Background: an optimization exercise with open tools, aiming at small area. Do not read the settings as production practice.
Function was checked by simulation only, so behaviour that the tests miss may differ from the original.
Not every run is shown, and edits may drop behaviour that the tests do not exercise.
Power is estimated from default activity; no workload was simulated.

Figure 1. Pin map (run 1).
(2 px per µm) Pins as bars across the die edge, other pins in gray.
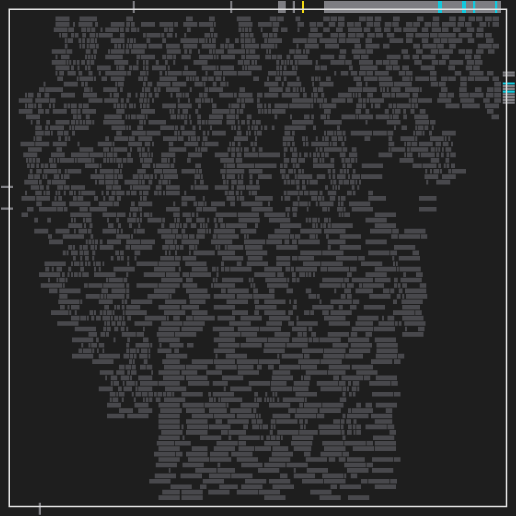
Figure 2. Clock nets (run 1).
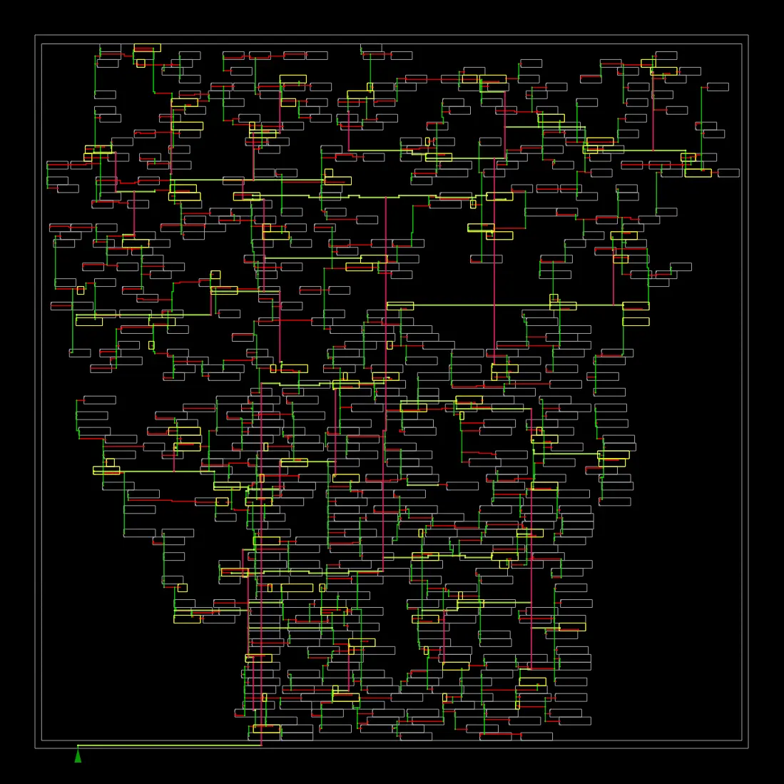
Figure 3. Nets reached from selected ports (run 1).
(1.5 px per µm)
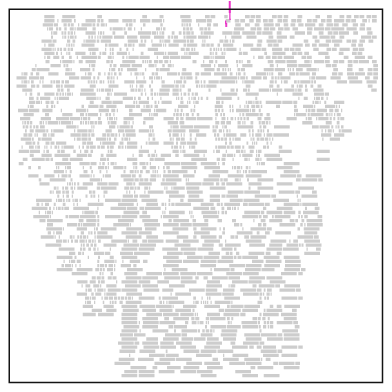
**flow/config.mk**
```make
export PLATFORM = sky130hd
export DESIGN_NAME = top
export DESIGN_NICKNAME = top
export VERILOG_FILES = /design/flow/design.v
export SDC_FILE = /design/flow/constraint.sdc
export NUM_CORES = 4
export LEC_CHECK = 0
export CAP_MARGIN = 20
export CORE_MARGIN = 2
export CORE_UTILIZATION = 40
export PLACE_DENSITY = 0.6
export SLEW_MARGIN = 20
```
**flow/constraint.sdc**
```tcl
create_clock -name core_clock -period 8.0 [get_ports {clk}]
set_input_delay 1.6000 -clock core_clock [delete_from_list [all_inputs] [get_ports {clk}]]
set_output_delay 1.6000 -clock core_clock [all_outputs]
set_load 0.01 [all_outputs]
```
**flow/design.v**
```verilog
module top(
      clk,
      rst,
      srx_c,
      srx_d,
      pwm_a,
      pwm_b,
      led1,
      led2,
      led3,
      led4,
      led5,
      led6,
      output_switch0,
      output_switch1,
      output_switch2,
      output_switch3,
      output0_from_A,
      output1_from_A,
      output2_from_A,
      output3_from_A,
      output0_from_B,
      output1_from_B,
      output2_from_B,
      output3_from_B,
      sw0,
      sw1,
      sw2,
      reset_CPUA_pad,
      reset_CPUB_pad,
      power_on_A_pad,
      power_on_B_pad,
      GPIO_A,
      GPIO_B
    );
input clk;
input rst;
input srx_c;
input srx_d;
input pwm_a;
input pwm_b;
output led1;
output led2;
output led3;
output led4;
output led5;
output led6;
output GPIO_A;
output GPIO_B;
output sw0;
output sw1;
output sw2;
output reset_CPUA_pad;
output reset_CPUB_pad;
output power_on_A_pad;
output power_on_B_pad;
output [7:0] output_switch0;
output [7:0] output_switch1;
output [7:0] output_switch2;
output [7:0] output_switch3;
input  [7:0] output0_from_A;
input  [7:0] output1_from_A;
input  [7:0] output2_from_A;
input  [7:0] output3_from_A;
input  [7:0] output0_from_B;
input  [7:0] output1_from_B;
input  [7:0] output2_from_B;
input  [7:0] output3_from_B;
wire switch;
wire io_a, io_b;
wire error, debug_mode;
wire reset_A, reset_B;
wire pwr_A, pwr_B;
reg [7:0] os0, os1, os2, os3;
always @(posedge clk) begin
  os0 <= switch ? output0_from_B : output0_from_A;
  os1 <= switch ? output1_from_B : output1_from_A;
  os2 <= switch ? output2_from_B : output2_from_A;
  os3 <= switch ? output3_from_B : output3_from_A;
end
assign output_switch0 = os0;
assign output_switch1 = os1;
assign output_switch2 = os2;
assign output_switch3 = os3;
assign {sw0, sw1, sw2} = {switch, switch, switch};
assign led1 = switch;
assign led2 = ~switch;
assign GPIO_A = ~switch;
assign GPIO_B = switch;
assign led3 = ~io_a;
assign led4 = ~io_b;
assign led5 = ~error;
assign led6 = ~debug_mode;
assign reset_CPUA_pad = reset_A;
assign reset_CPUB_pad = reset_B;
assign power_on_A_pad = pwr_A;
assign power_on_B_pad = pwr_B;
sc_pulse pulse_a(.clk(clk), .rst(rst), .pwm(pwm_a), .io(io_a));
sc_pulse pulse_b(.clk(clk), .rst(rst), .pwm(pwm_b), .io(io_b));
reg en;
always @(posedge clk)
  if (rst) en <= 1'b0;
  else     en <= ~en;
wire       pop;
wire       push_a, push_b;
wire       nz_a, nz_b;
wire [7:0] head_a, head_b;
sc_rx rx_a(.clk(clk), .rst(rst), .en(en), .srx(srx_c), .pop(pop),
           .push(push_a), .nz(nz_a), .head(head_a));
sc_rx rx_b(.clk(clk), .rst(rst), .en(en), .srx(srx_d), .pop(pop),
           .push(push_b), .nz(nz_b), .head(head_b));
localparam [13:0] IDLE_T = 14'd12160;    
reg [13:0] ca, cb;
reg        toa, tob, cto_d, sel;
reg [9:0]  na, nb;
wire       cto   = toa & tob;
wire       sat_a = (ca & IDLE_T) == IDLE_T;
wire       sat_b = (cb & IDLE_T) == IDLE_T;
always @(posedge clk)
  if (rst) begin
    ca <= 14'd0; cb <= 14'd0;
    na <= 10'd0; nb <= 10'd0;
    toa <= 1'b0; tob <= 1'b0;
    cto_d <= 1'b0;
    sel <= 1'b0;
  end else begin
    cto_d <= cto;
    if (push_a) begin ca <= 14'd0; na <= na + 1'b1; end
    else if (!sat_a) ca <= ca + 1'b1;
    if (push_b) begin cb <= 14'd0; nb <= nb + 1'b1; end
    else if (!sat_b) cb <= cb + 1'b1;
    toa <= sat_a;
    tob <= sat_b;
    if (cto_d) begin na <= 10'd0; nb <= 10'd0; end
    if (cto) begin
      if (na > nb) sel <= 1'b0;
      if (na < nb) sel <= 1'b1;
    end
  end
wire       data_flag = sel ? nz_b : nz_a;
wire [7:0] byte_in   = sel ? head_b : head_a;
reg       dfd;
reg [1:0] cyc;
reg       popr;
assign pop = popr;
always @(posedge clk)
  if (rst) begin
    dfd <= 1'b0; cyc <= 2'd0; popr <= 1'b0;
  end else begin
    dfd  <= data_flag;
    popr <= data_flag & cto_d & (cyc == 2'd2);
    if (data_flag & cto_d)
      cyc <= (cyc == 2'd2) ? 2'd0 : cyc + 1'b1;
  end
reg  [4:0] cnt;
reg  [4:0] step;
reg        crst;
wire       rd_en = step[0] & (step <= 5'd17);
wire       do_wr = popr & ~cnt[4];
wire       do_rd = rd_en & (cnt != 5'd0);
always @(posedge clk)
  if (rst | crst) cnt <= 5'd0;
  else if (do_wr & ~do_rd) cnt <= cnt + 1'b1;
  else if (do_rd & ~do_wr) cnt <= cnt - 1'b1;
reg  [1:0] hdr;     
reg  [7:0] sum;     
reg  [3:0] cls;     
wire       acc = do_wr & (step == 5'd0) & ~crst & ~cnt[3];
reg  [3:0] enc;
always @* begin
  case (byte_in)
    8'h0a: enc = 4'b0000;
    8'h0b: enc = 4'b0001;
    8'hab: enc = 4'b0010;
    8'hba: enc = 4'b0011;
    8'h55: enc = 4'b0100;
    8'haa: enc = 4'b0101;
    8'h44: enc = 4'b0110;
    8'hbb: enc = 4'b0111;
    8'ha0: enc = 4'b1000;
    8'hb0: enc = 4'b1010;
    8'h11: enc = 4'b1100;
    8'h22: enc = 4'b1101;
    default: enc = 4'b1111;
  endcase
end
always @(posedge clk)
  if (acc)
    case (cnt[2:0])
      3'd0: hdr[0] <= (byte_in == 8'heb);
      3'd1: hdr[1] <= (byte_in == 8'h90);
      3'd2: sum <= byte_in;
      3'd3: begin
              sum <= sum + byte_in;
              cls <= (byte_in == 8'hab) ? 4'b0000 : 4'b1111;
            end
      3'd4: begin
              sum <= sum + byte_in;
              cls <= (&cls) ? 4'b1111 : enc;
            end
      3'd5: sum <= sum + byte_in;
      3'd6: sum <= sum | (byte_in ^ 8'h09);
      3'd7: sum <= sum | (byte_in ^ 8'hd7);
    endcase
wire trig  = cto_d & ~data_flag & dfd;
wire valid = (sum == 8'd0);
wire g0    = (cls[3:2] == 2'b00);
wire g1    = (cls[3:2] == 2'b01);
wire g2    = (cls[3:2] == 2'b10);
wire condreq = g2 | (g1 & ~cls[0]);
reg  act;
reg  err_r, dbg_r;
assign error      = err_r;
assign debug_mode = dbg_r;
always @(posedge clk)
  if (rst) begin
    step <= 5'd0; crst <= 1'b0; err_r <= 1'b0; dbg_r <= 1'b0; act <= 1'b0;
  end else begin
    act <= 1'b0;
    case (step)
      5'd0: begin
              crst <= trig & (cnt != 5'd8);
              if (trig & (cnt == 5'd8)) step <= 5'd1;
            end
      5'd2: if (hdr[0]) step <= 5'd3;
            else begin step <= 5'd21; crst <= 1'b1; err_r <= 1'b1; end
      5'd4: if (hdr[1]) step <= 5'd5;
            else begin step <= 5'd21; crst <= 1'b1; err_r <= 1'b1; end
      5'd20: begin
              step <= 5'd0;
              crst <= 1'b1;
              err_r <= ~valid;
              act <= valid & (~condreq | (switch ^ cls[1]));
              if (valid & (cls == 4'b1100)) dbg_r <= 1'b1;
              if (valid & (cls == 4'b1101)) dbg_r <= 1'b0;
            end
      5'd21: step <= 5'd0;
      default: step <= step + 1'b1;
    endcase
  end
wire force_swi = act & g0;
wire cmd_swi   = cls[0];
wire reset_a_flag = act & ((g0 & cls[1]) | (g2 & ~cls[1]));
wire reset_b_flag = act & ((g0 & cls[1]) | (g2 & cls[1]));
wire fpc_A  = act & g1 & ~cls[1];
wire fpc_B  = act & g1 & cls[1];
wire cpw_A  = cls[0];
wire cpw_B  = cls[0];
localparam [13:0] RST_T = 14'd10000;
reg        rsa, rsb;
reg [13:0] ka, kb;
wire       done_a = (ka & RST_T) == RST_T;
wire       done_b = (kb & RST_T) == RST_T;
assign reset_A = rsa;
assign reset_B = rsb;
always @(posedge clk)
  if (rst) begin
    rsa <= 1'b0; rsb <= 1'b0; ka <= 14'd0; kb <= 14'd0;
  end else begin
    ka <= rsa ? ka + 1'b1 : 14'd0;
    kb <= rsb ? kb + 1'b1 : 14'd0;
    if (done_a) rsa <= 1'b0; else if (reset_a_flag) rsa <= 1'b1;
    if (done_b) rsb <= 1'b0; else if (reset_b_flag) rsb <= 1'b1;
  end
localparam [14:0] FAIL_T = 15'd20000;
reg        cur_A, cur_B, nxt_A, nxt_B, afl, bfl, fda, fdb, sw_r;
reg [14:0] fa, fb;
wire       a_fail = (fa & FAIL_T) == FAIL_T;
wire       b_fail = (fb & FAIL_T) == FAIL_T;
wire       a_ff = ((~io_a & cur_A) | afl) & ~debug_mode;
wire       b_ff = ((~io_b & cur_B) | bfl) & ~debug_mode;
assign switch = sw_r;
assign pwr_A = cur_A;
assign pwr_B = cur_B;
always @(posedge clk)
  if (rst) begin
    cur_A <= 1'b1; cur_B <= 1'b0;
    nxt_A <= 1'b1; nxt_B <= 1'b0;
    afl <= 1'b0; bfl <= 1'b0;
    fda <= 1'b0; fdb <= 1'b0;
    fa <= 15'd0; fb <= 15'd0;
    sw_r <= 1'b0;
  end else begin
    cur_A <= nxt_A;
    cur_B <= nxt_B;
    fda <= fpc_A;
    fdb <= fpc_B;
    if (a_ff & ~fpc_A & ~fda & ~debug_mode) begin if (!a_fail) fa <= fa + 1'b1; end
    else fa <= 15'd0;
    if (b_ff & ~fpc_B & ~fdb & ~debug_mode) begin if (!b_fail) fb <= fb + 1'b1; end
    else fb <= 15'd0;
    if (force_swi) sw_r <= cmd_swi;
    else if (~a_fail & b_fail) sw_r <= 1'b0;
    else if (a_fail & ~b_fail) sw_r <= 1'b1;
    if (fpc_A | fpc_B | fda | fdb) begin
      if (fpc_A | fda) begin afl <= 1'b0; nxt_A <= cpw_A; end
      if (fpc_B | fdb) begin bfl <= 1'b0; nxt_B <= cpw_B; end
    end else if (~a_fail & b_fail) begin
      nxt_B <= 1'b0; nxt_A <= 1'b1; bfl <= 1'b1;
    end else if (a_fail & ~b_fail) begin
      nxt_A <= 1'b0; nxt_B <= 1'b1; afl <= 1'b1;
    end
  end
endmodule
module sc_pulse(clk, rst, pwm, io);
input  clk;
input  rst;
input  pwm;
output io;
reg        d1, d2, st, st1, st2;
reg [10:0] tc;           
reg        rok, fok;     
reg        io_r;
wire rise = d1 & ~d2;
wire fall = ~d1 & d2;
wire rin  = (tc >= 11'd950) & (tc <= 11'd1050);
wire fin  = (tc >= 11'd450) & (tc <= 11'd550);
assign io = io_r;
always @(posedge clk)
  if (rst) begin
    d1 <= 1'b0; d2 <= 1'b0; st <= 1'b0; st1 <= 1'b0; st2 <= 1'b0;
    tc <= 11'd0; rok <= 1'b0; fok <= 1'b0; io_r <= 1'b1;
  end else begin
    d1 <= pwm;
    d2 <= d1;
    st1 <= st;
    st2 <= st1;
    if (rise) st <= ~st;
    if (st & fall) fok <= fin;
    if (st & rise) rok <= rin;
    if (~st2) begin rok <= 1'b0; fok <= 1'b0; end
    if (~st1) tc <= 11'd0;
    else if (st & ~(&tc)) tc <= tc + 1'b1;
    if (~st1) io_r <= rok & fok;
  end
endmodule
module sc_rx(clk, rst, en, srx, pop, push, nz, head);
input        clk;
input        rst;
input        en;
input        srx;
input        pop;
output       push;
output       nz;
output [7:0] head;
reg s1, s2;
always @(posedge clk)
  if (rst) begin s1 <= 1'b0; s2 <= 1'b0; end
  else begin s1 <= srx; s2 <= s1; end
localparam [2:0] IDLE = 3'd0, START = 3'd1, PREP = 3'd2, BIT = 3'd3,
                 ENDB = 3'd4, STOP = 3'd5, PUSH = 3'd6;
reg [2:0] st;
reg [3:0] rc;
reg [2:0] bc;
reg [7:0] sh;
reg       ferr;
reg       rpush;
wire      rc7 = (rc == 4'd7);
wire      rc0 = (rc == 4'd0);
wire [3:0] rcm = rc - 1'b1;
always @(posedge clk)
  if (rst) begin
    st <= IDLE; rpush <= 1'b0;
  end else if (en) begin
    case (st)
      IDLE:  begin rpush <= 1'b0; rc <= 4'd14; if (!s2) st <= START; end
      START: begin rpush <= 1'b0; if (rc7) st <= s2 ? IDLE : PREP; rc <= rcm; end
      PREP:  begin bc <= 3'd7; if (rc0) st <= BIT; rc <= rcm; end
      BIT:   begin if (rc0) st <= ENDB; if (rc7) sh <= {s2, sh[7:1]}; rc <= rcm; end
      ENDB:  begin
               if (bc == 3'd0) st <= STOP;
               else begin st <= BIT; bc <= bc - 1'b1; end
               rc <= 4'd14;
             end
      STOP:  begin if (rc7) begin ferr <= ~s2; st <= PUSH; end rc <= rcm; end
      PUSH:  if (s2) begin rpush <= 1'b1; st <= IDLE; end
             else if (~ferr) begin rpush <= 1'b1; rc <= 4'd14; st <= START; end
      default: st <= IDLE;
    endcase
  end
assign push = rpush & ~en;
reg [7:0] mem [0:15];
reg [3:0] top, bot;
reg       full;
assign nz   = full | (top != bot);
assign head = mem[bot];
always @(posedge clk)
  if (push & ~full) mem[top] <= sh;
always @(posedge clk)
  if (rst) begin
    top <= 4'd0; bot <= 4'd0; full <= 1'b0;
  end else
    case ({push, pop})
      2'b10: if (~full) begin
               top <= top + 1'b1;
               if (top + 4'd1 == bot) full <= 1'b1;
             end
      2'b01: if (nz) begin bot <= bot + 1'b1; full <= 1'b0; end
      2'b11: begin top <= top + 1'b1; bot <= bot + 1'b1; end
      default: ;
    endcase
endmodule
```
**flow/run.sh**
```bash
#!/bin/bash
# synth_recipe.tcl (not shown) runs the flow's synth.tcl, then flattens the netlist and writes it again
# the make line also repeats each setting of config.mk as NAME=value (left out here)
make -C /OpenROAD-flow-scripts/flow DESIGN_CONFIG=/design/flow/config.mk WORK_HOME=/design/flow/orfs CLKGATE_MAP_FILE= SYNTH_SCRIPT=/design/flow/synth_recipe.tcl finish
```
==> metrics.cfg, run 1 <==
[status]
status=complete, no violations

[synth]
netlist.area_leader.share_pct=38.1
ys_ff_latch=550
synth_area_mm2=0.0238
yosys.area_share.adder_pct=3.22
muxShareOfSynthArea_pct=7.94
syn_nets=2161
synth_ff_type=edfxtp_1
yosys_warnings=3

[placement]
gp_congestion=0.863
dp_worst_setup_slack_ps=3230

[grt]
grt_pass1_vias=15100
grt_use_total_pct=16.4
grt_pass1_wl_um=80800

[sta]
fmax_mhz=211
max_slew_margin_pct=25.9
setup-tns-final_ps=0
drv_slew=0
rsz0062_at_grt=no

[clock_network]
htree_levels=2
cts_buffers=58
cts_tree=done
cts_buffer_depth=3

[setup_path]
cp_max_fo=20
reg2reg_to=sum[7]

[worst_hold_path]
worstHoldEndpoint=rx_a.s2
holdPathStages=1

[cells_and_area]
fin_cells=2949
drive_above_1_share_pct=9.47

[detailed_routing]
firstDrtPassIters=5
drc=0

[power]
leakagePower_nw=9.16
totalPowerFinal_mw=5.90

[floorplan]
die_w_um=248

## Picture notes: Figure 1
`output0_from_A`: marked cyan, pins 8, direction input, edge 6 top, 2 right. `led6`: marked yellow, pins 1, direction output, edge top.
All pins by edge: 104 top, 10 right, 2 left, 1 bottom.

## Picture notes: Figure 2
CTS Sinks: 550
clock latency (worst-skew pair): 610 ps
power in the clock group: 2.71 mW
Seq cells: 550
Setup Skew: 28.1 ps

## Picture notes: Figure 3
`led6`: marked magenta, bits 1, direction output, edge top, end cells 1, buffers 1, wire 9.30 µm.

## run 1: per-stage QoR
stage               hold slack [ps]  util (%)
floorplan                       413         -
global placement                425      43.4
detailed placement              426      43.4
CTS                             442      46.7
global route                    461      46.7
finish                          432      46.7
## run 1: power breakdown
| group | switching [mW] | internal [mW] | leakage, nW |
|---|---|---|---|
| registers | 0.0273 | 2.98 | 4.71 |
| logic | 0.0932 | 0.0987 | 3.50 |
| clock network | 1.10 | 1.61 | 0.953 |
## run 1: state kept, by name, summed over array words and instances (netlist names), 10 cells and up, named ones only
signal	count
ca	14
cb	14
fa	15
fb	15
ka	14
kb	14
na	10
nb	10
pulse_a.tc	11
pulse_b.tc	11
rx_a.mem	128
rx_b.mem	128
## run 1: layout make-up
type / count / area, µm²
clock inverter: 31 / 305
multi-input combinational: 1313 / 9010
tap: 773 / 967
timing repair buffer: 131 / 1270
inverter: 76 / 290
clock buffer: 75 / 1640
fill: 5207 / 31400
sequential: 550 / 14000
## run 1: cells in the final DEF (no fill, tap or decap), types with 14 or more instances in the layout
cell             Yosys  routed
edfxtp_1           302     302
dfxtp_1            248     245
nor2_1             238     238
nand2_1            131     131
clkdlybuf4s50_1      0     115
a21oi_1             89      89
nand3_1             86      86
xor2_1              83      83
inv_1               69      69
mux2i_1             65      65
xnor2_1             62      62
clkbuf_16            0      61
ha_1                58      58
nor3_1              56      56
o21ai_0             47      47
nand4_1             40      40
mux2_2              36      36
nor2b_1             35      35
and3_1              33      33
mux4_2              30      30
nand2b_1            23      23
a22oi_1             23      23
a31oi_1             20      20
a211oi_1            18      18
buf_4                9      16
or3_1               14      14
## run 1: logic make-up (layout without fill, tap and decap cells)
family	count (synthesis)	count (layout)
and+or+nand+nor	717	717
DFF	550	550
AOI/OAI and AO/OA	254	254
buffers and inverters	168	313
xor gates and xnor gates	145	145
muxes	137	137
adders and majority gates	60	60
## run 1: worst max-delay path by stage
stage              from     end  depth (start not counted)
5_1_grt        register  sum[6]                         17
3_3_place_gp   register  sum[7]                         15
6_report       register  sum[7]                         15
3_5_place_dp   register  sum[7]                         15
4_1_cts        register  sum[7]                         15
2_1_floorplan  register  sum[7]                         17
## run 1: worst max-delay path, cell delays in order, from the launching register on
cell and delay [ps]:
dfxtp_1 710, buf_4 390, mux4_2 540, mux2i_1 140, nor2_1 90, nor4_4 590, inv_4 120, ha_1 230
a21o_1 180, a21oi_1 230, o21ai_0 110, a21oi_1 220, o21ai_0 270, a221o_1 390, o21ai_0 160, o211ai_1 120
## run 1: metal layers
metal  wire (µm)  track usage (%)
met1       23300             22.6
met2       24400             27.0
met3        2300             2.61
met4         967             4.31
met5           0                0
Figure 4. Layout detail (run 1).
Region (114, 164) to (134, 184) µm. Cells in gray, sequential cells in the stronger gray; small squares are vias.
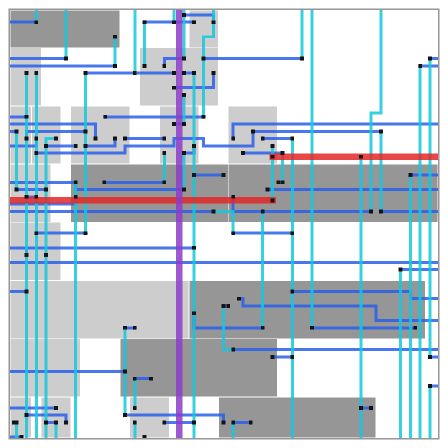

--- run 2 (diff from run 1) ---
--- a/flow/design.v
+++ b/flow/design.v
@@ -109,28 +109,29 @@
            .push(push_a), .nz(nz_a), .head(head_a));
 sc_rx rx_b(.clk(clk), .rst(rst), .en(en), .srx(srx_d), .pop(pop),
            .push(push_b), .nz(nz_b), .head(head_b));
-localparam [13:0] IDLE_T = 14'd12160;    
-reg [13:0] ca, cb;
+localparam [14:0] IDLE_HIT = 15'b001010011111011;    
+reg [14:0] la, lb;
+reg        fla, flb;
 reg        toa, tob, cto_d, sel;
 reg [9:0]  na, nb;
-wire       cto   = toa & tob;
-wire       sat_a = (ca & IDLE_T) == IDLE_T;
-wire       sat_b = (cb & IDLE_T) == IDLE_T;
+wire       cto = toa & tob;
+always @(posedge clk) begin
+  la  <= (rst | push_a) ? 15'd0 : {la[13:0], ~(la[14] ^ la[13])};
+  lb  <= (rst | push_b) ? 15'd0 : {lb[13:0], ~(lb[14] ^ lb[13])};
+  fla <= ~rst & ~push_a & (fla | (la == IDLE_HIT));
+  flb <= ~rst & ~push_b & (flb | (lb == IDLE_HIT));
+  toa <= ~rst & fla;
+  tob <= ~rst & flb;
+end
 always @(posedge clk)
   if (rst) begin
-    ca <= 14'd0; cb <= 14'd0;
     na <= 10'd0; nb <= 10'd0;
-    toa <= 1'b0; tob <= 1'b0;
     cto_d <= 1'b0;
     sel <= 1'b0;
   end else begin
     cto_d <= cto;
-    if (push_a) begin ca <= 14'd0; na <= na + 1'b1; end
-    else if (!sat_a) ca <= ca + 1'b1;
-    if (push_b) begin cb <= 14'd0; nb <= nb + 1'b1; end
-    else if (!sat_b) cb <= cb + 1'b1;
-    toa <= sat_a;
-    tob <= sat_b;
+    if (push_a) na <= na + 1'b1;
+    if (push_b) nb <= nb + 1'b1;
     if (cto_d) begin na <= 10'd0; nb <= 10'd0; end
     if (cto) begin
       if (na > nb) sel <= 1'b0;
@@ -246,29 +247,42 @@
 wire fpc_B  = act & g1 & cls[1];
 wire cpw_A  = cls[0];
 wire cpw_B  = cls[0];
-localparam [13:0] RST_T = 14'd10000;
-reg        rsa, rsb;
+localparam [13:0] RST_HIT = 14'b01100001001011;    
+reg        rsa, rsb, dla, dlb;
 reg [13:0] ka, kb;
-wire       done_a = (ka & RST_T) == RST_T;
-wire       done_b = (kb & RST_T) == RST_T;
+wire       eq_a   = (ka == RST_HIT);
+wire       eq_b   = (kb == RST_HIT);
+wire       done_a = eq_a | dla;
+wire       done_b = eq_b | dlb;
 assign reset_A = rsa;
 assign reset_B = rsb;
+always @(posedge clk) begin
+  ka  <= (rst | ~rsa) ? 14'd0 : {ka[12:0], ~(ka[13] ^ ka[12])};
+  kb  <= (rst | ~rsb) ? 14'd0 : {kb[12:0], ~(kb[13] ^ kb[12])};
+  dla <= ~rst & eq_a;
+  dlb <= ~rst & eq_b;
+end
 always @(posedge clk)
   if (rst) begin
-    rsa <= 1'b0; rsb <= 1'b0; ka <= 14'd0; kb <= 14'd0;
+    rsa <= 1'b0; rsb <= 1'b0;
   end else begin
-    ka <= rsa ? ka + 1'b1 : 14'd0;
-    kb <= rsb ? kb + 1'b1 : 14'd0;
     if (done_a) rsa <= 1'b0; else if (reset_a_flag) rsa <= 1'b1;
     if (done_b) rsb <= 1'b0; else if (reset_b_flag) rsb <= 1'b1;
   end
-localparam [14:0] FAIL_T = 15'd20000;
+localparam [14:0] FAIL_HIT = 15'b010001011110011;    
 reg        cur_A, cur_B, nxt_A, nxt_B, afl, bfl, fda, fdb, sw_r;
 reg [14:0] fa, fb;
-wire       a_fail = (fa & FAIL_T) == FAIL_T;
-wire       b_fail = (fb & FAIL_T) == FAIL_T;
+reg        a_fail, b_fail;
 wire       a_ff = ((~io_a & cur_A) | afl) & ~debug_mode;
 wire       b_ff = ((~io_b & cur_B) | bfl) & ~debug_mode;
+wire       a_cnt = a_ff & ~fpc_A & ~fda & ~debug_mode;
+wire       b_cnt = b_ff & ~fpc_B & ~fdb & ~debug_mode;
+always @(posedge clk) begin
+  fa <= (rst | ~a_cnt) ? 15'd0 : {fa[13:0], ~(fa[14] ^ fa[13])};
+  fb <= (rst | ~b_cnt) ? 15'd0 : {fb[13:0], ~(fb[14] ^ fb[13])};
+  a_fail <= ~rst & a_cnt & (a_fail | (fa == FAIL_HIT));
+  b_fail <= ~rst & b_cnt & (b_fail | (fb == FAIL_HIT));
+end
 assign switch = sw_r;
 assign pwr_A = cur_A;
 assign pwr_B = cur_B;
@@ -278,17 +292,12 @@
     nxt_A <= 1'b1; nxt_B <= 1'b0;
     afl <= 1'b0; bfl <= 1'b0;
     fda <= 1'b0; fdb <= 1'b0;
-    fa <= 15'd0; fb <= 15'd0;
     sw_r <= 1'b0;
   end else begin
     cur_A <= nxt_A;
     cur_B <= nxt_B;
     fda <= fpc_A;
     fdb <= fpc_B;
-    if (a_ff & ~fpc_A & ~fda & ~debug_mode) begin if (!a_fail) fa <= fa + 1'b1; end
-    else fa <= 15'd0;
-    if (b_ff & ~fpc_B & ~fdb & ~debug_mode) begin if (!b_fail) fb <= fb + 1'b1; end
-    else fb <= 15'd0;
     if (force_swi) sw_r <= cmd_swi;
     else if (~a_fail & b_fail) sw_r <= 1'b0;
     else if (a_fail & ~b_fail) sw_r <= 1'b1;
@@ -313,8 +322,10 @@
 reg        io_r;
 wire rise = d1 & ~d2;
 wire fall = ~d1 & d2;
-wire rin  = (tc >= 11'd950) & (tc <= 11'd1050);
-wire fin  = (tc >= 11'd450) & (tc <= 11'd550);
+localparam [10:0] P_LO = 11'd950, P_HI = 11'd1050;    
+localparam [10:0] D_LO = 11'd450, D_HI = 11'd550;     
+wire rin  = (tc >= P_LO) & (tc <= P_HI);
+wire fin  = (tc >= D_LO) & (tc <= D_HI);
 assign io = io_r;
 always @(posedge clk)
   if (rst) begin
--- a/flow/config.mk
+++ b/flow/config.mk
@@ -8,5 +8,6 @@
 export CAP_MARGIN = 20
 export CORE_MARGIN = 2
 export CORE_UTILIZATION = 40
+export CTS_BUF_LIST = sky130_fd_sc_hd__clkbuf_2 sky130_fd_sc_hd__clkbuf_4 sky130_fd_sc_hd__clkbuf_8
 export PLACE_DENSITY = 0.6
 export SLEW_MARGIN = 20
Figure 5. Layout detail (run 2).
Region (113, 162) to (133, 182) µm. Cells in gray, sequential cells in the stronger gray; small squares are vias.
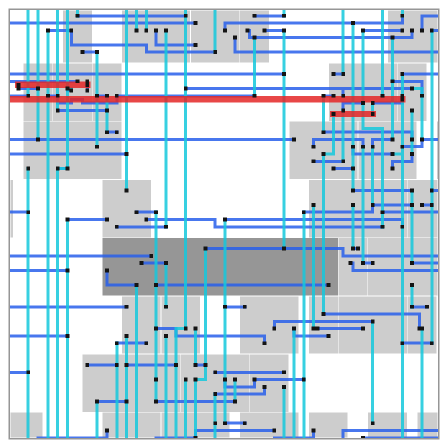
metal 3: marked red. metal 2: marked cyan. metal 1: marked blue.
Sequential cells in the window: 1. Netlist names of flops here include `sum` (1). Most frequent: inv_1 (4), ha_1 (4), o21ai_0 (3). 28 logic cells have their middle in the window.

Figure 6. Clock nets (run 2).
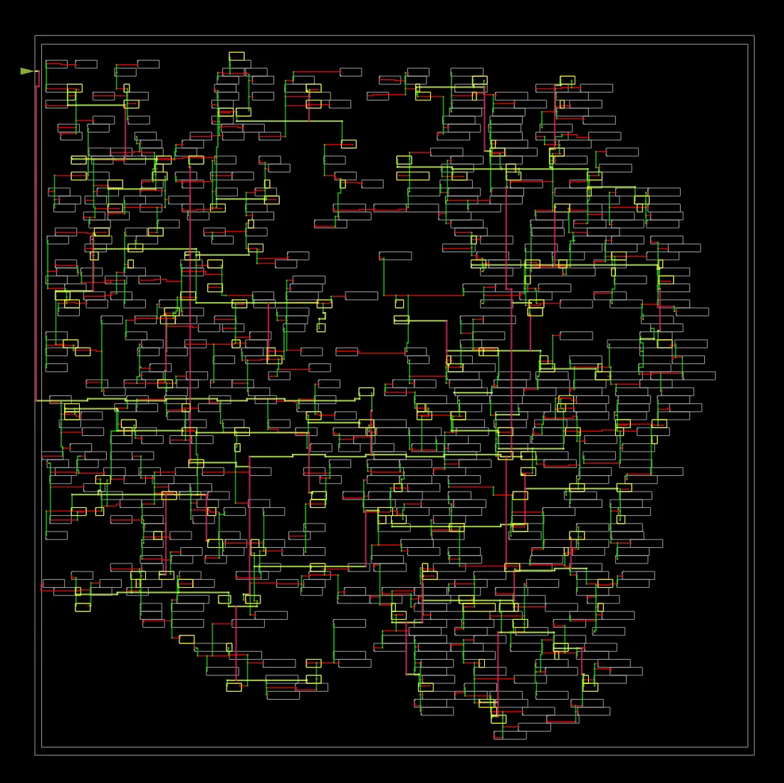
power in the clock group: 2.59 mW
CTS Sinks: 558
clk_buf instances: 133
Seq cells: 558
Setup Skew: 31.0 ps

Figure 7. Cells colored by class (run 2).
(2 px per µm) Fill, decap, tap and diode cells in gray.
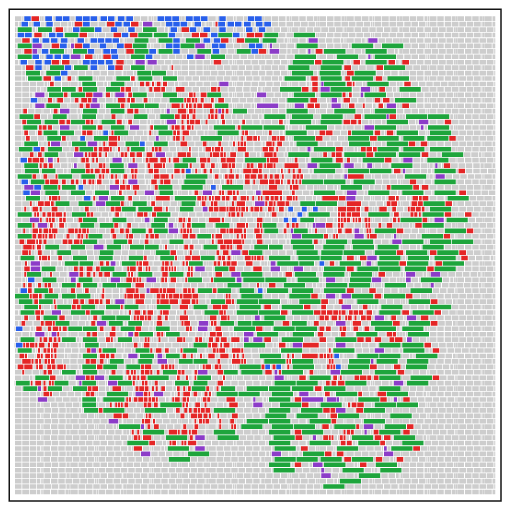
clock drivers and dummy loads: marked purple, cells 173, share of their area 7.5%. sequential cells: marked green, cells 558, share of their area 55%. combinational and other logic: marked red, cells 1275, share of their area 33%. remaining buffers and delay cells: marked blue, cells 133, share of their area 5.0%.

==> run 2 against run 1 <==
  * Via count decreased by 4.8%
  * Setup slack improved by 120 ps
  * Fmax increased by 2.6%
  * Routed wire length decreased by 4.4%
  * Sequential power increased by 1%
  * Final area decreased by 2.1%
  * Clock skew increased by 3.0 ps
  * First-iteration DRC count decreased by 29%
  * Highest routed layer unchanged
==> metrics.cfg, run 2 <==
[power]
intPower_mw=4.56  ; -2.6%
leakagePower_nw=9.09  ; -0.82%
clkPwrFrac_pct=44.5  ; -1.3 points
switching_share_pct=21.5  ; +0.87 points
power_frac_comb_pct=3.2  ; about the same
pwr-share-seq_pct=52.3  ; +1.4 points
power.switching_mw=1.25  ; +2.6%

[floorplan]
initial_utilization_pct=40.4
coreArea_mm2=0.0576
die_w_um=245  ; -1.1%
die_height_um=245

[clock_network]
cts_tree=done
clkLatencyLatePin_ps=670  ; +60 ps
cts_buffer_depth=3  ; unchanged
cts_buffers=94  ; +62%

[setup_path]
reg2reg_to=sum[7]
crit_type=reg -> reg
path_buf_inv=1  ; -1
cpLargestDelayFamily=compound AO/OA/AOI/OAI gates
crit_path_frequent_cell=a21oi_1
cp_slowest_cell=dfxtp_2
cp_max_fo=34  ; +70%
path_cells=nor2b_1, a22o_1, a21oi_1, a211oi_2, inv_1, ha_1, a21oi_1, o21bai_1, a21oi_1, o21ai_0, nand2b_1, a21bo_2, o221ai_1, a32oi_1, o21ai_0
required_ps=8380

[sta]
drv_slew=0  ; unchanged
rsz0062_at_grt=no
fmax_mhz=216  ; +2.6%
max_slew_margin_pct=26.9  ; +0.98 points
setup-tns-final_ps=0  ; unchanged

[cells_and_area]
drive_above_1_share_pct=11.4  ; +1.9 points
mostFrequentLayoutCell=edfxtp_1
reg_top3=rx_a.mem (128), rx_b.mem (128)
final_cell_mix=edfxtp_1 (302), dfxtp_1 (252), nor2_1 (172), mux2i_1 (127)
nFillCells=5169  ; -0.73%

[grt]
grt_use_total_pct=16.1  ; -0.28 points
grt_pass1_vias=14800  ; -2.4%

[synth]
yosys_warnings=3  ; unchanged
syn_nets=2050  ; -5.1%
ys_ff_latch=558  ; +1.5%
yosysSeqAreaShare_pct=61.1
synth_area_mm2=0.0232  ; -2.3%
netlist.area_leader.share_pct=39.0  ; +0.90 points
synth.most_common_cell=edfxtp_1
synth_ff_type=edfxtp_1

[placement]
dp_worst_setup_slack_ps=3470  ; +241 ps
gp_congestion=0.894  ; +3.6%

[worst_hold_path]
holdPathStages=1  ; unchanged
worstHoldEndpoint=fb[9]

[detailed_routing]
drc=0  ; unchanged
firstDrtPassIters=5  ; unchanged

[status]
status=complete, no violations

-- run 2: cell types whose count changed after synthesis, sizes merged, moves of 28 or more --
cell	before	now
mux2i	65	127
mux4	36	4
xor2	83	45
and3	33	5
and2	8	96
nand3	87	26
nor2	238	177
-- run 2: how the worst max path moves through the flow --
stage / startpoint / end / cells past startpoint
after floorplan: register / sum[6] / 23
after global placement: register / sum[7] / 16
after detailed placement: register / sum[7] / 15
after CTS: register / sum[7] / 15
after global routing: register / sum[7] / 14
final: register / sum[7] / 15
-- run 2: worst reg2reg max path: stages (launching register included) --
cell      delay [ps]
dfxtp_2         1000
nor2b_1          540
a22o_1           250
a21oi_1           70
a211oi_2         430
inv_1            220
ha_1             370
a21oi_1          220
o21bai_1          90
a21oi_1          230
o21ai_0          240
nand2b_1         160
a21bo_2          140
o221ai_1          90
a32oi_1          180
o21ai_0          120
-- run 2: power groups by stage --
stage	clock, mW	sequential (mW)	combinational, mW
6_report	2.59	3.04	0.185
5_1_grt	2.80	3.04	0.206
4_1_cts	2.66	3.04	0.186
3_5_place_dp	0	3.10	0.184
3_3_place_gp	0	3.10	0.183
2_1_floorplan	0	3.10	0.105
-- run 2: per-stage QoR --
stage                     hold slack (ps)  instances
after floorplan                       414       1924
after global placement                429       2731
after detailed placement              431       2731
after CTS                             451       2904
after global routing                  465       2905
final                                 440       2905
-- run 2: cell families after synthesis --
kind of cell | Yosys count | share of synthesized area [%]
muxes | 165 | 7.50
AOI/OAI and AO/OA | 262 | 7.59
xor gates and xnor gates | 88 | 3.32
DFF | 558 | 61.1
adders and majority gates | 56 | 3.08
buffers and inverters | 152 | 3.21
and+or+nand+nor | 643 | 14.2
-- run 2: area by class of cell --
class / count / area [µm²] / share of cell area (%)
Antenna cell: 1 / 2.50 / 0.00929
Clock buffer: 133 / 1710 / 6.35
Clock inverter: 40 / 248 / 0.920
Inverter: 61 / 229 / 0.850
Multi-Input combinational cell: 1214 / 8310 / 30.8
Sequential cell: 558 / 14200 / 52.7
Tap cell: 765 / 957 / 3.55
Timing Repair Buffer: 133 / 1290 / 4.77
-- run 2: layer usage --
| layer | up-vias | track usage (%) | wire, µm |
|---|---|---|---|
| met2 | 354 | 26.3 | 23000 |
| met5 | - | 0 | 0 |
| met3 | 78 | 3.07 | 2620 |
| met1 | 7115 | 21.3 | 21900 |
| li1 | 7206 | - | - |
| met4 | 0 | 6.12 | 1200 |
Figure 8. Pin map (run 2).
(2 px per µm) Pins as bars across the die edge, other pins in gray.
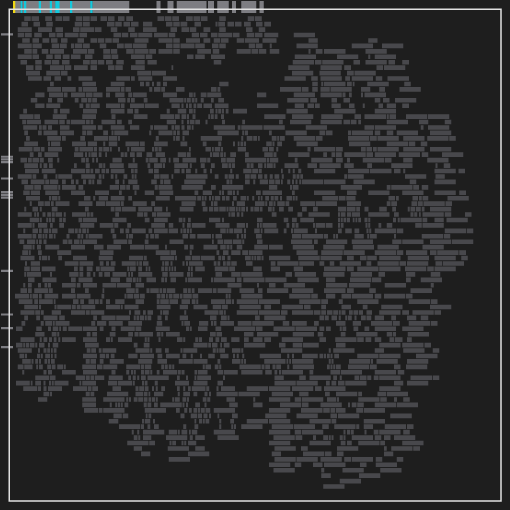

--- run 3 (diff from run 2) ---
--- a/flow/config.mk
+++ b/flow/config.mk
@@ -8,6 +8,5 @@
 export CAP_MARGIN = 20
 export CORE_MARGIN = 2
 export CORE_UTILIZATION = 40
-export CTS_BUF_LIST = sky130_fd_sc_hd__clkbuf_2 sky130_fd_sc_hd__clkbuf_4 sky130_fd_sc_hd__clkbuf_8
 export PLACE_DENSITY = 0.6
 export SLEW_MARGIN = 20
Figure 9. Pin map (run 3).
(2 px per µm) Pins as bars across the die edge, other pins in gray.
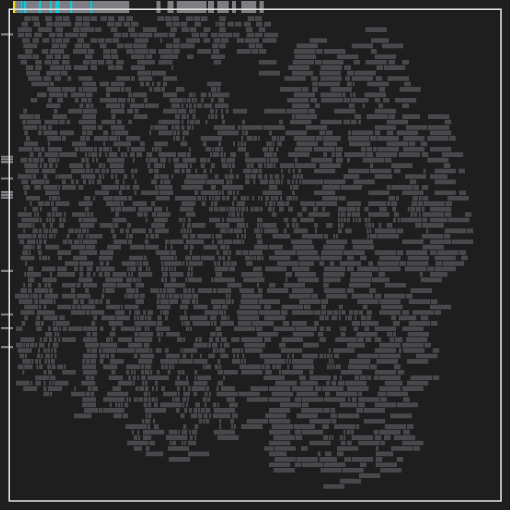
`output0_from_A`: marked cyan, pins 8, direction input, edge top. `led6`: marked yellow, pins 1, direction output, edge top.
All pins by edge: 105 top, 12 left.

Figure 10. Layout detail (run 3).
Region (113, 162) to (133, 182) µm. Cells in gray, sequential cells in the stronger gray; small squares are vias.
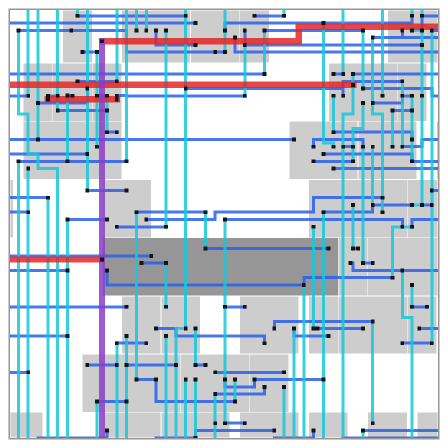
metal 3: marked red. metal 4: marked purple. metal 2: marked cyan. metal 1: marked blue.
28 logic cells have their middle in the window. Sequential cells in the window: 1. Most frequent: inv_1 (4), ha_1 (4), o21ai_0 (3). Netlist names of flops here include `sum` (1).

Figure 11. Nets reached from selected ports (run 3).
(1.5 px per µm)
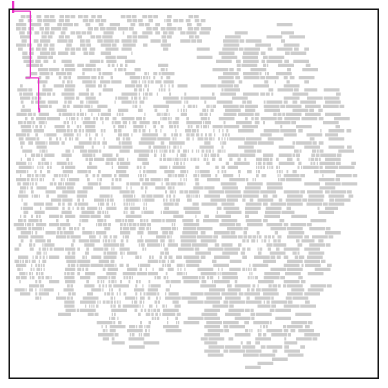
`led6`: marked magenta, bits 1, direction output, edge top, end cells 1, buffers 1, wire 86.4 µm.

==> run 3 against run 2 <==
  * Still clean on timing, DRC and antenna
  * Clock skew is 2.5 ps lower
  * Synthesized area unchanged
  * Register-to-register slack improved by 50 ps
  * Setup slack better by 53 ps
  * Final area grew 0.84%
  * Fmax grew 1.2%
  * Core utilization increased by 0.39 points
==> metrics.cfg, run 3 <==
[setup_path]
cp_slowest_cell=dfxtp_2
cpLargestDelayFamily=simple AND/OR/NAND/NOR gates
worst-path-stages=14  ; -1

[floorplan]
die_height_um=245  ; unchanged
initial_utilization_pct=40.4  ; unchanged

[sta]
drv_slew=0  ; unchanged
setup-tns-final_ps=0  ; unchanged
fmax_mhz=218  ; +1.2%
rsz0062_at_grt=no
max_slew_margin_pct=25.6  ; -1.3 points
finalClockSkew_ps=28.6  ; -2.48 ps

[synth]
synth_ff_type=edfxtp_1
synth-simple-area-share_pct=14.2  ; unchanged
synth.most_common_cell=edfxtp_1
ys_ff_latch=558  ; unchanged
netlist.area_leader.share_pct=39.0  ; unchanged
synth_compound_area_share_pct=7.59  ; unchanged
yosys_warnings=3  ; unchanged
synth_area_mm2=0.0232  ; unchanged
muxShareOfSynthArea_pct=7.50  ; unchanged
syn_nets=2050  ; unchanged

[power]
leakagePower_nw=9.13  ; +0.51%

[detailed_routing]
drc=0  ; unchanged
firstDrtPassIters=5  ; unchanged

[clock_network]
clkLatencyLatePin_ps=640  ; -30 ps
cts_buffer_depth=3  ; unchanged

[grt]
grt_use_total_pct=15.9  ; -0.21 points

[cells_and_area]
drive_above_1_share_pct=9.06  ; -2.3 points
multiInputGateArea_mm2=0.00831  ; unchanged
reg_top3=rx_a.mem (128), rx_b.mem (128)
final_cell_mix=edfxtp_1 (302), dfxtp_1 (252), nor2_1 (172), mux2i_1 (127)
n_antenna_cell=0  ; -1

[status]
status=complete, no violations

==> run 3: cell counts after synthesis <==
No cell type changed its count.
==> run 3: report_power, final <==
| part | leakage [nW] | internal (mW) | switching, mW |
|---|---|---|---|
| combinational | 3.28 | 0.0959 | 0.0890 |
| sequential | 4.77 | 3.02 | 0.0236 |
| clock | 1.08 | 1.86 | 1.15 |
==> run 3: cells by family (layout without fill, tap and decap cells) <==
| kind of cell | Yosys count | after routing |
|---|---|---|
| fa+ha+maj | 56 | 56 |
| xor+xnor | 88 | 88 |
| compound gates | 262 | 262 |
| buf+inv | 152 | 304 |
| flops | 558 | 558 |
| simple gates | 643 | 643 |
| mux | 165 | 165 |
==> run 3: worst reg2reg max path, cell delays in order, from the launching register on <==
cell      delay, ps
dfxtp_2        1010
nor2b_1         570
a22oi_1         180
nand3_1         110
o41ai_1         110
nor3_2          590
inv_1           250
ha_1            380
a21oi_1         230
o21ai_0         230
nand2b_1        160
a21bo_2         130
o221ai_1         90
a32oi_1         170
o21ai_0         120
==> run 3: through the flow <==
step / instances / utilization [%] / hold WS (ps) / total power [mW] / setup WS, ps
after CTS: 2841 / 47.2 / 450 / 6.31 / 3460
final: 2841 / 47.2 / 444 / 6.23 / 3420
after global placement: 2731 / 43.4 / 429 / 3.28 / 3610
after detailed placement: 2731 / 43.4 / 431 / 3.29 / 3470
after global routing: 2841 / 47.2 / 461 / 6.45 / 3060
after floorplan: 1924 / - / 414 / 3.20 / 4360
==> run 3: final timing paths <==
check	from	to	slack [ps]
max reg2reg	register	sum[7]	3420
min reg2reg	rx_a.s1	rx_a.s2	440
max	register	sum[7]	3420
min	rx_a.s1	rx_a.s2	440
==> run 3: area by class of cell <==
cell class	instances	area share, %
clock buffer	78	6.26
clock inverter	32	1.79
inverter	61	0.843
multi-input combinational	1214	30.6
sequential	558	52.3
tap	765	3.52
timing repair buffer	133	4.73
==> run 3: metal layers <==
layer	wire, µm	track usage, %	part of all wire, %
met1	22200	21.5	46
met2	22700	25.8	47
met4	1360	5.20	2.8
met3	2130	2.94	4.4
met5	0	0	0
Figure 12. Cells colored by class (run 3).
(2 px per µm) Fill, decap, tap and diode cells in gray.
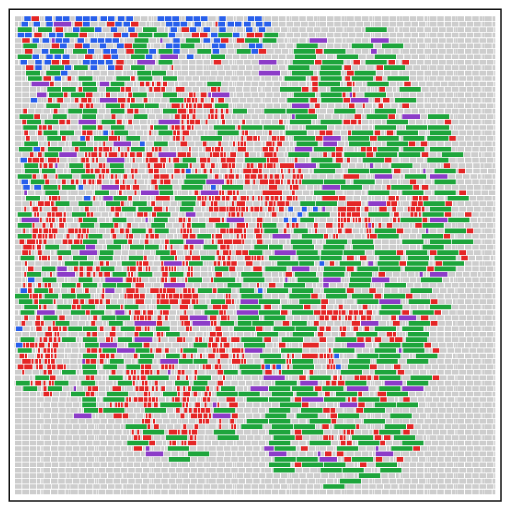

--- run 4 (diff from run 3) ---
--- a/flow/design.v
+++ b/flow/design.v
@@ -110,18 +110,26 @@
 sc_rx rx_b(.clk(clk), .rst(rst), .en(en), .srx(srx_d), .pop(pop),
            .push(push_b), .nz(nz_b), .head(head_b));
 localparam [14:0] IDLE_HIT = 15'b001010011111011;    
-reg [14:0] la, lb;
+localparam [14:0] PM15 = 15'b010101010101010;
+localparam [13:0] PM14 = 14'b10101010101010;
+reg [14:0] la, lb;       
 reg        fla, flb;
-reg        toa, tob, cto_d, sel;
+reg        cto, cto_d, sel;    
 reg [9:0]  na, nb;
-wire       cto = toa & tob;
+function [14:0] lfsr15;
+  input [14:0] x;
+  lfsr15 = {x[13:0], ~(x[14] ^ x[13])};
+endfunction
+function [13:0] lfsr14;
+  input [13:0] x;
+  lfsr14 = {x[12:0], ~(x[13] ^ x[12])};
+endfunction
 always @(posedge clk) begin
-  la  <= (rst | push_a) ? 15'd0 : {la[13:0], ~(la[14] ^ la[13])};
-  lb  <= (rst | push_b) ? 15'd0 : {lb[13:0], ~(lb[14] ^ lb[13])};
-  fla <= ~rst & ~push_a & (fla | (la == IDLE_HIT));
-  flb <= ~rst & ~push_b & (flb | (lb == IDLE_HIT));
-  toa <= ~rst & fla;
-  tob <= ~rst & flb;
+  la  <= ((rst | push_a) ? 15'd0 : lfsr15(la ^ PM15)) ^ PM15;
+  lb  <= ((rst | push_b) ? 15'd0 : lfsr15(lb ^ PM15)) ^ PM15;
+  fla <= ~rst & ~push_a & (fla | (la == (IDLE_HIT ^ PM15)));
+  flb <= ~rst & ~push_b & (flb | (lb == (IDLE_HIT ^ PM15)));
+  cto <= ~rst & fla & flb;
 end
 always @(posedge clk)
   if (rst) begin
@@ -249,16 +257,16 @@
 wire cpw_B  = cls[0];
 localparam [13:0] RST_HIT = 14'b01100001001011;    
 reg        rsa, rsb, dla, dlb;
-reg [13:0] ka, kb;
-wire       eq_a   = (ka == RST_HIT);
-wire       eq_b   = (kb == RST_HIT);
+reg [13:0] ka, kb;       
+wire       eq_a   = (ka == (RST_HIT ^ PM14));
+wire       eq_b   = (kb == (RST_HIT ^ PM14));
 wire       done_a = eq_a | dla;
 wire       done_b = eq_b | dlb;
 assign reset_A = rsa;
 assign reset_B = rsb;
 always @(posedge clk) begin
-  ka  <= (rst | ~rsa) ? 14'd0 : {ka[12:0], ~(ka[13] ^ ka[12])};
-  kb  <= (rst | ~rsb) ? 14'd0 : {kb[12:0], ~(kb[13] ^ kb[12])};
+  ka  <= ((rst | ~rsa) ? 14'd0 : lfsr14(ka ^ PM14)) ^ PM14;
+  kb  <= ((rst | ~rsb) ? 14'd0 : lfsr14(kb ^ PM14)) ^ PM14;
   dla <= ~rst & eq_a;
   dlb <= ~rst & eq_b;
 end
@@ -271,17 +279,17 @@
   end
 localparam [14:0] FAIL_HIT = 15'b010001011110011;    
 reg        cur_A, cur_B, nxt_A, nxt_B, afl, bfl, fda, fdb, sw_r;
-reg [14:0] fa, fb;
+reg [14:0] fa, fb;       
 reg        a_fail, b_fail;
 wire       a_ff = ((~io_a & cur_A) | afl) & ~debug_mode;
 wire       b_ff = ((~io_b & cur_B) | bfl) & ~debug_mode;
 wire       a_cnt = a_ff & ~fpc_A & ~fda & ~debug_mode;
 wire       b_cnt = b_ff & ~fpc_B & ~fdb & ~debug_mode;
 always @(posedge clk) begin
-  fa <= (rst | ~a_cnt) ? 15'd0 : {fa[13:0], ~(fa[14] ^ fa[13])};
-  fb <= (rst | ~b_cnt) ? 15'd0 : {fb[13:0], ~(fb[14] ^ fb[13])};
-  a_fail <= ~rst & a_cnt & (a_fail | (fa == FAIL_HIT));
-  b_fail <= ~rst & b_cnt & (b_fail | (fb == FAIL_HIT));
+  fa <= ((rst | ~a_cnt) ? 15'd0 : lfsr15(fa ^ PM15)) ^ PM15;
+  fb <= ((rst | ~b_cnt) ? 15'd0 : lfsr15(fb ^ PM15)) ^ PM15;
+  a_fail <= ~rst & a_cnt & (a_fail | (fa == (FAIL_HIT ^ PM15)));
+  b_fail <= ~rst & b_cnt & (b_fail | (fb == (FAIL_HIT ^ PM15)));
 end
 assign switch = sw_r;
 assign pwr_A = cur_A;
@@ -362,8 +370,7 @@
                  ENDB = 3'd4, STOP = 3'd5, PUSH = 3'd6;
 reg [2:0] st;
 reg [3:0] rc;
-reg [2:0] bc;
-reg [7:0] sh;
+reg [8:0] sh;       
 reg       ferr;
 reg       rpush;
 wire      rc7 = (rc == 4'd7);
@@ -376,13 +383,9 @@
     case (st)
       IDLE:  begin rpush <= 1'b0; rc <= 4'd14; if (!s2) st <= START; end
       START: begin rpush <= 1'b0; if (rc7) st <= s2 ? IDLE : PREP; rc <= rcm; end
-      PREP:  begin bc <= 3'd7; if (rc0) st <= BIT; rc <= rcm; end
-      BIT:   begin if (rc0) st <= ENDB; if (rc7) sh <= {s2, sh[7:1]}; rc <= rcm; end
-      ENDB:  begin
-               if (bc == 3'd0) st <= STOP;
-               else begin st <= BIT; bc <= bc - 1'b1; end
-               rc <= 4'd14;
-             end
+      PREP:  begin sh <= 9'h100; if (rc0) st <= BIT; rc <= rcm; end
+      BIT:   begin if (rc0) st <= ENDB; if (rc7) sh <= {s2, sh[8:1]}; rc <= rcm; end
+      ENDB:  begin st <= sh[0] ? STOP : BIT; rc <= 4'd14; end
       STOP:  begin if (rc7) begin ferr <= ~s2; st <= PUSH; end rc <= rcm; end
       PUSH:  if (s2) begin rpush <= 1'b1; st <= IDLE; end
              else if (~ferr) begin rpush <= 1'b1; rc <= 4'd14; st <= START; end
@@ -396,7 +399,7 @@
 assign nz   = full | (top != bot);
 assign head = mem[bot];
 always @(posedge clk)
-  if (push & ~full) mem[top] <= sh;
+  if (push & ~full) mem[top] <= sh[8:1];
 always @(posedge clk)
   if (rst) begin
     top <= 4'd0; bot <= 4'd0; full <= 1'b0;
--- a/flow/config.mk
+++ b/flow/config.mk
@@ -8,5 +8,8 @@
 export CAP_MARGIN = 20
 export CORE_MARGIN = 2
 export CORE_UTILIZATION = 40
+export CTS_BUF_LIST = sky130_fd_sc_hd__clkbuf_8
+export CTS_CLUSTER_DIAMETER = 50
+export CTS_CLUSTER_SIZE = 14
 export PLACE_DENSITY = 0.6
 export SLEW_MARGIN = 20
Figure 13. Cells colored by class (run 4).
(2 px per µm) Fill, decap, tap and diode cells in gray.
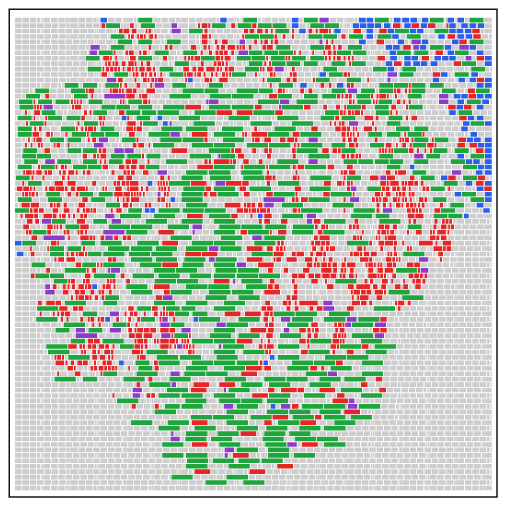
remaining buffers and delay cells: marked blue, cells 133, share of their area 5.1%. sequential cells: marked green, cells 553, share of their area 56%. clock drivers and dummy loads: marked purple, cells 105, share of their area 5.2%. combinational and other logic: marked red, cells 1230, share of their area 33%.

Figure 14. Pin map (run 4).
(2 px per µm) Pins as bars across the die edge, other pins in gray.
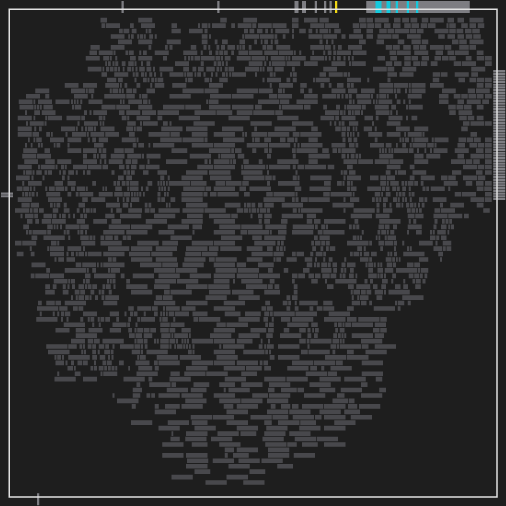
`output0_from_A`: marked cyan, pins 8, direction input, edge top. `led6`: marked yellow, pins 1, direction output, edge top.
All pins by edge: 66 top, 48 right, 2 left, 1 bottom.

==> run 4 against run 3 <==
  * Still clean
  * Fmax shrank 5.9%
  * Synthesized area down 1.7%
  * Final area down 4.4%
  * Clock skew increased by 22 ps
  * Hold slack lost 69 ps
  * Clock power fell by 34%
  * Sequential cell count down 5
  * Synthesized cell count down 3.0%
  * Routed wire length shrank 1.9%
  * Via count is 1.0% lower
==> metrics.cfg, run 4 <==
[synth]
ys_ff_latch=553  ; -0.90%
synth_compound_area_share_pct=6.29  ; -1.3 points
synth_edf_count=298
yosys_warnings=3  ; unchanged
muxShareOfSynthArea_pct=8.72  ; +1.2 points
syn_nets=1990  ; -2.9%
synth_ff_type=edfxtp_1
synth_top_area_cell=edfxtp_1
netlist_instances=1867
netlist.area_leader.share_pct=39.1  ; +0.13 points
synth.most_common_cell=edfxtp_1
synth_top_family_by_area=simple AND/OR/NAND/NOR gates
yosys.area_share.adder_pct=2.97
yosysSeqAreaShare_pct=61.5
synth.distinct_cells=80
synth-simple-area-share_pct=14.4  ; +0.12 points
synth_area_mm2=0.0229  ; -1.7%

[grt]
use_met2_pct=26.9  ; +1.1 points
grt-busiest-layer=met2
use_met3_pct=2.36  ; -0.59 points
grt_pass1_wl_um=76900
grt_overflow=0
grt_use_total_pct=16.0  ; +0.077 points
grt_use_met1_pct=21.3  ; -0.19 points

[sta]
whs_ps=374  ; -69.5 ps
fmax_mhz=206  ; -5.9%
setup_ws_ps=3140  ; -285 ps
max_slew_margin_pct=27.1  ; +1.6 points
rsz0062_at_grt=no
setup-tns-final_ps=0  ; unchanged
finalClockSkew_ps=50.3  ; +21.8 ps
drv_slew=0  ; unchanged

[setup_path]
end_kind=register
critPathLaunchType=register
arrival_ps=5260

[cells_and_area]
final_cell_mix=edfxtp_1 (298), dfxtp_1 (251), nor2_1 (224), nand2_1 (156), clkdlybuf4s50_1 (115)
reg_top3=rx_a.mem (128), rx_b.mem (128)
area_growth_pct=13.6
mostFrequentLayoutCell=edfxtp_1
drive_above_1_share_pct=11.0  ; +2.0 points

[power]
totalPowerFinal_mw=5.20  ; -17%
peakVddDrop_mv=0.138
leakagePower_nw=8.66  ; -5.2%

[clock_network]
post_cts_buffers=0
clkLatencyLatePin_ps=700  ; +60 ps
cts_tree=done
cts_buffer_depth=3  ; unchanged

[status]
status=complete, no violations

[floorplan]
coreArea_mm2=0.0565
initial_utilization_pct=40.5  ; +0.099 points
die_height_um=243  ; -0.82%

[placement]
dp_worst_setup_slack_ps=3090  ; -377 ps

[detailed_routing]
drc=0  ; unchanged
firstDrtPassIters=5  ; unchanged
drtIter0Drc=970

Figure 15. Layout detail (run 4).
Region (112, 160) to (132, 180) µm. Cells in gray, sequential cells in the stronger gray; small squares are vias.
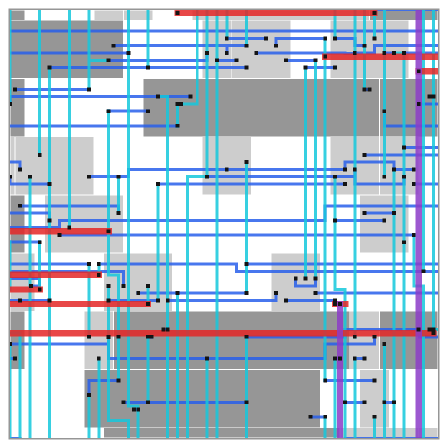
metal 2: marked cyan. metal 4: marked purple. metal 3: marked red. metal 1: marked blue.
Most frequent: nand2_1 (3), edfxtp_1 (3). 18 logic cells have their middle in the window. Sequential cells in the window: 3. Netlist names of flops here include `rx_b.mem` (3).

==> run 4: changes by cell type after synthesis, moves of 8 or more <==
cell,delta
mux4_2,+43
a22o_1,-17
nor2_1,+52
a22oi_1,-19
nand3_1,+20
nand2b_1,-8
nand2_1,+41
o21ai_0,-10
mux2i_1,-74
and2_1,-68
==> run 4: final cells by class <==
type / instances / area (µm²) / share of cell area, %
clock buffer: 63 / 867 / 3.34
tap: 756 / 946 / 3.64
inverter: 61 / 229 / 0.881
sequential: 553 / 14100 / 54.1
antenna: 1 / 2.50 / 0.00963
clock inverter: 42 / 434 / 1.67
timing repair buffer: 133 / 1290 / 4.95
multi-input combinational: 1169 / 8160 / 31.4
==> run 4: final timing paths <==
check,start,end,slack (ps),cells after the start
setup reg to reg,register,sum[6],3140,14
hold / removal,la[12],la[13],370,1
hold reg to reg,la[12],la[13],370,1
setup / recovery,register,sum[6],3140,14
==> run 4: critical path, stage by stage (launching register included) <==
cell and delay, ps:
dfxtp_2 670, buf_4 500, mux4_2 560, a22oi_1 240, nand4_1 460, ha_1 410, fa_1 420, a21o_1 170
a21oi_1 220, o21bai_1 100, a21oi_1 170, xor2_1 190, o21ai_0 90, a221oi_1 250, a21boi_0 120
==> run 4: routing by layer <==
layer	vias to the layer above	wire length (µm)	part of all wire [%]
li1	6958	-	-
met1	7012	21700	46
met2	298	22600	48
met3	87	1970	4.2
met4	0	1160	2.4
met5	-	0	0
==> run 4: per-stage QoR <==
| step | instances | util, % |
|---|---|---|
| after global placement | 2672 | 43.7 |
| after CTS | 2777 | 46.0 |
| after global routing | 2778 | 46.0 |
| after floorplan | 1867 | - |
| after detailed placement | 2672 | 43.7 |
| final | 2778 | 46.0 |
==> run 4: power by group <==
group          switching [mW]  internal (mW)
Combinational          0.0915         0.0979
Sequential             0.0257           2.99
Clock                    1.07          0.935
==> run 4: cell families after synthesis <==
kind of cell | Yosys count
XOR/XNOR | 86
adder cells (fa/ha/maj) | 53
multiplexers | 136
AO/OA/AOI/OAI | 216
buffers and inverters | 145
AND/OR/NAND/NOR | 678
flip-flops | 553
Figure 16. Nets reached from selected ports (run 4).
(1.5 px per µm)
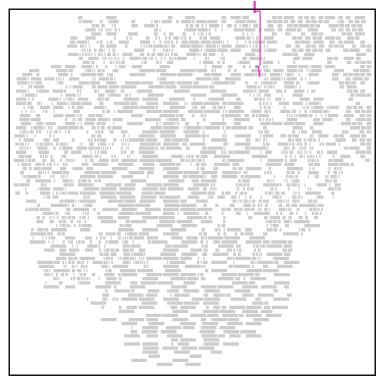

--- run 5 (diff from run 4) ---
--- a/flow/config.mk
+++ b/flow/config.mk
@@ -8,8 +8,8 @@
 export CAP_MARGIN = 20
 export CORE_MARGIN = 2
 export CORE_UTILIZATION = 40
-export CTS_BUF_LIST = sky130_fd_sc_hd__clkbuf_8
+export CTS_BUF_LIST = sky130_fd_sc_hd__clkbuf_4
 export CTS_CLUSTER_DIAMETER = 50
-export CTS_CLUSTER_SIZE = 14
+export CTS_CLUSTER_SIZE = 8
 export PLACE_DENSITY = 0.6
 export SLEW_MARGIN = 20
Figure 17. Nets reached from selected ports (run 5).
(1.5 px per µm)
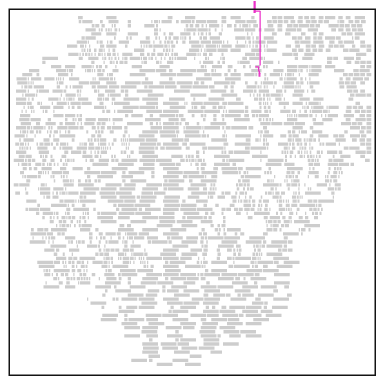
`led6`: marked magenta, bits 1, direction output, edge top, end cells 1, buffers 1, wire 47.7 µm.

Figure 18. Pin map (run 5).
(2 px per µm) Pins as bars across the die edge, other pins in gray.
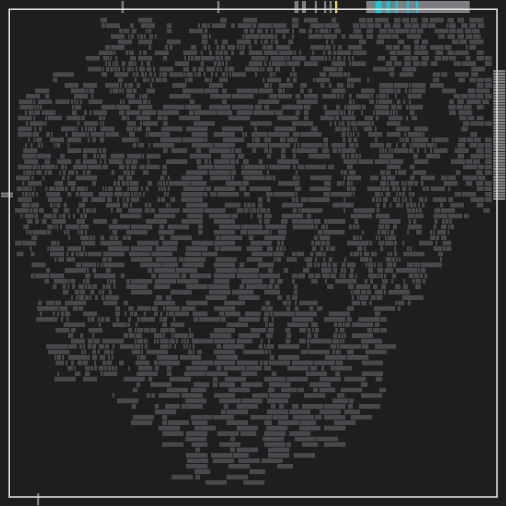
`led6`: marked yellow, pins 1, direction output, edge top. `output0_from_A`: marked cyan, pins 8, direction input, edge top.
All pins by edge: 66 top, 48 right, 2 left, 1 bottom.

==> run 5 against run 4 <==
  * Largest cell class unchanged
  * Sequential share of layout area is 0.42 points higher
  * Synthesized area is the same
  * Critical endpoint unchanged
  * Sequential power about the same
  * Critical path depth did not move
==> metrics.cfg, run 5 <==
[floorplan]
initial_utilization_pct=40.5  ; unchanged
die_height_um=243  ; unchanged
coreArea_mm2=0.0565  ; unchanged

[synth]
synthTopCellsByCount=edfxtp_1 (298), dfxtp_1 (255), nor2_1 (224)
ys_ff_latch=553  ; unchanged
synth_ff_type=edfxtp_1
synth_edf_count=298  ; unchanged
syn_nets=1990  ; unchanged
synth_area_mm2=0.0229  ; unchanged
yosys_warnings=3  ; unchanged
synth_top_area_cell=edfxtp_1
yosysSeqAreaShare_pct=61.5  ; unchanged
netlist_instances=1867  ; unchanged
synth.most_common_cell=edfxtp_1
netlist.area_leader.share_pct=39.1  ; unchanged
synth.distinct_cells=80  ; unchanged

[setup_path]
arrival_ps=5460  ; +200 ps
crit_path_frequent_cell=a21oi_1
critPathLaunchType=register
r2r_cells=14  ; unchanged
path_cells=buf_4, mux4_2, a22oi_1, nand4_1, ha_1, fa_1, a21o_1, a21oi_1, o21bai_1, a21oi_1, xor2_1, o21ai_0, a221oi_1, a21boi_0
end_kind=register
worst-path-stages=14  ; unchanged
cp_slowest_cell=dfxtp_2
cpLargestDelayFamily=compound AO/OA/AOI/OAI gates
cpPeakStageDelay_ps=670  ; about the same
path_buf_inv=1  ; unchanged

[power]
peakVddDrop_mv=0.126  ; -8.6%
leakagePower_nw=8.59  ; -0.73%

[detailed_routing]
drtIter0Drc=975  ; +0.52%
drc=0  ; unchanged
firstDrtPassIters=5  ; unchanged

[cells_and_area]
reg_top3=rx_a.mem (128), rx_b.mem (128)
final_nets=2124
area_growth_pct=12.8
drive_above_1_share_pct=12.8  ; +1.7 points
utilization_pct=45.6  ; -0.36 points
final_cell_mix=edfxtp_1 (298), dfxtp_1 (251), nor2_1 (224), nand2_1 (156), clkbuf_4 (121)
mostFrequentLayoutCell=edfxtp_1

[clock_network]
post_cts_buffers=0  ; unchanged
cts_tree=done
cts_buffer_depth=3  ; unchanged

[worst_hold_path]
hp-start=fa[12]
holdPathStages=1  ; unchanged

[sta]
fmax_mhz=204  ; -0.73%
finalClockSkew_ps=61.4  ; +11.1 ps
setup-tns-final_ps=0  ; unchanged
drv_slew=0  ; unchanged
whs_ps=365  ; -9.01 ps
max_slew_margin_pct=27.8  ; +0.65 points

[status]
status=complete, no violations

[grt]
grt_pass1_wl_um=77800  ; +1.1%
grt_overflow=0  ; unchanged
grt_use_total_pct=16.3  ; +0.30 points

Figure 19. Clock nets (run 5).
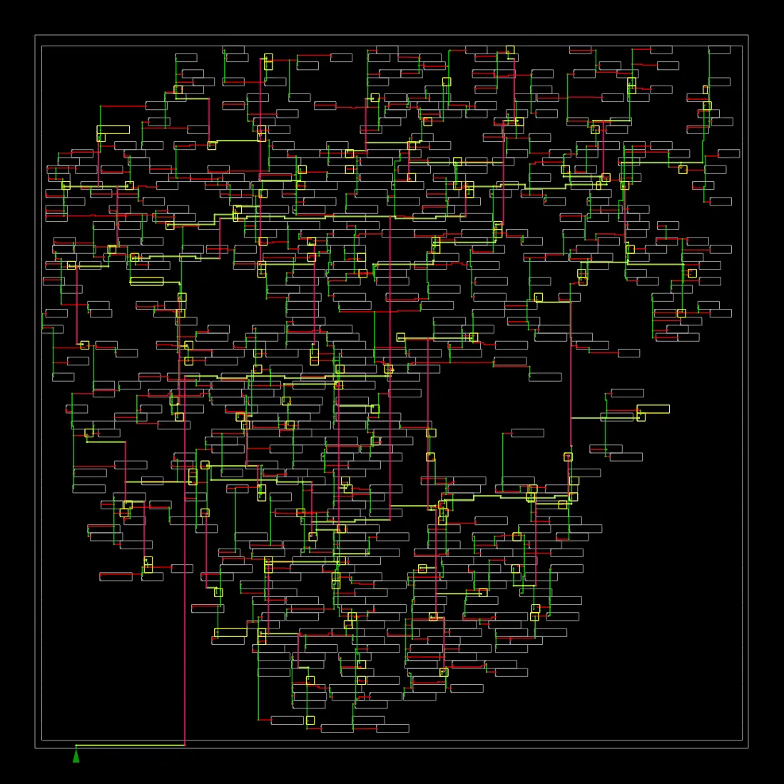
clk_buf instances: 121
clock latency (worst-skew pair): 870 ps
Seq cells: 553
total CTS buffers: 83
power in the clock group: 1.81 mW

## run 5: layout make-up
cell class | instances | area, µm²
fill | 5142 | 30700
multi-input combinational | 1169 | 8160
sequential | 553 | 14100
tap | 756 | 946
inverter | 61 | 229
antenna | 6 | 15.0
clock inverter | 13 | 179
timing repair buffer | 133 | 1290
clock buffer | 121 | 908
## run 5: path summary, 6_finish.rpt
| path | slack, ps | to |
|---|---|---|
| max | 3100 | sum[6] |
| min | 370 | fa[13] |
| max reg2reg | 3100 | sum[6] |
| min reg2reg | 370 | fa[13] |
## run 5: power by group
part	switching [mW]	internal (mW)	leakage, nW	total, mW
sequential	0.0255	2.99	4.74	3.01
combinational	0.0912	0.0979	3.22	0.189
clock	0.991	0.822	0.633	1.81
total	1.11	3.91	8.59	5.02
## run 5: metrics by stage
step                setup slack (ps)  std cells  total power [mW]
floorplan                       4300       1867              3.18
global placement                3130       2672              3.27
detailed placement              3090       2672              3.27
CTS                             3040       2806              5.09
global route                    2550       2812              5.22
finish                          3100       2812              5.02
## run 5: kinds of logic after synthesis
group                      share of synthesized area (%)
and+or+nand+nor                                     14.4
xor gates and xnor gates                            3.29
buffers and inverters                               2.89
DFF                                                 61.5
adders and majority gates                           2.97
muxes                                               8.72
AOI/OAI and AO/OA                                   6.29
## run 5: routing by layer
layer | share of wire, % | global-route usage [%]
met5 | 0 | 0
met4 | 2.4 | 5.34
met3 | 4.4 | 3.22
met2 | 48 | 26.8
met1 | 46 | 21.6
## run 5: worst reg2reg max path: stages (launching register included)
cell and delay [ps]:
dfxtp_2 670, buf_4 510, mux4_2 570, a22oi_1 240
nand4_1 450, ha_1 410, fa_1 420, a21o_1 170
a21oi_1 240, o21bai_1 110, a21oi_1 170, xor2_1 190
o21ai_0 90, a221oi_1 250, a21boi_0 120
Figure 20. Layout detail (run 5).
Region (112, 160) to (132, 180) µm. Cells in gray, sequential cells in the stronger gray; small squares are vias.
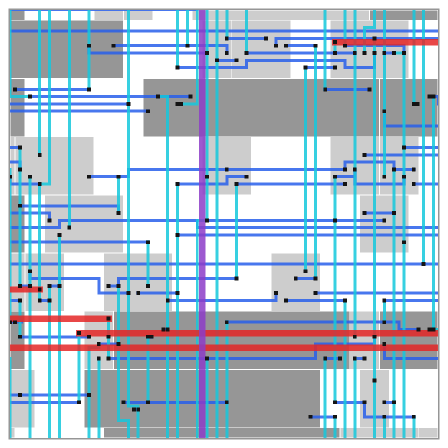

--- run 6 (diff from run 5) ---
==> flow/flow/run.sh (new file) <==
#!/bin/bash
# Own layout flow: the standard flow (standard.sh) with three ORFS
# variables changed:
#   - port buffers use the smallest buffer cell (buf_1);
#   - clock tree: clkbuf_4 leaf clusters of at most 10 sinks, no dummy loads;
#   - global route recovers power (downsizes cells) on all paths with slack.
# Everything else (synthesis, floorplan, power grid, taps, routing) is the
# standard flow's. The full make output goes to flow_make.log here.
set -uo pipefail
bash standard.sh \
  "BUFFER_PORTS_ARGS=-buffer_cell sky130_fd_sc_hd__buf_1" \
  "CTS_ARGS=-sink_clustering_enable -repair_clock_nets -dont_use_dummy_load -buf_list sky130_fd_sc_hd__clkbuf_4 -sink_clustering_size 10 -sink_clustering_max_diameter 50" \
  "RECOVER_POWER=100" \
  finish > flow_make.log 2>&1
status=$?
tail -n 30 flow_make.log
exit $status
==> flow/standard.sh (new file) <==
#!/bin/bash
# synth_recipe.tcl (not shown) runs the flow's synth.tcl, then flattens the netlist and writes it again
# the make line also repeats each setting of config.mk as NAME=value (left out here)
make -C /OpenROAD-flow-scripts/flow DESIGN_CONFIG=/design/flow/config.mk WORK_HOME=/design/flow/orfs CLKGATE_MAP_FILE= SYNTH_SCRIPT=/design/flow/synth_recipe.tcl "${@:-finish}"
--- a/flow/config.mk
+++ b/flow/config.mk
@@ -8,8 +8,5 @@
 export CAP_MARGIN = 20
 export CORE_MARGIN = 2
 export CORE_UTILIZATION = 40
-export CTS_BUF_LIST = sky130_fd_sc_hd__clkbuf_4
-export CTS_CLUSTER_DIAMETER = 50
-export CTS_CLUSTER_SIZE = 8
 export PLACE_DENSITY = 0.6
 export SLEW_MARGIN = 20
removed: flow/run.sh
Figure 21. Layout detail (run 6).
Region (112, 160) to (132, 180) µm. Cells in gray, sequential cells in the stronger gray; small squares are vias.
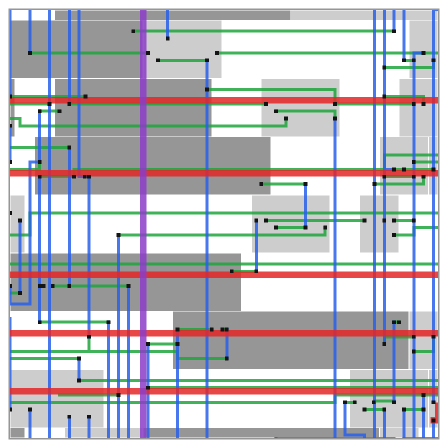
metal 2: marked blue. metal 3: marked red. metal 4: marked purple. metal 1: marked green.
Netlist names of flops here include `rx_b.mem` (4). Sequential cells in the window: 5. Most frequent: mux2i_1 (4), edfxtp_1 (4). 15 logic cells have their middle in the window.

Figure 22. Clock nets (run 6).
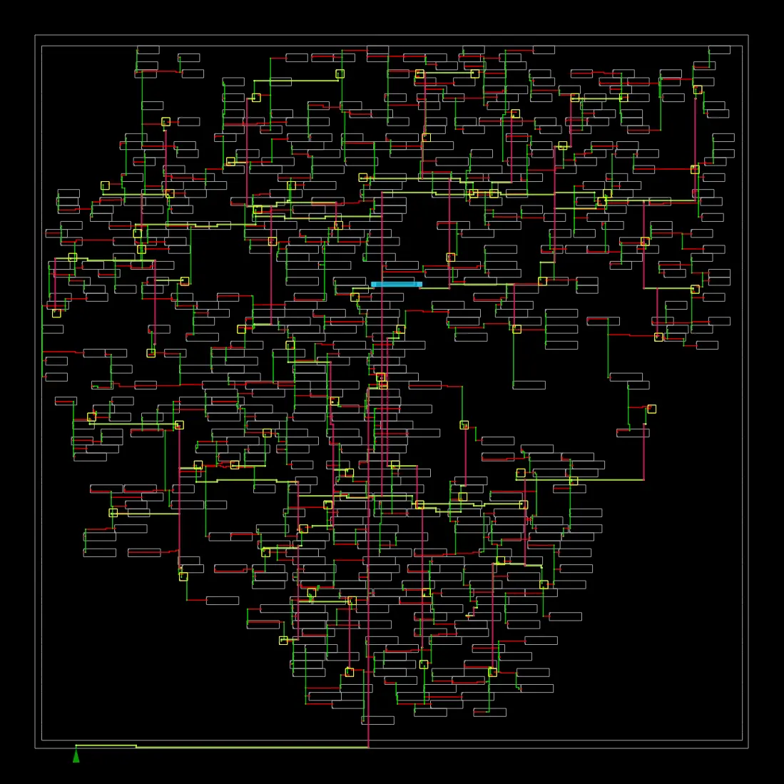
clock latency (worst-skew pair): 810 ps
power in the clock group: 1.28 mW
Setup Skew: 112 ps
total CTS buffers: 71

==> run 6 against run 5 <==
  * The layout now fails its checks (max-capacitance violations, max-slew violations)
  * First-iteration DRC count up 0.31%
  * Register-to-register slack worse by 470 ps
  * Synthesized cell count unchanged
  * Power down 11%
  * Critical path depth unchanged
  * Die area unchanged
  * Via count down 0.91%
  * Fmax down 8.7%
  * Critical path type unchanged
  * Highest routed layer is now met5
==> metrics.cfg, run 6 <==
[status]
status=finished with violations
so_faults=max-capacitance violations, max-slew violations

[setup_path]
path_cells=buf_4, mux4_2, a22oi_1, and4_1, inv_1, ha_1, a21o_1, a21oi_1, o21bai_1, a21oi_1, o21ai_0, and4_1, a311oi_1, o211ai_1
reg2reg_to=sum[7]
r2r_slack_ps=2630  ; -470 ps
r2r_cells=14  ; unchanged
critPathLaunchType=register

[clock_network]
cts_tree=done

[cells_and_area]
drive_above_1_share_pct=9.11  ; -3.7 points
final_nets=2112  ; -0.56%
reg_top3=rx_a.mem (128), rx_b.mem (128)
area_growth_pct=6.91
nFillCells=5263  ; +2.4%
regArea_mm2=0.0141  ; about the same
mostFrequentLayoutCell=edfxtp_1

[synth]
synth.distinct_cells=80  ; unchanged
syn_nets=1990  ; unchanged
yosys_warnings=3  ; unchanged
synth_top_area_cell=edfxtp_1
netlist_instances=1867  ; unchanged

[floorplan]
initial_utilization_pct=40.5  ; unchanged

[detailed_routing]
firstDrtPassIters=5  ; unchanged
drtIter0Drc=978  ; +0.31%

[placement]
dp_worst_setup_slack_ps=3070  ; -22.0 ps

[run]
cap_violations=5

[grt]
grt_use_total_pct=15.8  ; -0.49 points
grt_pass1_wl_um=75400  ; -3.0%

[sta]
drv_slew=152  ; +152

Figure 23. Pin map (run 6).
(2 px per µm) Pins as bars across the die edge, other pins in gray.
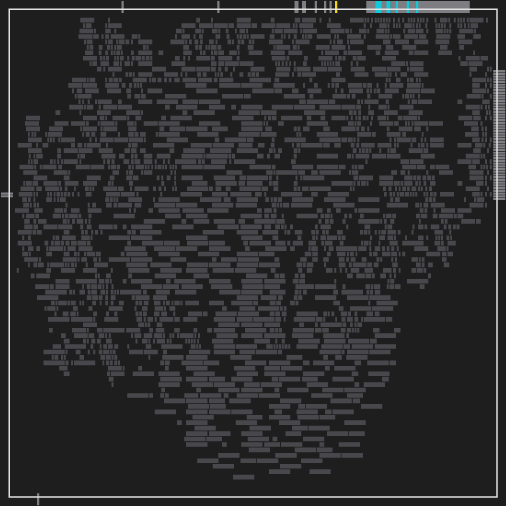
`led6`: marked yellow, pins 1, direction output, edge top. `output0_from_A`: marked cyan, pins 8, direction input, edge top.

run 6: cell types whose count changed in the layout (fill, tap and decap cells not counted), moves of 11 or more:
| cell | previous run | this run |
|---|---|---|
| clkbuf_4 | 121 | 71 |
| clkbuf_1 | 0 | 11 |
| and2_0 | 0 | 20 |
| buf_4 | 18 | 7 |
| and2_1 | 27 | 7 |
| buf_1 | 0 | 115 |
| clkdlybuf4s50_1 | 115 | 0 |
run 6: area by class of cell:
cell class | count | area share [%]
sequential | 553 | 57.5
clock buffer | 71 | 2.18
tap | 756 | 3.87
timing repair buffer | 133 | 2.15
antenna | 2 | 0.0205
inverter | 61 | 0.937
multi-input combinational | 1169 | 33.3
run 6: how the worst max path moves through the flow:
stage / from / endpoint / slack (ps)
after floorplan: register / sum[6] / 4300
after global placement: register / sum[6] / 3120
after detailed placement: register / sum[6] / 3070
after CTS: register / sum[7] / 3000
after global routing: register / sum[7] / 2190
final: register / sum[7] / 2630
run 6: per-stage QoR:
stage,instance area (µm²),hold slack (ps)
floorplan,22900,353
global placement,24000,360
detailed placement,24000,367
CTS,24500,379
global route,24400,401
finish,24400,373
run 6: kinds of logic (layout without fill, tap and decap cells):
family	after synthesis	in the layout	share of synthesized area (%)
simple gates	678	678	14.4
compound gates	216	216	6.29
other cells	0	2	0
mux	136	136	8.72
flops	553	553	61.5
buf+inv	145	265	2.89
fa+ha+maj	53	53	2.97
xor+xnor	86	86	3.29
run 6: layer usage:
metal	track usage, %	routed length [µm]	vias to the layer above
met1	21.2	21100	6972
met4	5.32	1350	2
li1	-	-	6974
met2	25.8	22000	322
met3	3.10	2240	103
met5	0	15	-
run 6: worst max-delay path: cells and delay by family (launching register included):
family          cells  cell delay, ps
fa+ha+maj           1             310
buf+inv             2             700
simple gates        2             690
flops               1            1110
mux                 1             570
compound gates      8            1630
run 6: power breakdown:
part           internal [mW]  switching (mW)
combinational         0.0624          0.0903
clock                  0.409           0.871
sequential              2.99          0.0263
Figure 24. Cells colored by class (run 6).
(2 px per µm) Fill, decap, tap and diode cells in gray.
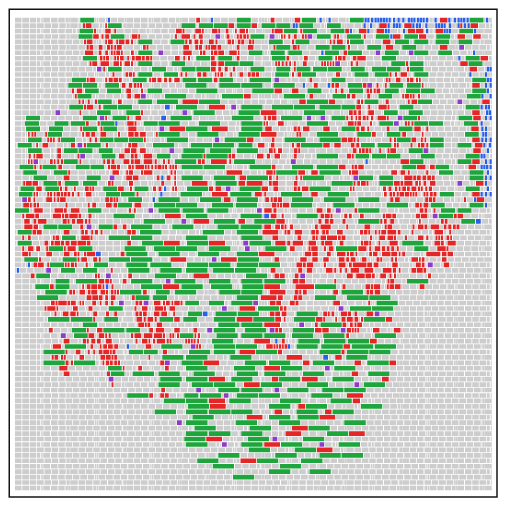

--- run 7 (diff from run 6) ---
==> flow/flow/run.sh (replaced) <==
#!/bin/bash
# Own layout flow: the standard flow (standard.sh) with two ORFS
# variables changed:
#   - port buffers use the smallest buffer cell (buf_1);
#   - clock tree: clkbuf_4 leaf clusters of at most 10 sinks, no dummy loads.
# Everything else (synthesis, floorplan, power grid, taps, routing) is the
# standard flow's. The full make output goes to flow_make.log here.
set -uo pipefail
bash standard.sh \
  "BUFFER_PORTS_ARGS=-buffer_cell sky130_fd_sc_hd__buf_1" \
  "CTS_ARGS=-sink_clustering_enable -repair_clock_nets -dont_use_dummy_load -buf_list sky130_fd_sc_hd__clkbuf_4 -sink_clustering_size 10 -sink_clustering_max_diameter 50" \
  finish > flow_make.log 2>&1
status=$?
tail -n 30 flow_make.log
exit $status
Figure 25. Cells colored by class (run 7).
(2 px per µm) Fill, decap, tap and diode cells in gray.
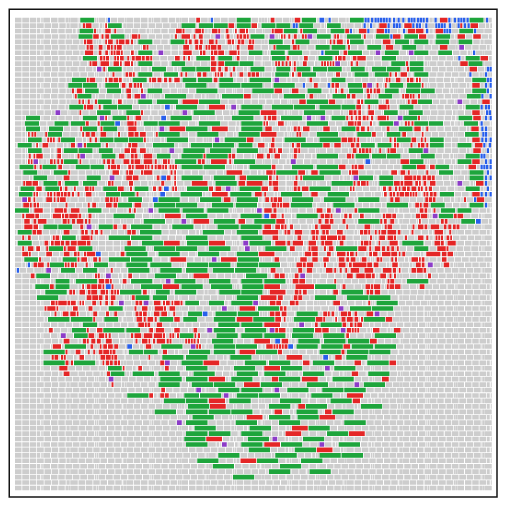
combinational and other logic: marked red, cells 1230, share of their area 36%. remaining buffers and delay cells: marked blue, cells 133, share of their area 2.4%. sequential cells: marked green, cells 553, share of their area 60%. clock drivers: marked purple, cells 71, share of their area 2.3%.

Figure 26. Nets reached from selected ports (run 7).
(1.5 px per µm)
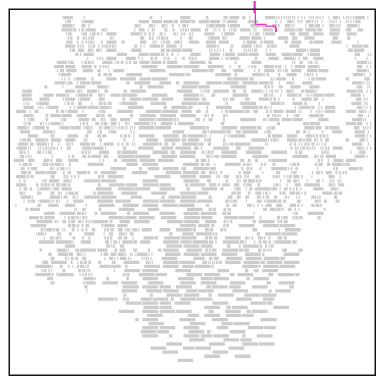
`led6`: marked magenta, bits 1, direction output, edge top, end cells 1, buffers 1, wire 26.5 µm.

==> run 7 against run 6 <==
  * Now clean on timing, DRC and antenna
  * Sequential share of layout area shrank 0.12 points
  * Hold slack lost 1.1 ps
  * Cell count is the same
  * Synthesized area is the same
  * Die area is the same
  * Largest power group unchanged
  * Setup slack gained 400 ps
  * Highest routed layer unchanged
  * Combinational power is essentially flat
  * Sequential power is essentially flat
  * Fmax grew 8.1%
==> metrics.cfg, run 7 <==
[sta]
drv_slew=0  ; -100%
whs_ps=372  ; -1.13 ps
finalClockSkew_ps=111  ; -1.34 ps

[cells_and_area]
reg_top3=rx_a.mem (128), rx_b.mem (128)
drive_above_1_share_pct=10.1  ; +0.96 points
design_area_mm2=0.0245  ; +0.23%
area_growth_pct=7.15
final_nets=2112  ; unchanged
mostFrequentLayoutCell=edfxtp_1

[floorplan]
initial_utilization_pct=40.5  ; unchanged
die_area_mm2=0.0591

[setup_path]
path_buf_inv=2  ; unchanged
r2r_cells=14  ; unchanged
cpLargestDelayFamily=compound AO/OA/AOI/OAI gates
path_cells=buf_4, mux4_2, a22oi_1, and4_1, inv_1, ha_1, a21o_1, a21oi_1, o21bai_1, a21oi_1, o21ai_0, and4_1, a311oi_1, o211ai_1
r2r_slack_ps=3030  ; +400 ps
critPathLaunchType=register
end_kind=register
reg2reg_to=sum[7]

[placement]
place_area_mm2=0.0240  ; unchanged

[clock_network]
cts_buffers=71  ; unchanged
htree_levels=3
cts_tree=done
clkLatencyLatePin_ps=810  ; about the same

[synth]
syn_nets=1990  ; unchanged
synth_top_area_cell=edfxtp_1
netlist_instances=1867  ; unchanged
synth.distinct_cells=80  ; unchanged
yosys_warnings=3  ; unchanged

[worst_hold_path]
hp-start=fb[10]

[detailed_routing]
drtIter0Drc=1009  ; +3.2%
drt-total-wl_um=46600
firstDrtPassIters=5  ; unchanged

[power]
power_density_mw_per_mm2=182
peakVddDrop_mv=0.0895

[status]
status=complete, no violations

[run]
cap_violations=0  ; -5

Figure 27. Layout detail (run 7).
Region (112, 160) to (132, 180) µm. Cells in gray, sequential cells in the stronger gray; small squares are vias.
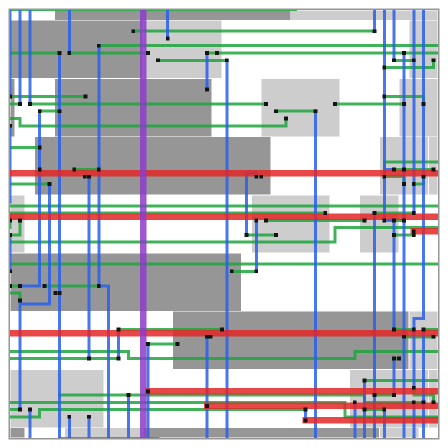
metal 1: marked green. metal 3: marked red. metal 2: marked blue. metal 4: marked purple.
Sequential cells in the window: 5. Netlist names of flops here include `rx_b.mem` (4). 15 logic cells have their middle in the window. Most frequent: mux2i_1 (4), edfxtp_1 (4).

## run 7: cell type report
type	instances	area, µm²
tap	756	946
clock buffer	71	533
timing repair buffer	133	567
inverter	61	229
fill	5251	32000
multi-input combinational	1169	8160
sequential	553	14100
antenna	2	5.00
## run 7: worst max path at each step
stage             end  cells after the start      from  slack (ps)
6_report       sum[7]                     14  register        3030
3_3_place_gp   sum[6]                     14  register        3120
3_5_place_dp   sum[6]                     14  register        3070
2_1_floorplan  sum[6]                     16  register        4300
5_1_grt        sum[7]                     13  register        2660
4_1_cts        sum[7]                     14  register        3000
## run 7: worst register-to-register path: stages, from the launching register on
cell and delay (ps):
dfxtp_2 750, buf_4 490, mux4_2 590, a22oi_1 230, and4_1 410, inv_1 170
ha_1 310, a21o_1 170, a21oi_1 220, o21bai_1 90, a21oi_1 220, o21ai_0 240
and4_1 280, a311oi_1 320, o211ai_1 130
## run 7: where the power goes
part / total, mW / switching, mW / leakage, nW / internal [mW]
registers: 3.01 / 0.0261 / 4.74 / 2.99
logic: 0.153 / 0.0898 / 2.90 / 0.0628
clock network: 1.28 / 0.873 / 0.327 / 0.409
## run 7: routing by layer
metal / GRT usage [%] / part of all wire [%] / routed length [µm]
met1: 21.2 / 45 / 21200
met2: 25.8 / 47 / 22000
met3: 3.10 / 4.5 / 2110
met4: 5.32 / 2.9 / 1330
met5: 0 / 0.032 / 15
## run 7: logic make-up (layout without fill, tap and decap cells)
family / count (synthesis) / in the layout / share of synthesized area, %
other: 0 / 2 / 0
buffers and inverters: 145 / 265 / 2.89
multiplexers: 136 / 136 / 8.72
flip-flops: 553 / 553 / 61.5
XOR/XNOR: 86 / 86 / 3.29
AND/OR/NAND/NOR: 678 / 678 / 14.4
adder cells (fa/ha/maj): 53 / 53 / 2.97
AO/OA/AOI/OAI: 216 / 216 / 6.29
Figure 28. Pin map (run 7).
(2 px per µm) Pins as bars across the die edge, other pins in gray.
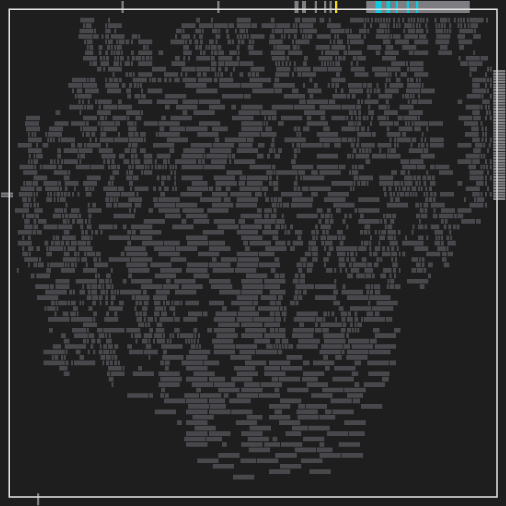

--- run 8 (diff from run 7) ---
--- a/flow/design.v
+++ b/flow/design.v
@@ -105,9 +105,9 @@
 wire       push_a, push_b;
 wire       nz_a, nz_b;
 wire [7:0] head_a, head_b;
-sc_rx rx_a(.clk(clk), .rst(rst), .en(en), .srx(srx_c), .pop(pop),
+sc_rx rx_a(.clk(clk), .rst(rst), .en(en), .srx(srx_c), .pop(pop), .rd(~sel),
            .push(push_a), .nz(nz_a), .head(head_a));
-sc_rx rx_b(.clk(clk), .rst(rst), .en(en), .srx(srx_d), .pop(pop),
+sc_rx rx_b(.clk(clk), .rst(rst), .en(en), .srx(srx_d), .pop(pop), .rd(sel),
            .push(push_b), .nz(nz_b), .head(head_b));
 localparam [14:0] IDLE_HIT = 15'b001010011111011;    
 localparam [14:0] PM15 = 15'b010101010101010;
@@ -147,7 +147,7 @@
     end
   end
 wire       data_flag = sel ? nz_b : nz_a;
-wire [7:0] byte_in   = sel ? head_b : head_a;
+wire [7:0] byte_in   = head_a | head_b;    
 reg       dfd;
 reg [1:0] cyc;
 reg       popr;
@@ -353,7 +353,7 @@
     if (~st1) io_r <= rok & fok;
   end
 endmodule
-module sc_rx(clk, rst, en, srx, pop, push, nz, head);
+module sc_rx(clk, rst, en, srx, pop, rd, push, nz, head);
 input        clk;
 input        rst;
 input        en;
@@ -361,6 +361,7 @@
 input        pop;
 output       push;
 output       nz;
+input        rd;      
 output [7:0] head;
 reg s1, s2;
 always @(posedge clk)
@@ -397,7 +398,19 @@
 reg [3:0] top, bot;
 reg       full;
 assign nz   = full | (top != bot);
-assign head = mem[bot];
+reg [7:0] grp [0:3];
+reg [7:0] head_r;
+integer   hi, hj;
+always @* begin
+  head_r = 8'h00;
+  for (hj = 0; hj < 4; hj = hj + 1) begin
+    grp[hj] = 8'h00;
+    for (hi = 0; hi < 4; hi = hi + 1)
+      grp[hj] = grp[hj] | (mem[{hj[1:0], hi[1:0]}] & {8{bot[1:0] == hi[1:0]}});
+    head_r = head_r | (grp[hj] & {8{rd & (bot[3:2] == hj[1:0])}});
+  end
+end
+assign head = head_r;
 always @(posedge clk)
   if (push & ~full) mem[top] <= sh[8:1];
 always @(posedge clk)
Figure 29. Pin map (run 8).
(2 px per µm) Pins as bars across the die edge, other pins in gray.
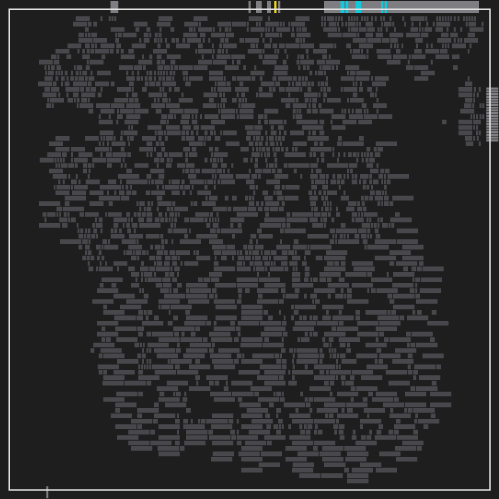
`output0_from_A`: marked cyan, pins 8, direction input, edge top. `led6`: marked yellow, pins 1, direction output, edge top.
All pins by edge: 96 top, 20 right, 1 bottom.

Figure 30. Layout detail (run 8).
Region (110, 158) to (130, 178) µm. Cells in gray, sequential cells in the stronger gray; small squares are vias.
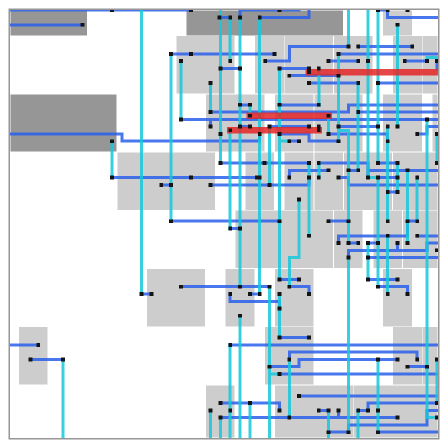
metal 1: marked blue. metal 3: marked red. metal 2: marked cyan.
30 logic cells have their middle in the window. Most frequent: nand2_1 (6), inv_1 (4). Sequential cells in the window: 1. Netlist names of flops here include `step` (1).

Figure 31. Nets reached from selected ports (run 8).
(1.5 px per µm)
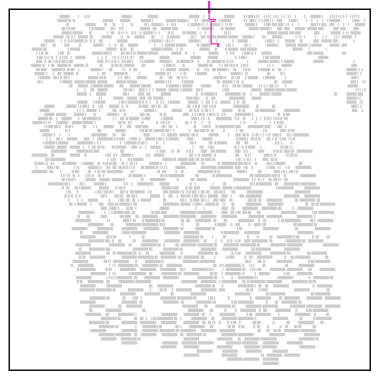
`led6`: marked magenta, bits 1, direction output, edge top, end cells 1, buffers 1, wire 33.0 µm.

==> run 8 against run 7 <==
  * Still clean on timing, DRC and antenna
  * Non-clock buffer count fell by 2
  * Core utilization down 0.16 points
  * Critical path depth up 2
  * Critical endpoint unchanged
  * Largest cell class unchanged
  * Highest routed layer is now met4
==> metrics.cfg, run 8 <==
[status]
status=complete, no violations

[clock_network]
clkLatencyLatePin_ps=820  ; about the same
cts_tree=done
cts_buffers=69  ; -2.8%

[detailed_routing]
firstDrtPassIters=7  ; +2
drtIter0Drc=1012  ; +0.30%

[setup_path]
cp_slowest_cell=ha_1
reg2reg_to=sum[7]
cpLargestDelayFamily=compound AO/OA/AOI/OAI gates

[synth]
synth_compound_area_share_pct=10.6  ; +4.3 points
synth-simple-area-share_pct=14.6  ; +0.26 points
synth_xor_area_share_pct=3.43  ; +0.14 points
yosys_warnings=4  ; +1
yosys.area_share.adder_pct=3.45  ; +0.48 points
netlist_instances=1898  ; +1.7%
muxShareOfSynthArea_pct=2.08  ; -6.6 points
synth.distinct_cells=76  ; -5.0%
synth_top_family_by_area=simple AND/OR/NAND/NOR gates
synth_top_area_cell=edfxtp_1

[cells_and_area]
reg_top3=rx_a.mem (128), rx_b.mem (128)
final_nets=2144  ; +1.5%
area_growth_pct=6.97
design_area_mm2=0.0238  ; -3.0%
drive_above_1_share_pct=7.85  ; -2.2 points
mostFrequentLayoutCell=edfxtp_1

[worst_hold_path]
hp-start=ka[6]

[power]
power_density_mw_per_mm2=185  ; +1.7%
peakVddDrop_mv=0.0791  ; -12%

[sta]
drv_slew=0  ; unchanged
max_slew_margin_pct=32.9
finalClockSkew_ps=97.6  ; -13.0 ps

[grt]
grt_use_met1_pct=22.6  ; +1.5 points
grt-busiest-layer=met2
use_met2_pct=26.9  ; +1.1 points
use_met3_pct=3.11  ; +0.016 points

[floorplan]
initial_utilization_pct=40.4  ; -0.083 points
die_area_mm2=0.0574  ; -2.8%

[placement]
place_area_mm2=0.0232  ; -3.1%

==> run 8: cell count changes in the layout (fill, tap and decap cells not counted), sizes merged, moves of 6 or more <==
cell	before	now
dfxtp	255	247
nor2b	39	30
nand3	46	25
mux2i	53	8
ha	51	58
a21oi	77	120
nand2b	19	25
mux4	47	0
a22oi	14	139
==> run 8: area by class of cell <==
type / count / area, µm²
fill: 5142 / 31200
sequential: 545 / 13900
multi-input combinational: 1205 / 7620
tap: 748 / 936
timing repair buffer: 131 / 552
clock buffer: 69 / 518
inverter: 62 / 233
antenna: 1 / 2.50
==> run 8: worst max-delay path by stage <==
stage | startpoint | end | slack [ps] | cells past startpoint
after global routing | rx_a.bot[1] | sum[7] | 3320 | 17
after detailed placement | rx_a.bot[1] | sum[7] | 3790 | 17
final | rx_b.bot[0] | sum[7] | 3660 | 16
after floorplan | rx_a.bot[0] | sum[7] | 4420 | 18
after CTS | rx_a.bot[1] | sum[7] | 3690 | 17
after global placement | rx_a.bot[0] | sum[7] | 3970 | 16
==> run 8: through the flow <==
stage	util (%)	hold WS, ps
floorplan	-	353
detailed placement	42.2	362
finish	43.2	353
CTS	43.2	351
global route	43.2	350
global placement	42.2	360
==> run 8: worst reg2reg max path, stage by stage (launching register included) <==
cell and delay (ps):
dfxtp_1 470, inv_1 100, ha_1 200, buf_4 250
a22oi_1 270, a21oi_1 110, a21oi_1 200, nand4_1 450
ha_1 520, a21boi_0 140, o21ai_0 210, a21oi_1 110
o21ai_0 180, nand2b_1 150, a221oi_1 300, a21oi_1 110
a211o_1 240
==> run 8: power by group <==
part	internal [mW]	total, mW	switching [mW]
Sequential	2.95	2.97	0.0250
Clock	0.398	1.26	0.859
Combinational	0.0636	0.158	0.0940
Total	3.41	4.39	0.978
==> run 8: layer usage <==
layer | up-vias | wire length [µm]
li1 | 7041 | -
met1 | 7000 | 22100
met2 | 387 | 22600
met3 | 91 | 2680
met4 | 0 | 1420
met5 | - | 0
==> run 8: kinds of logic (layout without fill, tap and decap cells) <==
logic type | after synthesis | in the layout
simple gates | 658 | 658
flops | 545 | 545
compound gates | 358 | 358
buf+inv | 148 | 262
xor+xnor | 87 | 87
fa+ha+maj | 60 | 60
mux | 42 | 42
other cells | 0 | 1
Figure 32. Clock nets (run 8).
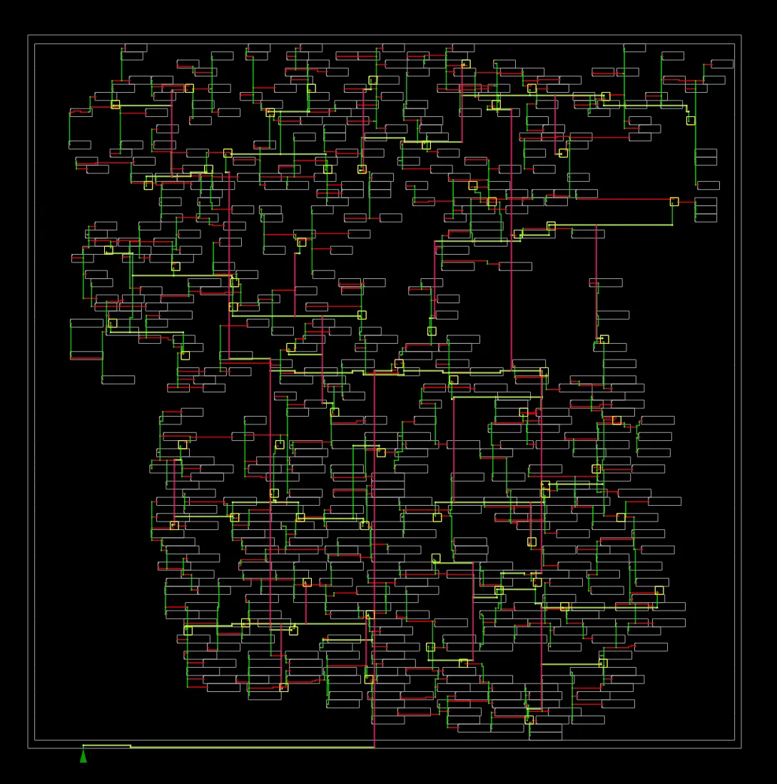

--- run 9 (diff from run 8) ---
--- a/flow/flow/run.sh
+++ b/flow/flow/run.sh
@@ -8,7 +8,7 @@
 set -uo pipefail
 bash standard.sh \
   "BUFFER_PORTS_ARGS=-buffer_cell sky130_fd_sc_hd__buf_1" \
-  "CTS_ARGS=-sink_clustering_enable -repair_clock_nets -dont_use_dummy_load -buf_list sky130_fd_sc_hd__clkbuf_4 -sink_clustering_size 10 -sink_clustering_max_diameter 50" \
+  "CTS_ARGS=-sink_clustering_enable -repair_clock_nets -dont_use_dummy_load -buf_list sky130_fd_sc_hd__clkbuf_2 -sink_clustering_size 6 -sink_clustering_max_diameter 30" \
   finish > flow_make.log 2>&1
 status=$?
 tail -n 30 flow_make.log
Figure 33. Clock nets (run 9).
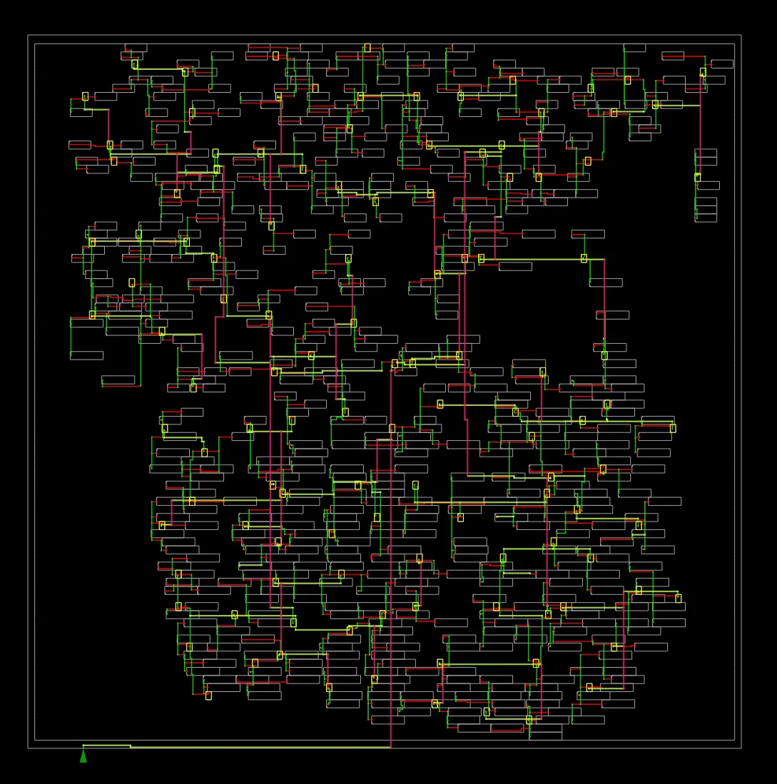
Setup Skew: 123 ps
clk_buf instances: 119
CTS Sinks: 545
total CTS buffers: 119
clock latency (worst-skew pair): 1110 ps

Figure 34. Nets reached from selected ports (run 9).
(1.5 px per µm)
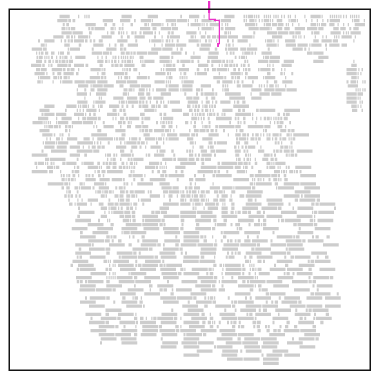
`led6`: marked magenta, bits 1, direction output, edge top, end cells 1, buffers 1, wire 30.4 µm.

Figure 35. Pin map (run 9).
(2 px per µm) Pins as bars across the die edge, other pins in gray.
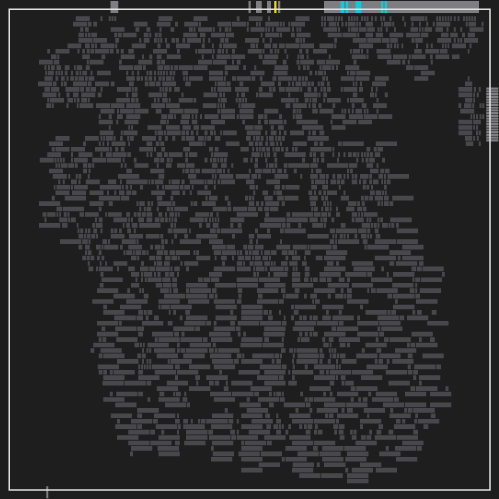
`led6`: marked yellow, pins 1, direction output, edge top. `output0_from_A`: marked cyan, pins 8, direction input, edge top.
All pins by edge: 96 top, 20 right, 1 bottom.

==> run 9 against run 8 <==
  * Core utilization grew 0.14 points
  * Largest power group unchanged
  * Largest cell class unchanged
  * Die area is the same
  * Clock power grew 5%
  * Highest routed layer unchanged
  * Still clean on timing, DRC and antenna
==> metrics.cfg, run 9 <==
[synth]
synth_top_area_cell=edfxtp_1
synth.distinct_cells=76  ; unchanged
yosys_warnings=4  ; unchanged
netlist_instances=1898  ; unchanged
synthTopCellsByCount=edfxtp_1 (298), dfxtp_1 (247), nor2_1 (227)

[cells_and_area]
design_area_mm2=0.0238  ; +0.33%
drive_above_1_share_pct=10.1  ; +2.2 points
mostFrequentLayoutCell=edfxtp_1
final_nets=2194  ; +2.3%
reg_top3=rx_a.mem (128), rx_b.mem (128)
utilization_pct=43.3  ; +0.14 points
area_growth_pct=7.32
fin_cells=2811

[floorplan]
initial_utilization_pct=40.4  ; unchanged
die_area_mm2=0.0574  ; unchanged

[detailed_routing]
wl_met1_um=22100  ; +0.11%
viasPerCell=5.25
routed-wl-met3_um=2840  ; +6.2%
drtAntennaViolNets=0
met2_length_um=22600  ; about the same
drtIter0Drc=941  ; -7.0%
top_layer=met4
firstDrtPassIters=5  ; -2

[setup_path]
crit_type=reg -> reg
critPathLaunch=rx_a.bot[1]
reg2reg_to=sum[7]
r2r_start=rx_a.bot[1]
r2r_cells=17

[power]
power_density_mw_per_mm2=187  ; +1.1%
peakVddDrop_mv=0.0778  ; -1.6%

[placement]
place_area_mm2=0.0232  ; unchanged
dp_worst_setup_slack_ps=3790

[clock_network]
cts_root_buf=clkbuf_2
cts_tree=done
htree_levels=3

[sta]
fmax_mhz=232
whs_ps=309  ; -43.9 ps
drv_slew=0  ; unchanged
max_slew_margin_pct=32.2  ; -0.69 points
setup-tns-final_ps=0

[worst_hold_path]
hp-class=reg -> reg
hp-start=kb[11]

[status]
status=complete, no violations

[run 9: where the power goes]
| group | total [mW] | switching [mW] | leakage [nW] | internal [mW] |
|---|---|---|---|---|
| Sequential | 2.97 | 0.0252 | 4.68 | 2.95 |
| Clock | 1.32 | 0.936 | 0.494 | 0.385 |
| Combinational | 0.157 | 0.0938 | 2.87 | 0.0636 |
[run 9: how the worst max path moves through the flow]
stage	endpoint	depth (start not counted)	slack (ps)
2_1_floorplan	sum[7]	18	4420
3_5_place_dp	sum[7]	17	3790
5_1_grt	sum[7]	16	3360
3_3_place_gp	sum[7]	16	3970
6_report	sum[7]	17	3680
4_1_cts	sum[7]	16	3730
[run 9: layer usage]
| metal | vias to the layer above | track usage, % |
|---|---|---|
| li1 | 7159 | - |
| met1 | 7075 | 22.2 |
| met2 | 425 | 26.8 |
| met3 | 110 | 3.52 |
| met4 | 0 | 8.16 |
| met5 | - | 0 |
[run 9: cell families after synthesis]
logic type | Yosys count | share of synthesized area (%)
and+or+nand+nor | 658 | 14.6
muxes | 42 | 2.09
xor gates and xnor gates | 87 | 3.43
adders and majority gates | 60 | 3.45
AOI/OAI and AO/OA | 358 | 10.6
buffers and inverters | 148 | 3.26
DFF | 545 | 62.6
[run 9: layout make-up]
type | instances | area (µm²)
diodes | 1 | 2.50
clock buffers | 119 | 596
fillers | 5150 | 31200
inverters | 62 | 233
multi-input cells | 1205 | 7620
flip-flops and latches | 545 | 13900
well taps | 748 | 936
repair buffers | 131 | 552
[run 9: worst max-delay path, cell delays in order, from the launching register on]
cell	delay, ps
dfxtp_1	480
inv_1	110
ha_1	190
buf_4	250
a22oi_1	260
nand2_1	90
a21oi_1	290
nand4_2	320
ha_1	430
a21oi_1	190
a21boi_0	100
o21ai_0	210
a21oi_1	110
o21ai_0	180
nand2b_1	140
a221oi_1	290
a21oi_1	110
a211o_1	240
Figure 36. Cells colored by class (run 9).
(2 px per µm) Fill, decap, tap and diode cells in gray.
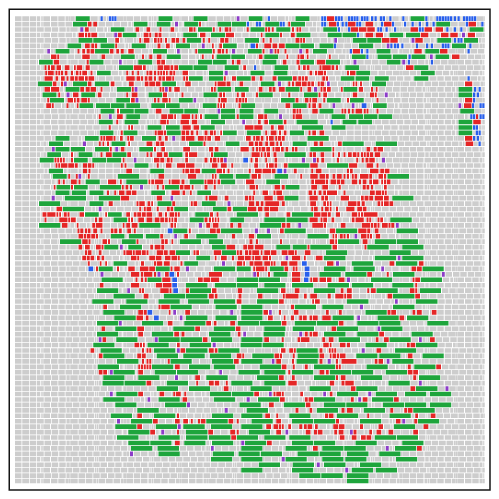

--- run 10 (diff from run 9) ---
--- a/flow/flow/run.sh
+++ b/flow/flow/run.sh
@@ -8,7 +8,7 @@
 set -uo pipefail
 bash standard.sh \
   "BUFFER_PORTS_ARGS=-buffer_cell sky130_fd_sc_hd__buf_1" \
-  "CTS_ARGS=-sink_clustering_enable -repair_clock_nets -dont_use_dummy_load -buf_list sky130_fd_sc_hd__clkbuf_2 -sink_clustering_size 6 -sink_clustering_max_diameter 30" \
+  "CTS_ARGS=-sink_clustering_enable -repair_clock_nets -dont_use_dummy_load -buf_list sky130_fd_sc_hd__clkbuf_8 -sink_clustering_size 16 -sink_clustering_max_diameter 40" \
   finish > flow_make.log 2>&1
 status=$?
 tail -n 30 flow_make.log
Figure 37. Cells colored by class (run 10).
(2 px per µm) Fill, decap, tap and diode cells in gray.
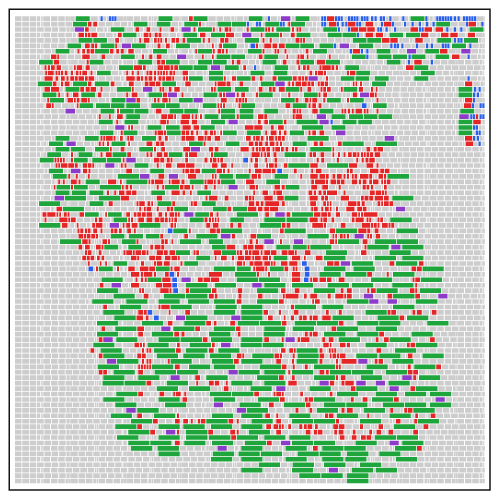
remaining buffers and delay cells: marked blue, cells 131, share of their area 2.4%. combinational and other logic: marked red, cells 1267, share of their area 34%. clock drivers: marked purple, cells 77, share of their area 4.5%. sequential cells: marked green, cells 545, share of their area 59%.

Figure 38. Layout detail (run 10).
Region (110, 158) to (130, 178) µm. Cells in gray, sequential cells in the stronger gray; small squares are vias.
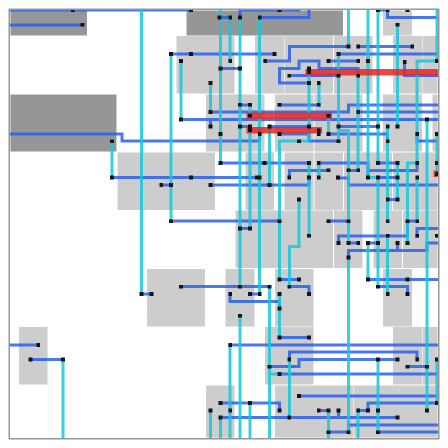
metal 2: marked cyan. metal 3: marked red. metal 1: marked blue.
Netlist names of flops here include `step` (1). Sequential cells in the window: 1. 30 logic cells have their middle in the window. Most frequent: nand2_1 (6), inv_1 (4).

Figure 39. Pin map (run 10).
(2 px per µm) Pins as bars across the die edge, other pins in gray.
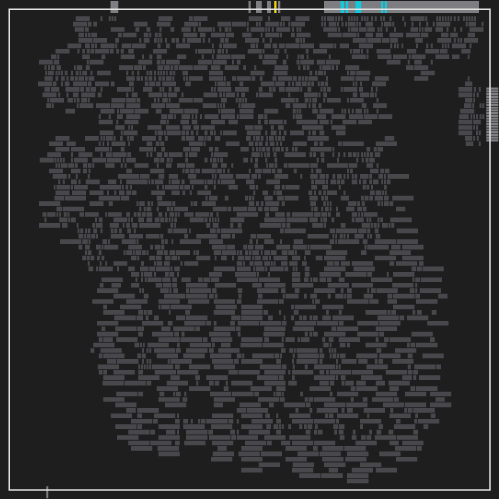
`led6`: marked yellow, pins 1, direction output, edge top. `output0_from_A`: marked cyan, pins 8, direction input, edge top.

==> run 10 against run 9 <==
  * Combinational power barely moved
  * Sequential power is essentially flat
  * Synthesized cell count unchanged
  * Largest power group unchanged
  * Die area unchanged
  * Still clean
  * Register-to-register slack is essentially flat
  * First-iteration DRC count up 4.7%
  * Fmax shrank 0.11%
  * Final area rose by 1.9%
  * Non-clock buffer count unchanged
  * Core utilization grew 0.84 points
  * Critical path depth is the same
==> metrics.cfg, run 10 <==
[setup_path]
reg2reg_to=sum[7]
r2r_start=rx_a.bot[1]
arrival_ps=4650
r2r_cells=17  ; unchanged
crit_type=reg -> reg

[synth]
synth.distinct_cells=76  ; unchanged
netlist_instances=1898  ; unchanged
synthTopCellsByCount=edfxtp_1 (298), dfxtp_1 (247), nor2_1 (227)
synth_top_area_cell=edfxtp_1

[detailed_routing]
drtAntennaViolNets=0  ; unchanged
firstDrtPassIters=5  ; unchanged
drtIter0Drc=985  ; +4.7%

[clock_network]
cts_buffers=77  ; -35%
clkLatencyLatePin_ps=660  ; -450 ps
htree_levels=3  ; unchanged
cts_root_buf=clkbuf_8
cts_sinks=545  ; unchanged
cts_tree=done

[power]
peakVddDrop_mv=0.107  ; +37%
power_density_mw_per_mm2=202  ; +8.0%

[placement]
place_area_mm2=0.0232  ; unchanged
dp_worst_setup_slack_ps=3790  ; unchanged

[sta]
drv_slew=0  ; unchanged
max_slew_margin_pct=31.9  ; -0.31 points
setup_ws_ps=3680
setup-tns-final_ps=0  ; unchanged
fmax_mhz=231  ; -0.11%
whs_ps=341  ; +31.9 ps
finalClockSkew_ps=80.9  ; -41.8 ps

[cells_and_area]
mostFrequentLayoutCell=edfxtp_1
utilization_pct=44.2  ; +0.84 points
final_nets=2152  ; -1.9%
regArea_mm2=0.0139  ; unchanged
area_growth_pct=9.41
nFillCells=5068  ; -1.6%
drive_above_1_share_pct=8.22  ; -1.9 points

[grt]
grt_max_degree=62
use_met3_pct=3.27  ; -0.24 points
use_met2_pct=26.8  ; -0.053 points

[worst_hold_path]
holdPathStages=1
hp-start=fb[12]

[floorplan]
initial_utilization_pct=40.4  ; unchanged
die_area_mm2=0.0574  ; unchanged

[status]
status=complete, no violations

==> run 10: cell counts after synthesis <==
No cell type changed its count.
==> run 10: logic make-up (layout without fill, tap and decap cells) <==
group                      after synthesis  in the layout  share of synthesized area, %
AOI/OAI and AO/OA                      358            358                          10.6
xor gates and xnor gates                87             87                          3.43
adders and majority gates               60             60                          3.45
buffers and inverters                  148            270                          3.26
DFF                                    545            545                          62.6
muxes                                   42             42                          2.09
other                                    0              1                             0
and+or+nand+nor                        658            658                          14.6
==> run 10: power breakdown <==
group	leakage [nW]	switching [mW]	internal (mW)
Sequential	4.68	0.0251	2.95
Clock	0.554	0.917	0.848
Combinational	2.87	0.0940	0.0636
==> run 10: area by class of cell <==
class                           instances  share of cell area [%]
Antenna cell                            1                  0.0103
Timing Repair Buffer                  131                    2.27
Multi-Input combinational cell       1205                    31.4
Sequential cell                       545                    57.2
Clock buffer                           77                    4.36
Inverter                               62                   0.958
Tap cell                              748                    3.85
==> run 10: metal layers <==
metal / part of all wire, % / vias up / wire [µm]
met5: 0 / - / 0
met4: 2.9 / 0 / 1430
met3: 5.7 / 108 / 2780
met2: 46 / 405 / 22400
met1: 45 / 6964 / 22100
li1: - / 7045 / -
==> run 10: how the worst max path moves through the flow <==
| stage | startpoint | end | cells after the start |
|---|---|---|---|
| global placement | rx_a.bot[0] | sum[7] | 16 |
| detailed placement | rx_a.bot[1] | sum[7] | 17 |
| finish | rx_a.bot[1] | sum[7] | 17 |
| global route | rx_a.bot[1] | sum[7] | 17 |
| CTS | rx_a.bot[1] | sum[7] | 17 |
| floorplan | rx_a.bot[0] | sum[7] | 18 |
==> run 10: critical path, stage by stage (launching register included) <==
cell and delay, ps:
dfxtp_1 470, inv_1 100, ha_1 190, buf_4 260
a22oi_1 250, nand2_1 90, a21oi_1 280, nand4_2 320
ha_1 440, a21oi_1 190, a21boi_0 100, o21ai_0 210
a21oi_1 110, o21ai_0 180, nand2b_1 150, a221oi_1 290
a21oi_1 110, a211o_1 240
Figure 40. Clock nets (run 10).
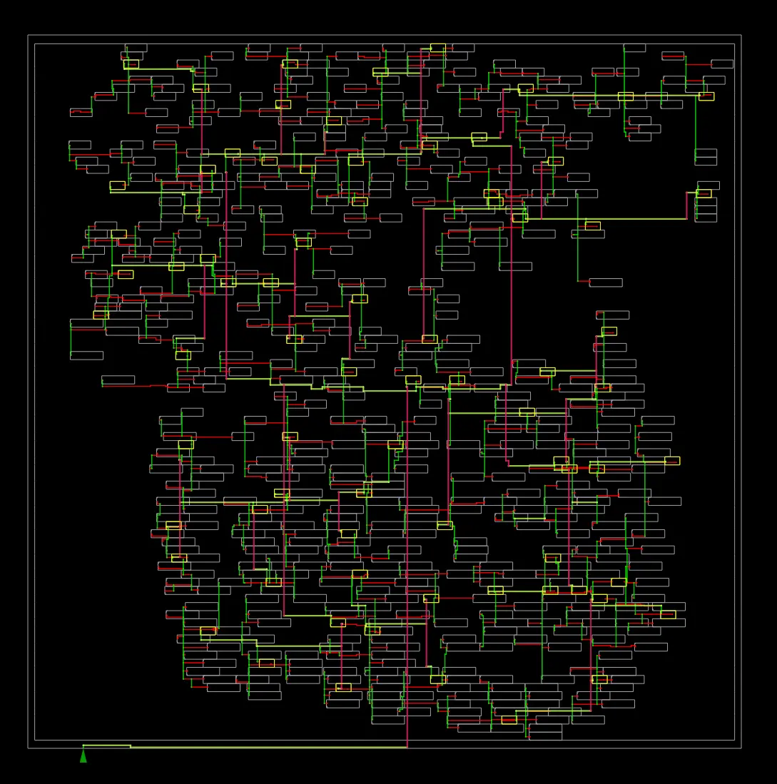

--- run 11 (diff from run 10) ---
==> flow/run.sh (new file) <==
#!/bin/bash
# synth_recipe.tcl (not shown) runs the flow's synth.tcl, then flattens the netlist and writes it again
# the make line also repeats each setting of config.mk as NAME=value (left out here)
make -C /OpenROAD-flow-scripts/flow DESIGN_CONFIG=/design/flow/config.mk WORK_HOME=/design/flow/orfs CLKGATE_MAP_FILE= SYNTH_SCRIPT=/design/flow/synth_recipe.tcl finish
--- a/flow/config.mk
+++ b/flow/config.mk
@@ -8,5 +8,8 @@
 export CAP_MARGIN = 20
 export CORE_MARGIN = 2
 export CORE_UTILIZATION = 40
+export CTS_BUF_LIST = sky130_fd_sc_hd__clkbuf_4
+export CTS_CLUSTER_DIAMETER = 50
+export CTS_CLUSTER_SIZE = 8
 export PLACE_DENSITY = 0.6
 export SLEW_MARGIN = 20
removed: flow/flow/run.sh
removed: flow/standard.sh
Figure 41. Clock nets (run 11).
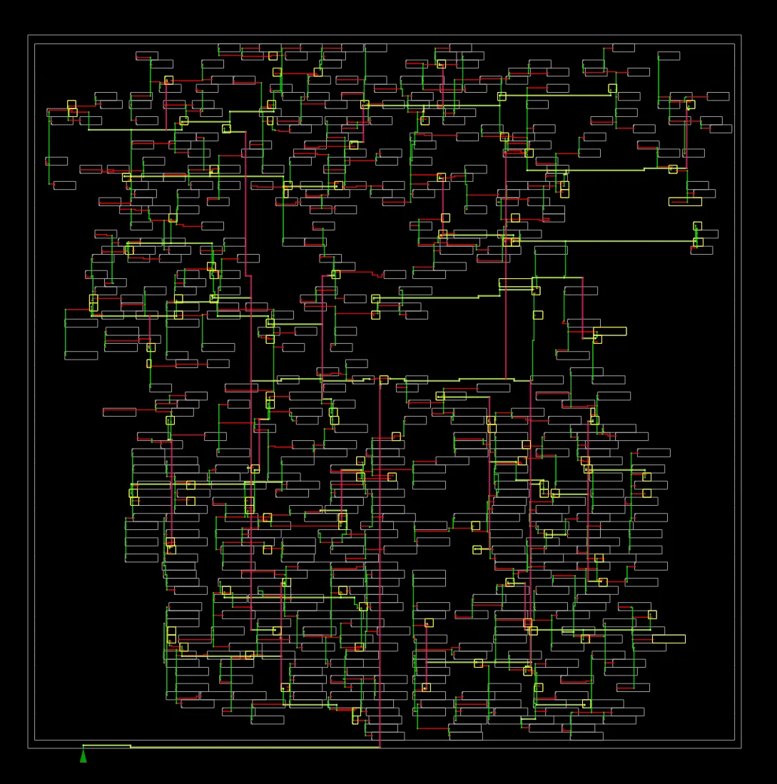
Setup Skew: 45.9 ps
clk_buf instances: 112
Seq cells: 545

Figure 42. Pin map (run 11).
(2 px per µm) Pins as bars across the die edge, other pins in gray.
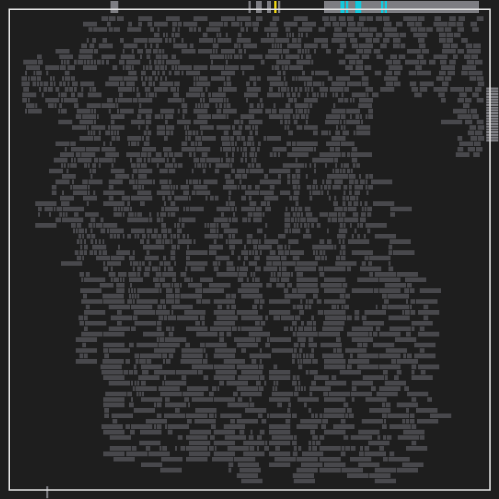
`led6`: marked yellow, pins 1, direction output, edge top. `output0_from_A`: marked cyan, pins 8, direction input, edge top.
All pins by edge: 96 top, 20 right, 1 bottom.

Figure 43. Cells colored by class (run 11).
(2 px per µm) Fill, decap, tap and diode cells in gray.
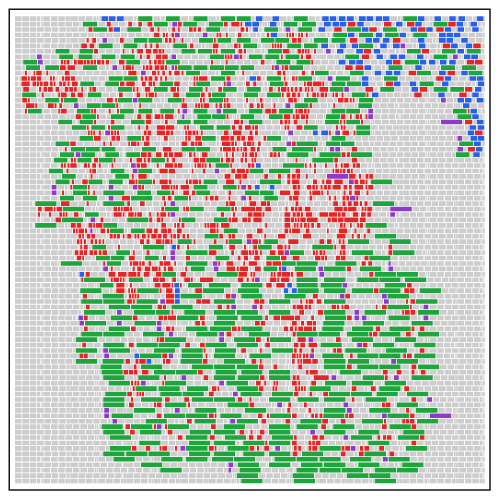
combinational and other logic: marked red, cells 1267, share of their area 33%. remaining buffers and delay cells: marked blue, cells 132, share of their area 5.3%. sequential cells: marked green, cells 545, share of their area 58%. clock drivers and dummy loads: marked purple, cells 124, share of their area 4.2%.

==> run 11 against run 10 <==
  * Die area unchanged
  * Global-route usage increased by 0.32 points
  * Register-to-register slack improved by 20 ps
  * Hold slack improved by 28 ps
  * Sequential cell count unchanged
  * Still clean on timing, DRC and antenna
  * Clock skew decreased by 35 ps
  * Sequential share of layout area decreased by 1.5 points
  * Count of clock-buffer cells in the layout increased by 35
  * Setup slack improved by 21 ps
  * Combinational power increased by 21%
  * Critical path type unchanged
  * Power decreased by 0.23%
  * Fmax increased by 0.50%
==> metrics.cfg, run 11 <==
[status]
status=complete, no violations

[clock_network]
htree_levels=3  ; unchanged
clkLatencyLatePin_ps=840  ; +180 ps
cts_root_buf=clkbuf_4
cts_buffers=83  ; +7.8%
cts_buffer_depth=3
cts_sinks=545  ; unchanged
cts_tree=done

[floorplan]
initial_utilization_pct=40.4  ; unchanged
die_area_mm2=0.0574  ; unchanged

[power]
peakVddDrop_mv=0.0986  ; -7.5%
power_density_mw_per_mm2=196  ; -2.9%

[grt]
grt_max_degree=65  ; +4.8%

[synth]
yosysSeqAreaShare_pct=62.6
netlist_instances=1898  ; unchanged
synth.most_common_cell=edfxtp_1
synth.distinct_cells=76  ; unchanged
synth_top_area_cell=edfxtp_1
synthTopCellsByCount=edfxtp_1 (298), dfxtp_1 (247), nor2_1 (227)

[worst_hold_path]
hp-class=reg -> reg

[sta]
max_slew_margin_pct=28.5  ; -3.4 points
fmax_mhz=233  ; +0.50%
whs_ps=368  ; +27.7 ps
drv_slew=0  ; unchanged
setup-tns-final_ps=0  ; unchanged

[detailed_routing]
firstDrtPassIters=5  ; unchanged
drtAntennaViolNets=0  ; unchanged

[cells_and_area]
final_nets=2159  ; +0.33%
area_growth_pct=12.4
mostFrequentLayoutCell=edfxtp_1
drive_above_1_share_pct=10.2  ; +2.0 points

[setup_path]
path_buf_inv=2  ; unchanged
arrival_ps=4870  ; +220 ps
cpPeakStageDelay_ps=530  ; +60 ps
cpLargestDelayFamily=compound AO/OA/AOI/OAI gates
crit_type=reg -> reg
cp_slowest_cell=ha_1
crit_path_frequent_cell=a21oi_1
path_cells=inv_1, ha_1, buf_4, a22oi_1, a21oi_1, a21oi_1, nand4_1, ha_1, a21boi_0, o21ai_0, a21oi_1, o21ai_0, nand2b_1, a221oi_1, a21oi_1, a211o_1

-- run 11: worst paths after layout --
check	from	depth (start not counted)	end
hold / removal	ka[2]	1	ka[3]
hold reg to reg	ka[2]	1	ka[3]
setup / recovery	rx_a.bot[0]	16	sum[7]
setup reg to reg	rx_a.bot[0]	16	sum[7]
-- run 11: power by group --
group          switching (mW)  total [mW]  leakage, nW  internal, mW
sequential             0.0254        2.97         4.68          2.95
combinational          0.0926       0.191         3.19        0.0980
clock                   0.954        1.73        0.593         0.772
-- run 11: through the flow --
stage,setup WS (ps),area [µm²],power (mW),utilization [%],instances
floorplan,4420,22200,3.14,-,1898
global placement,3960,23900,3.23,43.5,2692
detailed placement,3830,23900,3.23,43.5,2692
CTS,3790,24900,4.96,45.4,2816
global route,3330,25000,5.11,45.4,2817
finish,3700,25000,4.89,45.4,2817
-- run 11: kinds of logic (layout without fill, tap and decap cells) --
family | after synthesis | after routing | share of synthesized area (%)
other | 0 | 1 | 0
muxes | 42 | 42 | 2.09
xor gates and xnor gates | 87 | 87 | 3.43
AOI/OAI and AO/OA | 358 | 358 | 10.6
buffers and inverters | 148 | 318 | 3.26
and+or+nand+nor | 658 | 658 | 14.6
adders and majority gates | 60 | 60 | 3.45
DFF | 545 | 545 | 62.6
-- run 11: metal layers --
layer,vias up,global-route usage (%),routed length (µm),part of all wire [%]
met5,-,0,0,0
met1,7097,23.1,22300,45
met3,86,2.94,2630,5.3
met2,395,27.4,23100,47
met4,0,7.08,1300,2.6
li1,7126,-,-,-
-- run 11: area by class of cell --
cell class | instances | area, µm²
antenna | 1 | 2.50
tap | 748 | 936
fill | 5024 | 30000
sequential | 545 | 13900
multi-input combinational | 1205 | 7620
clock inverter | 12 | 166
inverter | 62 | 233
clock buffer | 112 | 841
timing repair buffer | 132 | 1280
-- run 11: worst register-to-register path, delay by kind of cell, from the launching register on --
kind	cells	cell delay (ps)
AND/OR/NAND/NOR	2	640
buffers and inverters	2	350
flip-flops	1	480
adder cells (fa/ha/maj)	2	750
AO/OA/AOI/OAI	10	1810

-- separate check: timing with driven ports --
The results above use ideal ports. As a check the final layouts listed here were re-extracted and re-timed, cells and wires unchanged.
Step 1: set_driving_cell puts a clkbuf_16 on clk and a buf_2 on each other input, an assumption about the parent block.
Step 2 moves the port delays by t, midway between the first and last clock arrival at a register: inputs arrive t later, outputs are due t later. That takes back most of the time a late clock gives input paths.
Three values: no drivers, after step 1, after step 2; two values: the first two.
run | t (ns) | setup slack, ns | hold WS [ns] | clock arrival spread, ns | worst register clock-pin slew, ns
run 1 | 0.657 | 3.250 / 3.250 / 3.250 | 0.432 / 0.432 / 0.432 | 0.028 / 0.028 | 0.06 / 0.06
run 2 | 0.703 | 3.369 / 3.369 / 3.369 | 0.440 / 0.440 / 0.440 | 0.031 / 0.031 | 0.07 / 0.07
run 3 | 0.680 | 3.421 / 3.421 / 3.421 | 0.444 / 0.444 / 0.444 | 0.031 / 0.031 | 0.06 / 0.06
run 4 | 0.726 | 3.136 / 3.136 / 3.136 | 0.374 / 0.374 / 0.374 | 0.051 / 0.051 | 0.10 / 0.10
run 5 | 0.896 | 3.101 / 3.101 / 3.101 | 0.365 / 0.365 / 0.365 | 0.061 / 0.062 | 0.11 / 0.11
run 6 | 0.806 | 2.631 / 2.631 / 1.981 | 0.373 / 0.373 / 0.373 | 0.112 / 0.112 | 0.11 / 0.11
run 7 | 0.809 | 3.033 / 3.033 / 3.033 | 0.372 / 0.372 / 0.372 | 0.113 / 0.112 | 0.12 / 0.12
run 8 | 0.823 | 3.662 / 3.662 / 3.662 | 0.353 / 0.353 / 0.353 | 0.097 / 0.098 | 0.11 / 0.11
run 9 | 1.095 | 3.683 / 3.683 / 3.683 | 0.309 / 0.309 / 0.309 | 0.123 / 0.123 | 0.12 / 0.12
run 10 | 0.676 | 3.678 / 3.678 / 3.678 | 0.341 / 0.341 / 0.341 | 0.088 / 0.088 | 0.09 / 0.09
run 11 | 0.869 | 3.699 / 3.699 / 3.699 | 0.368 / 0.368 / 0.368 | 0.048 / 0.049 | 0.11 / 0.11
For run 6, which loses most, drivers alone change the setup slack by 0.000 ns; drivers and shift together by -0.650 ns.
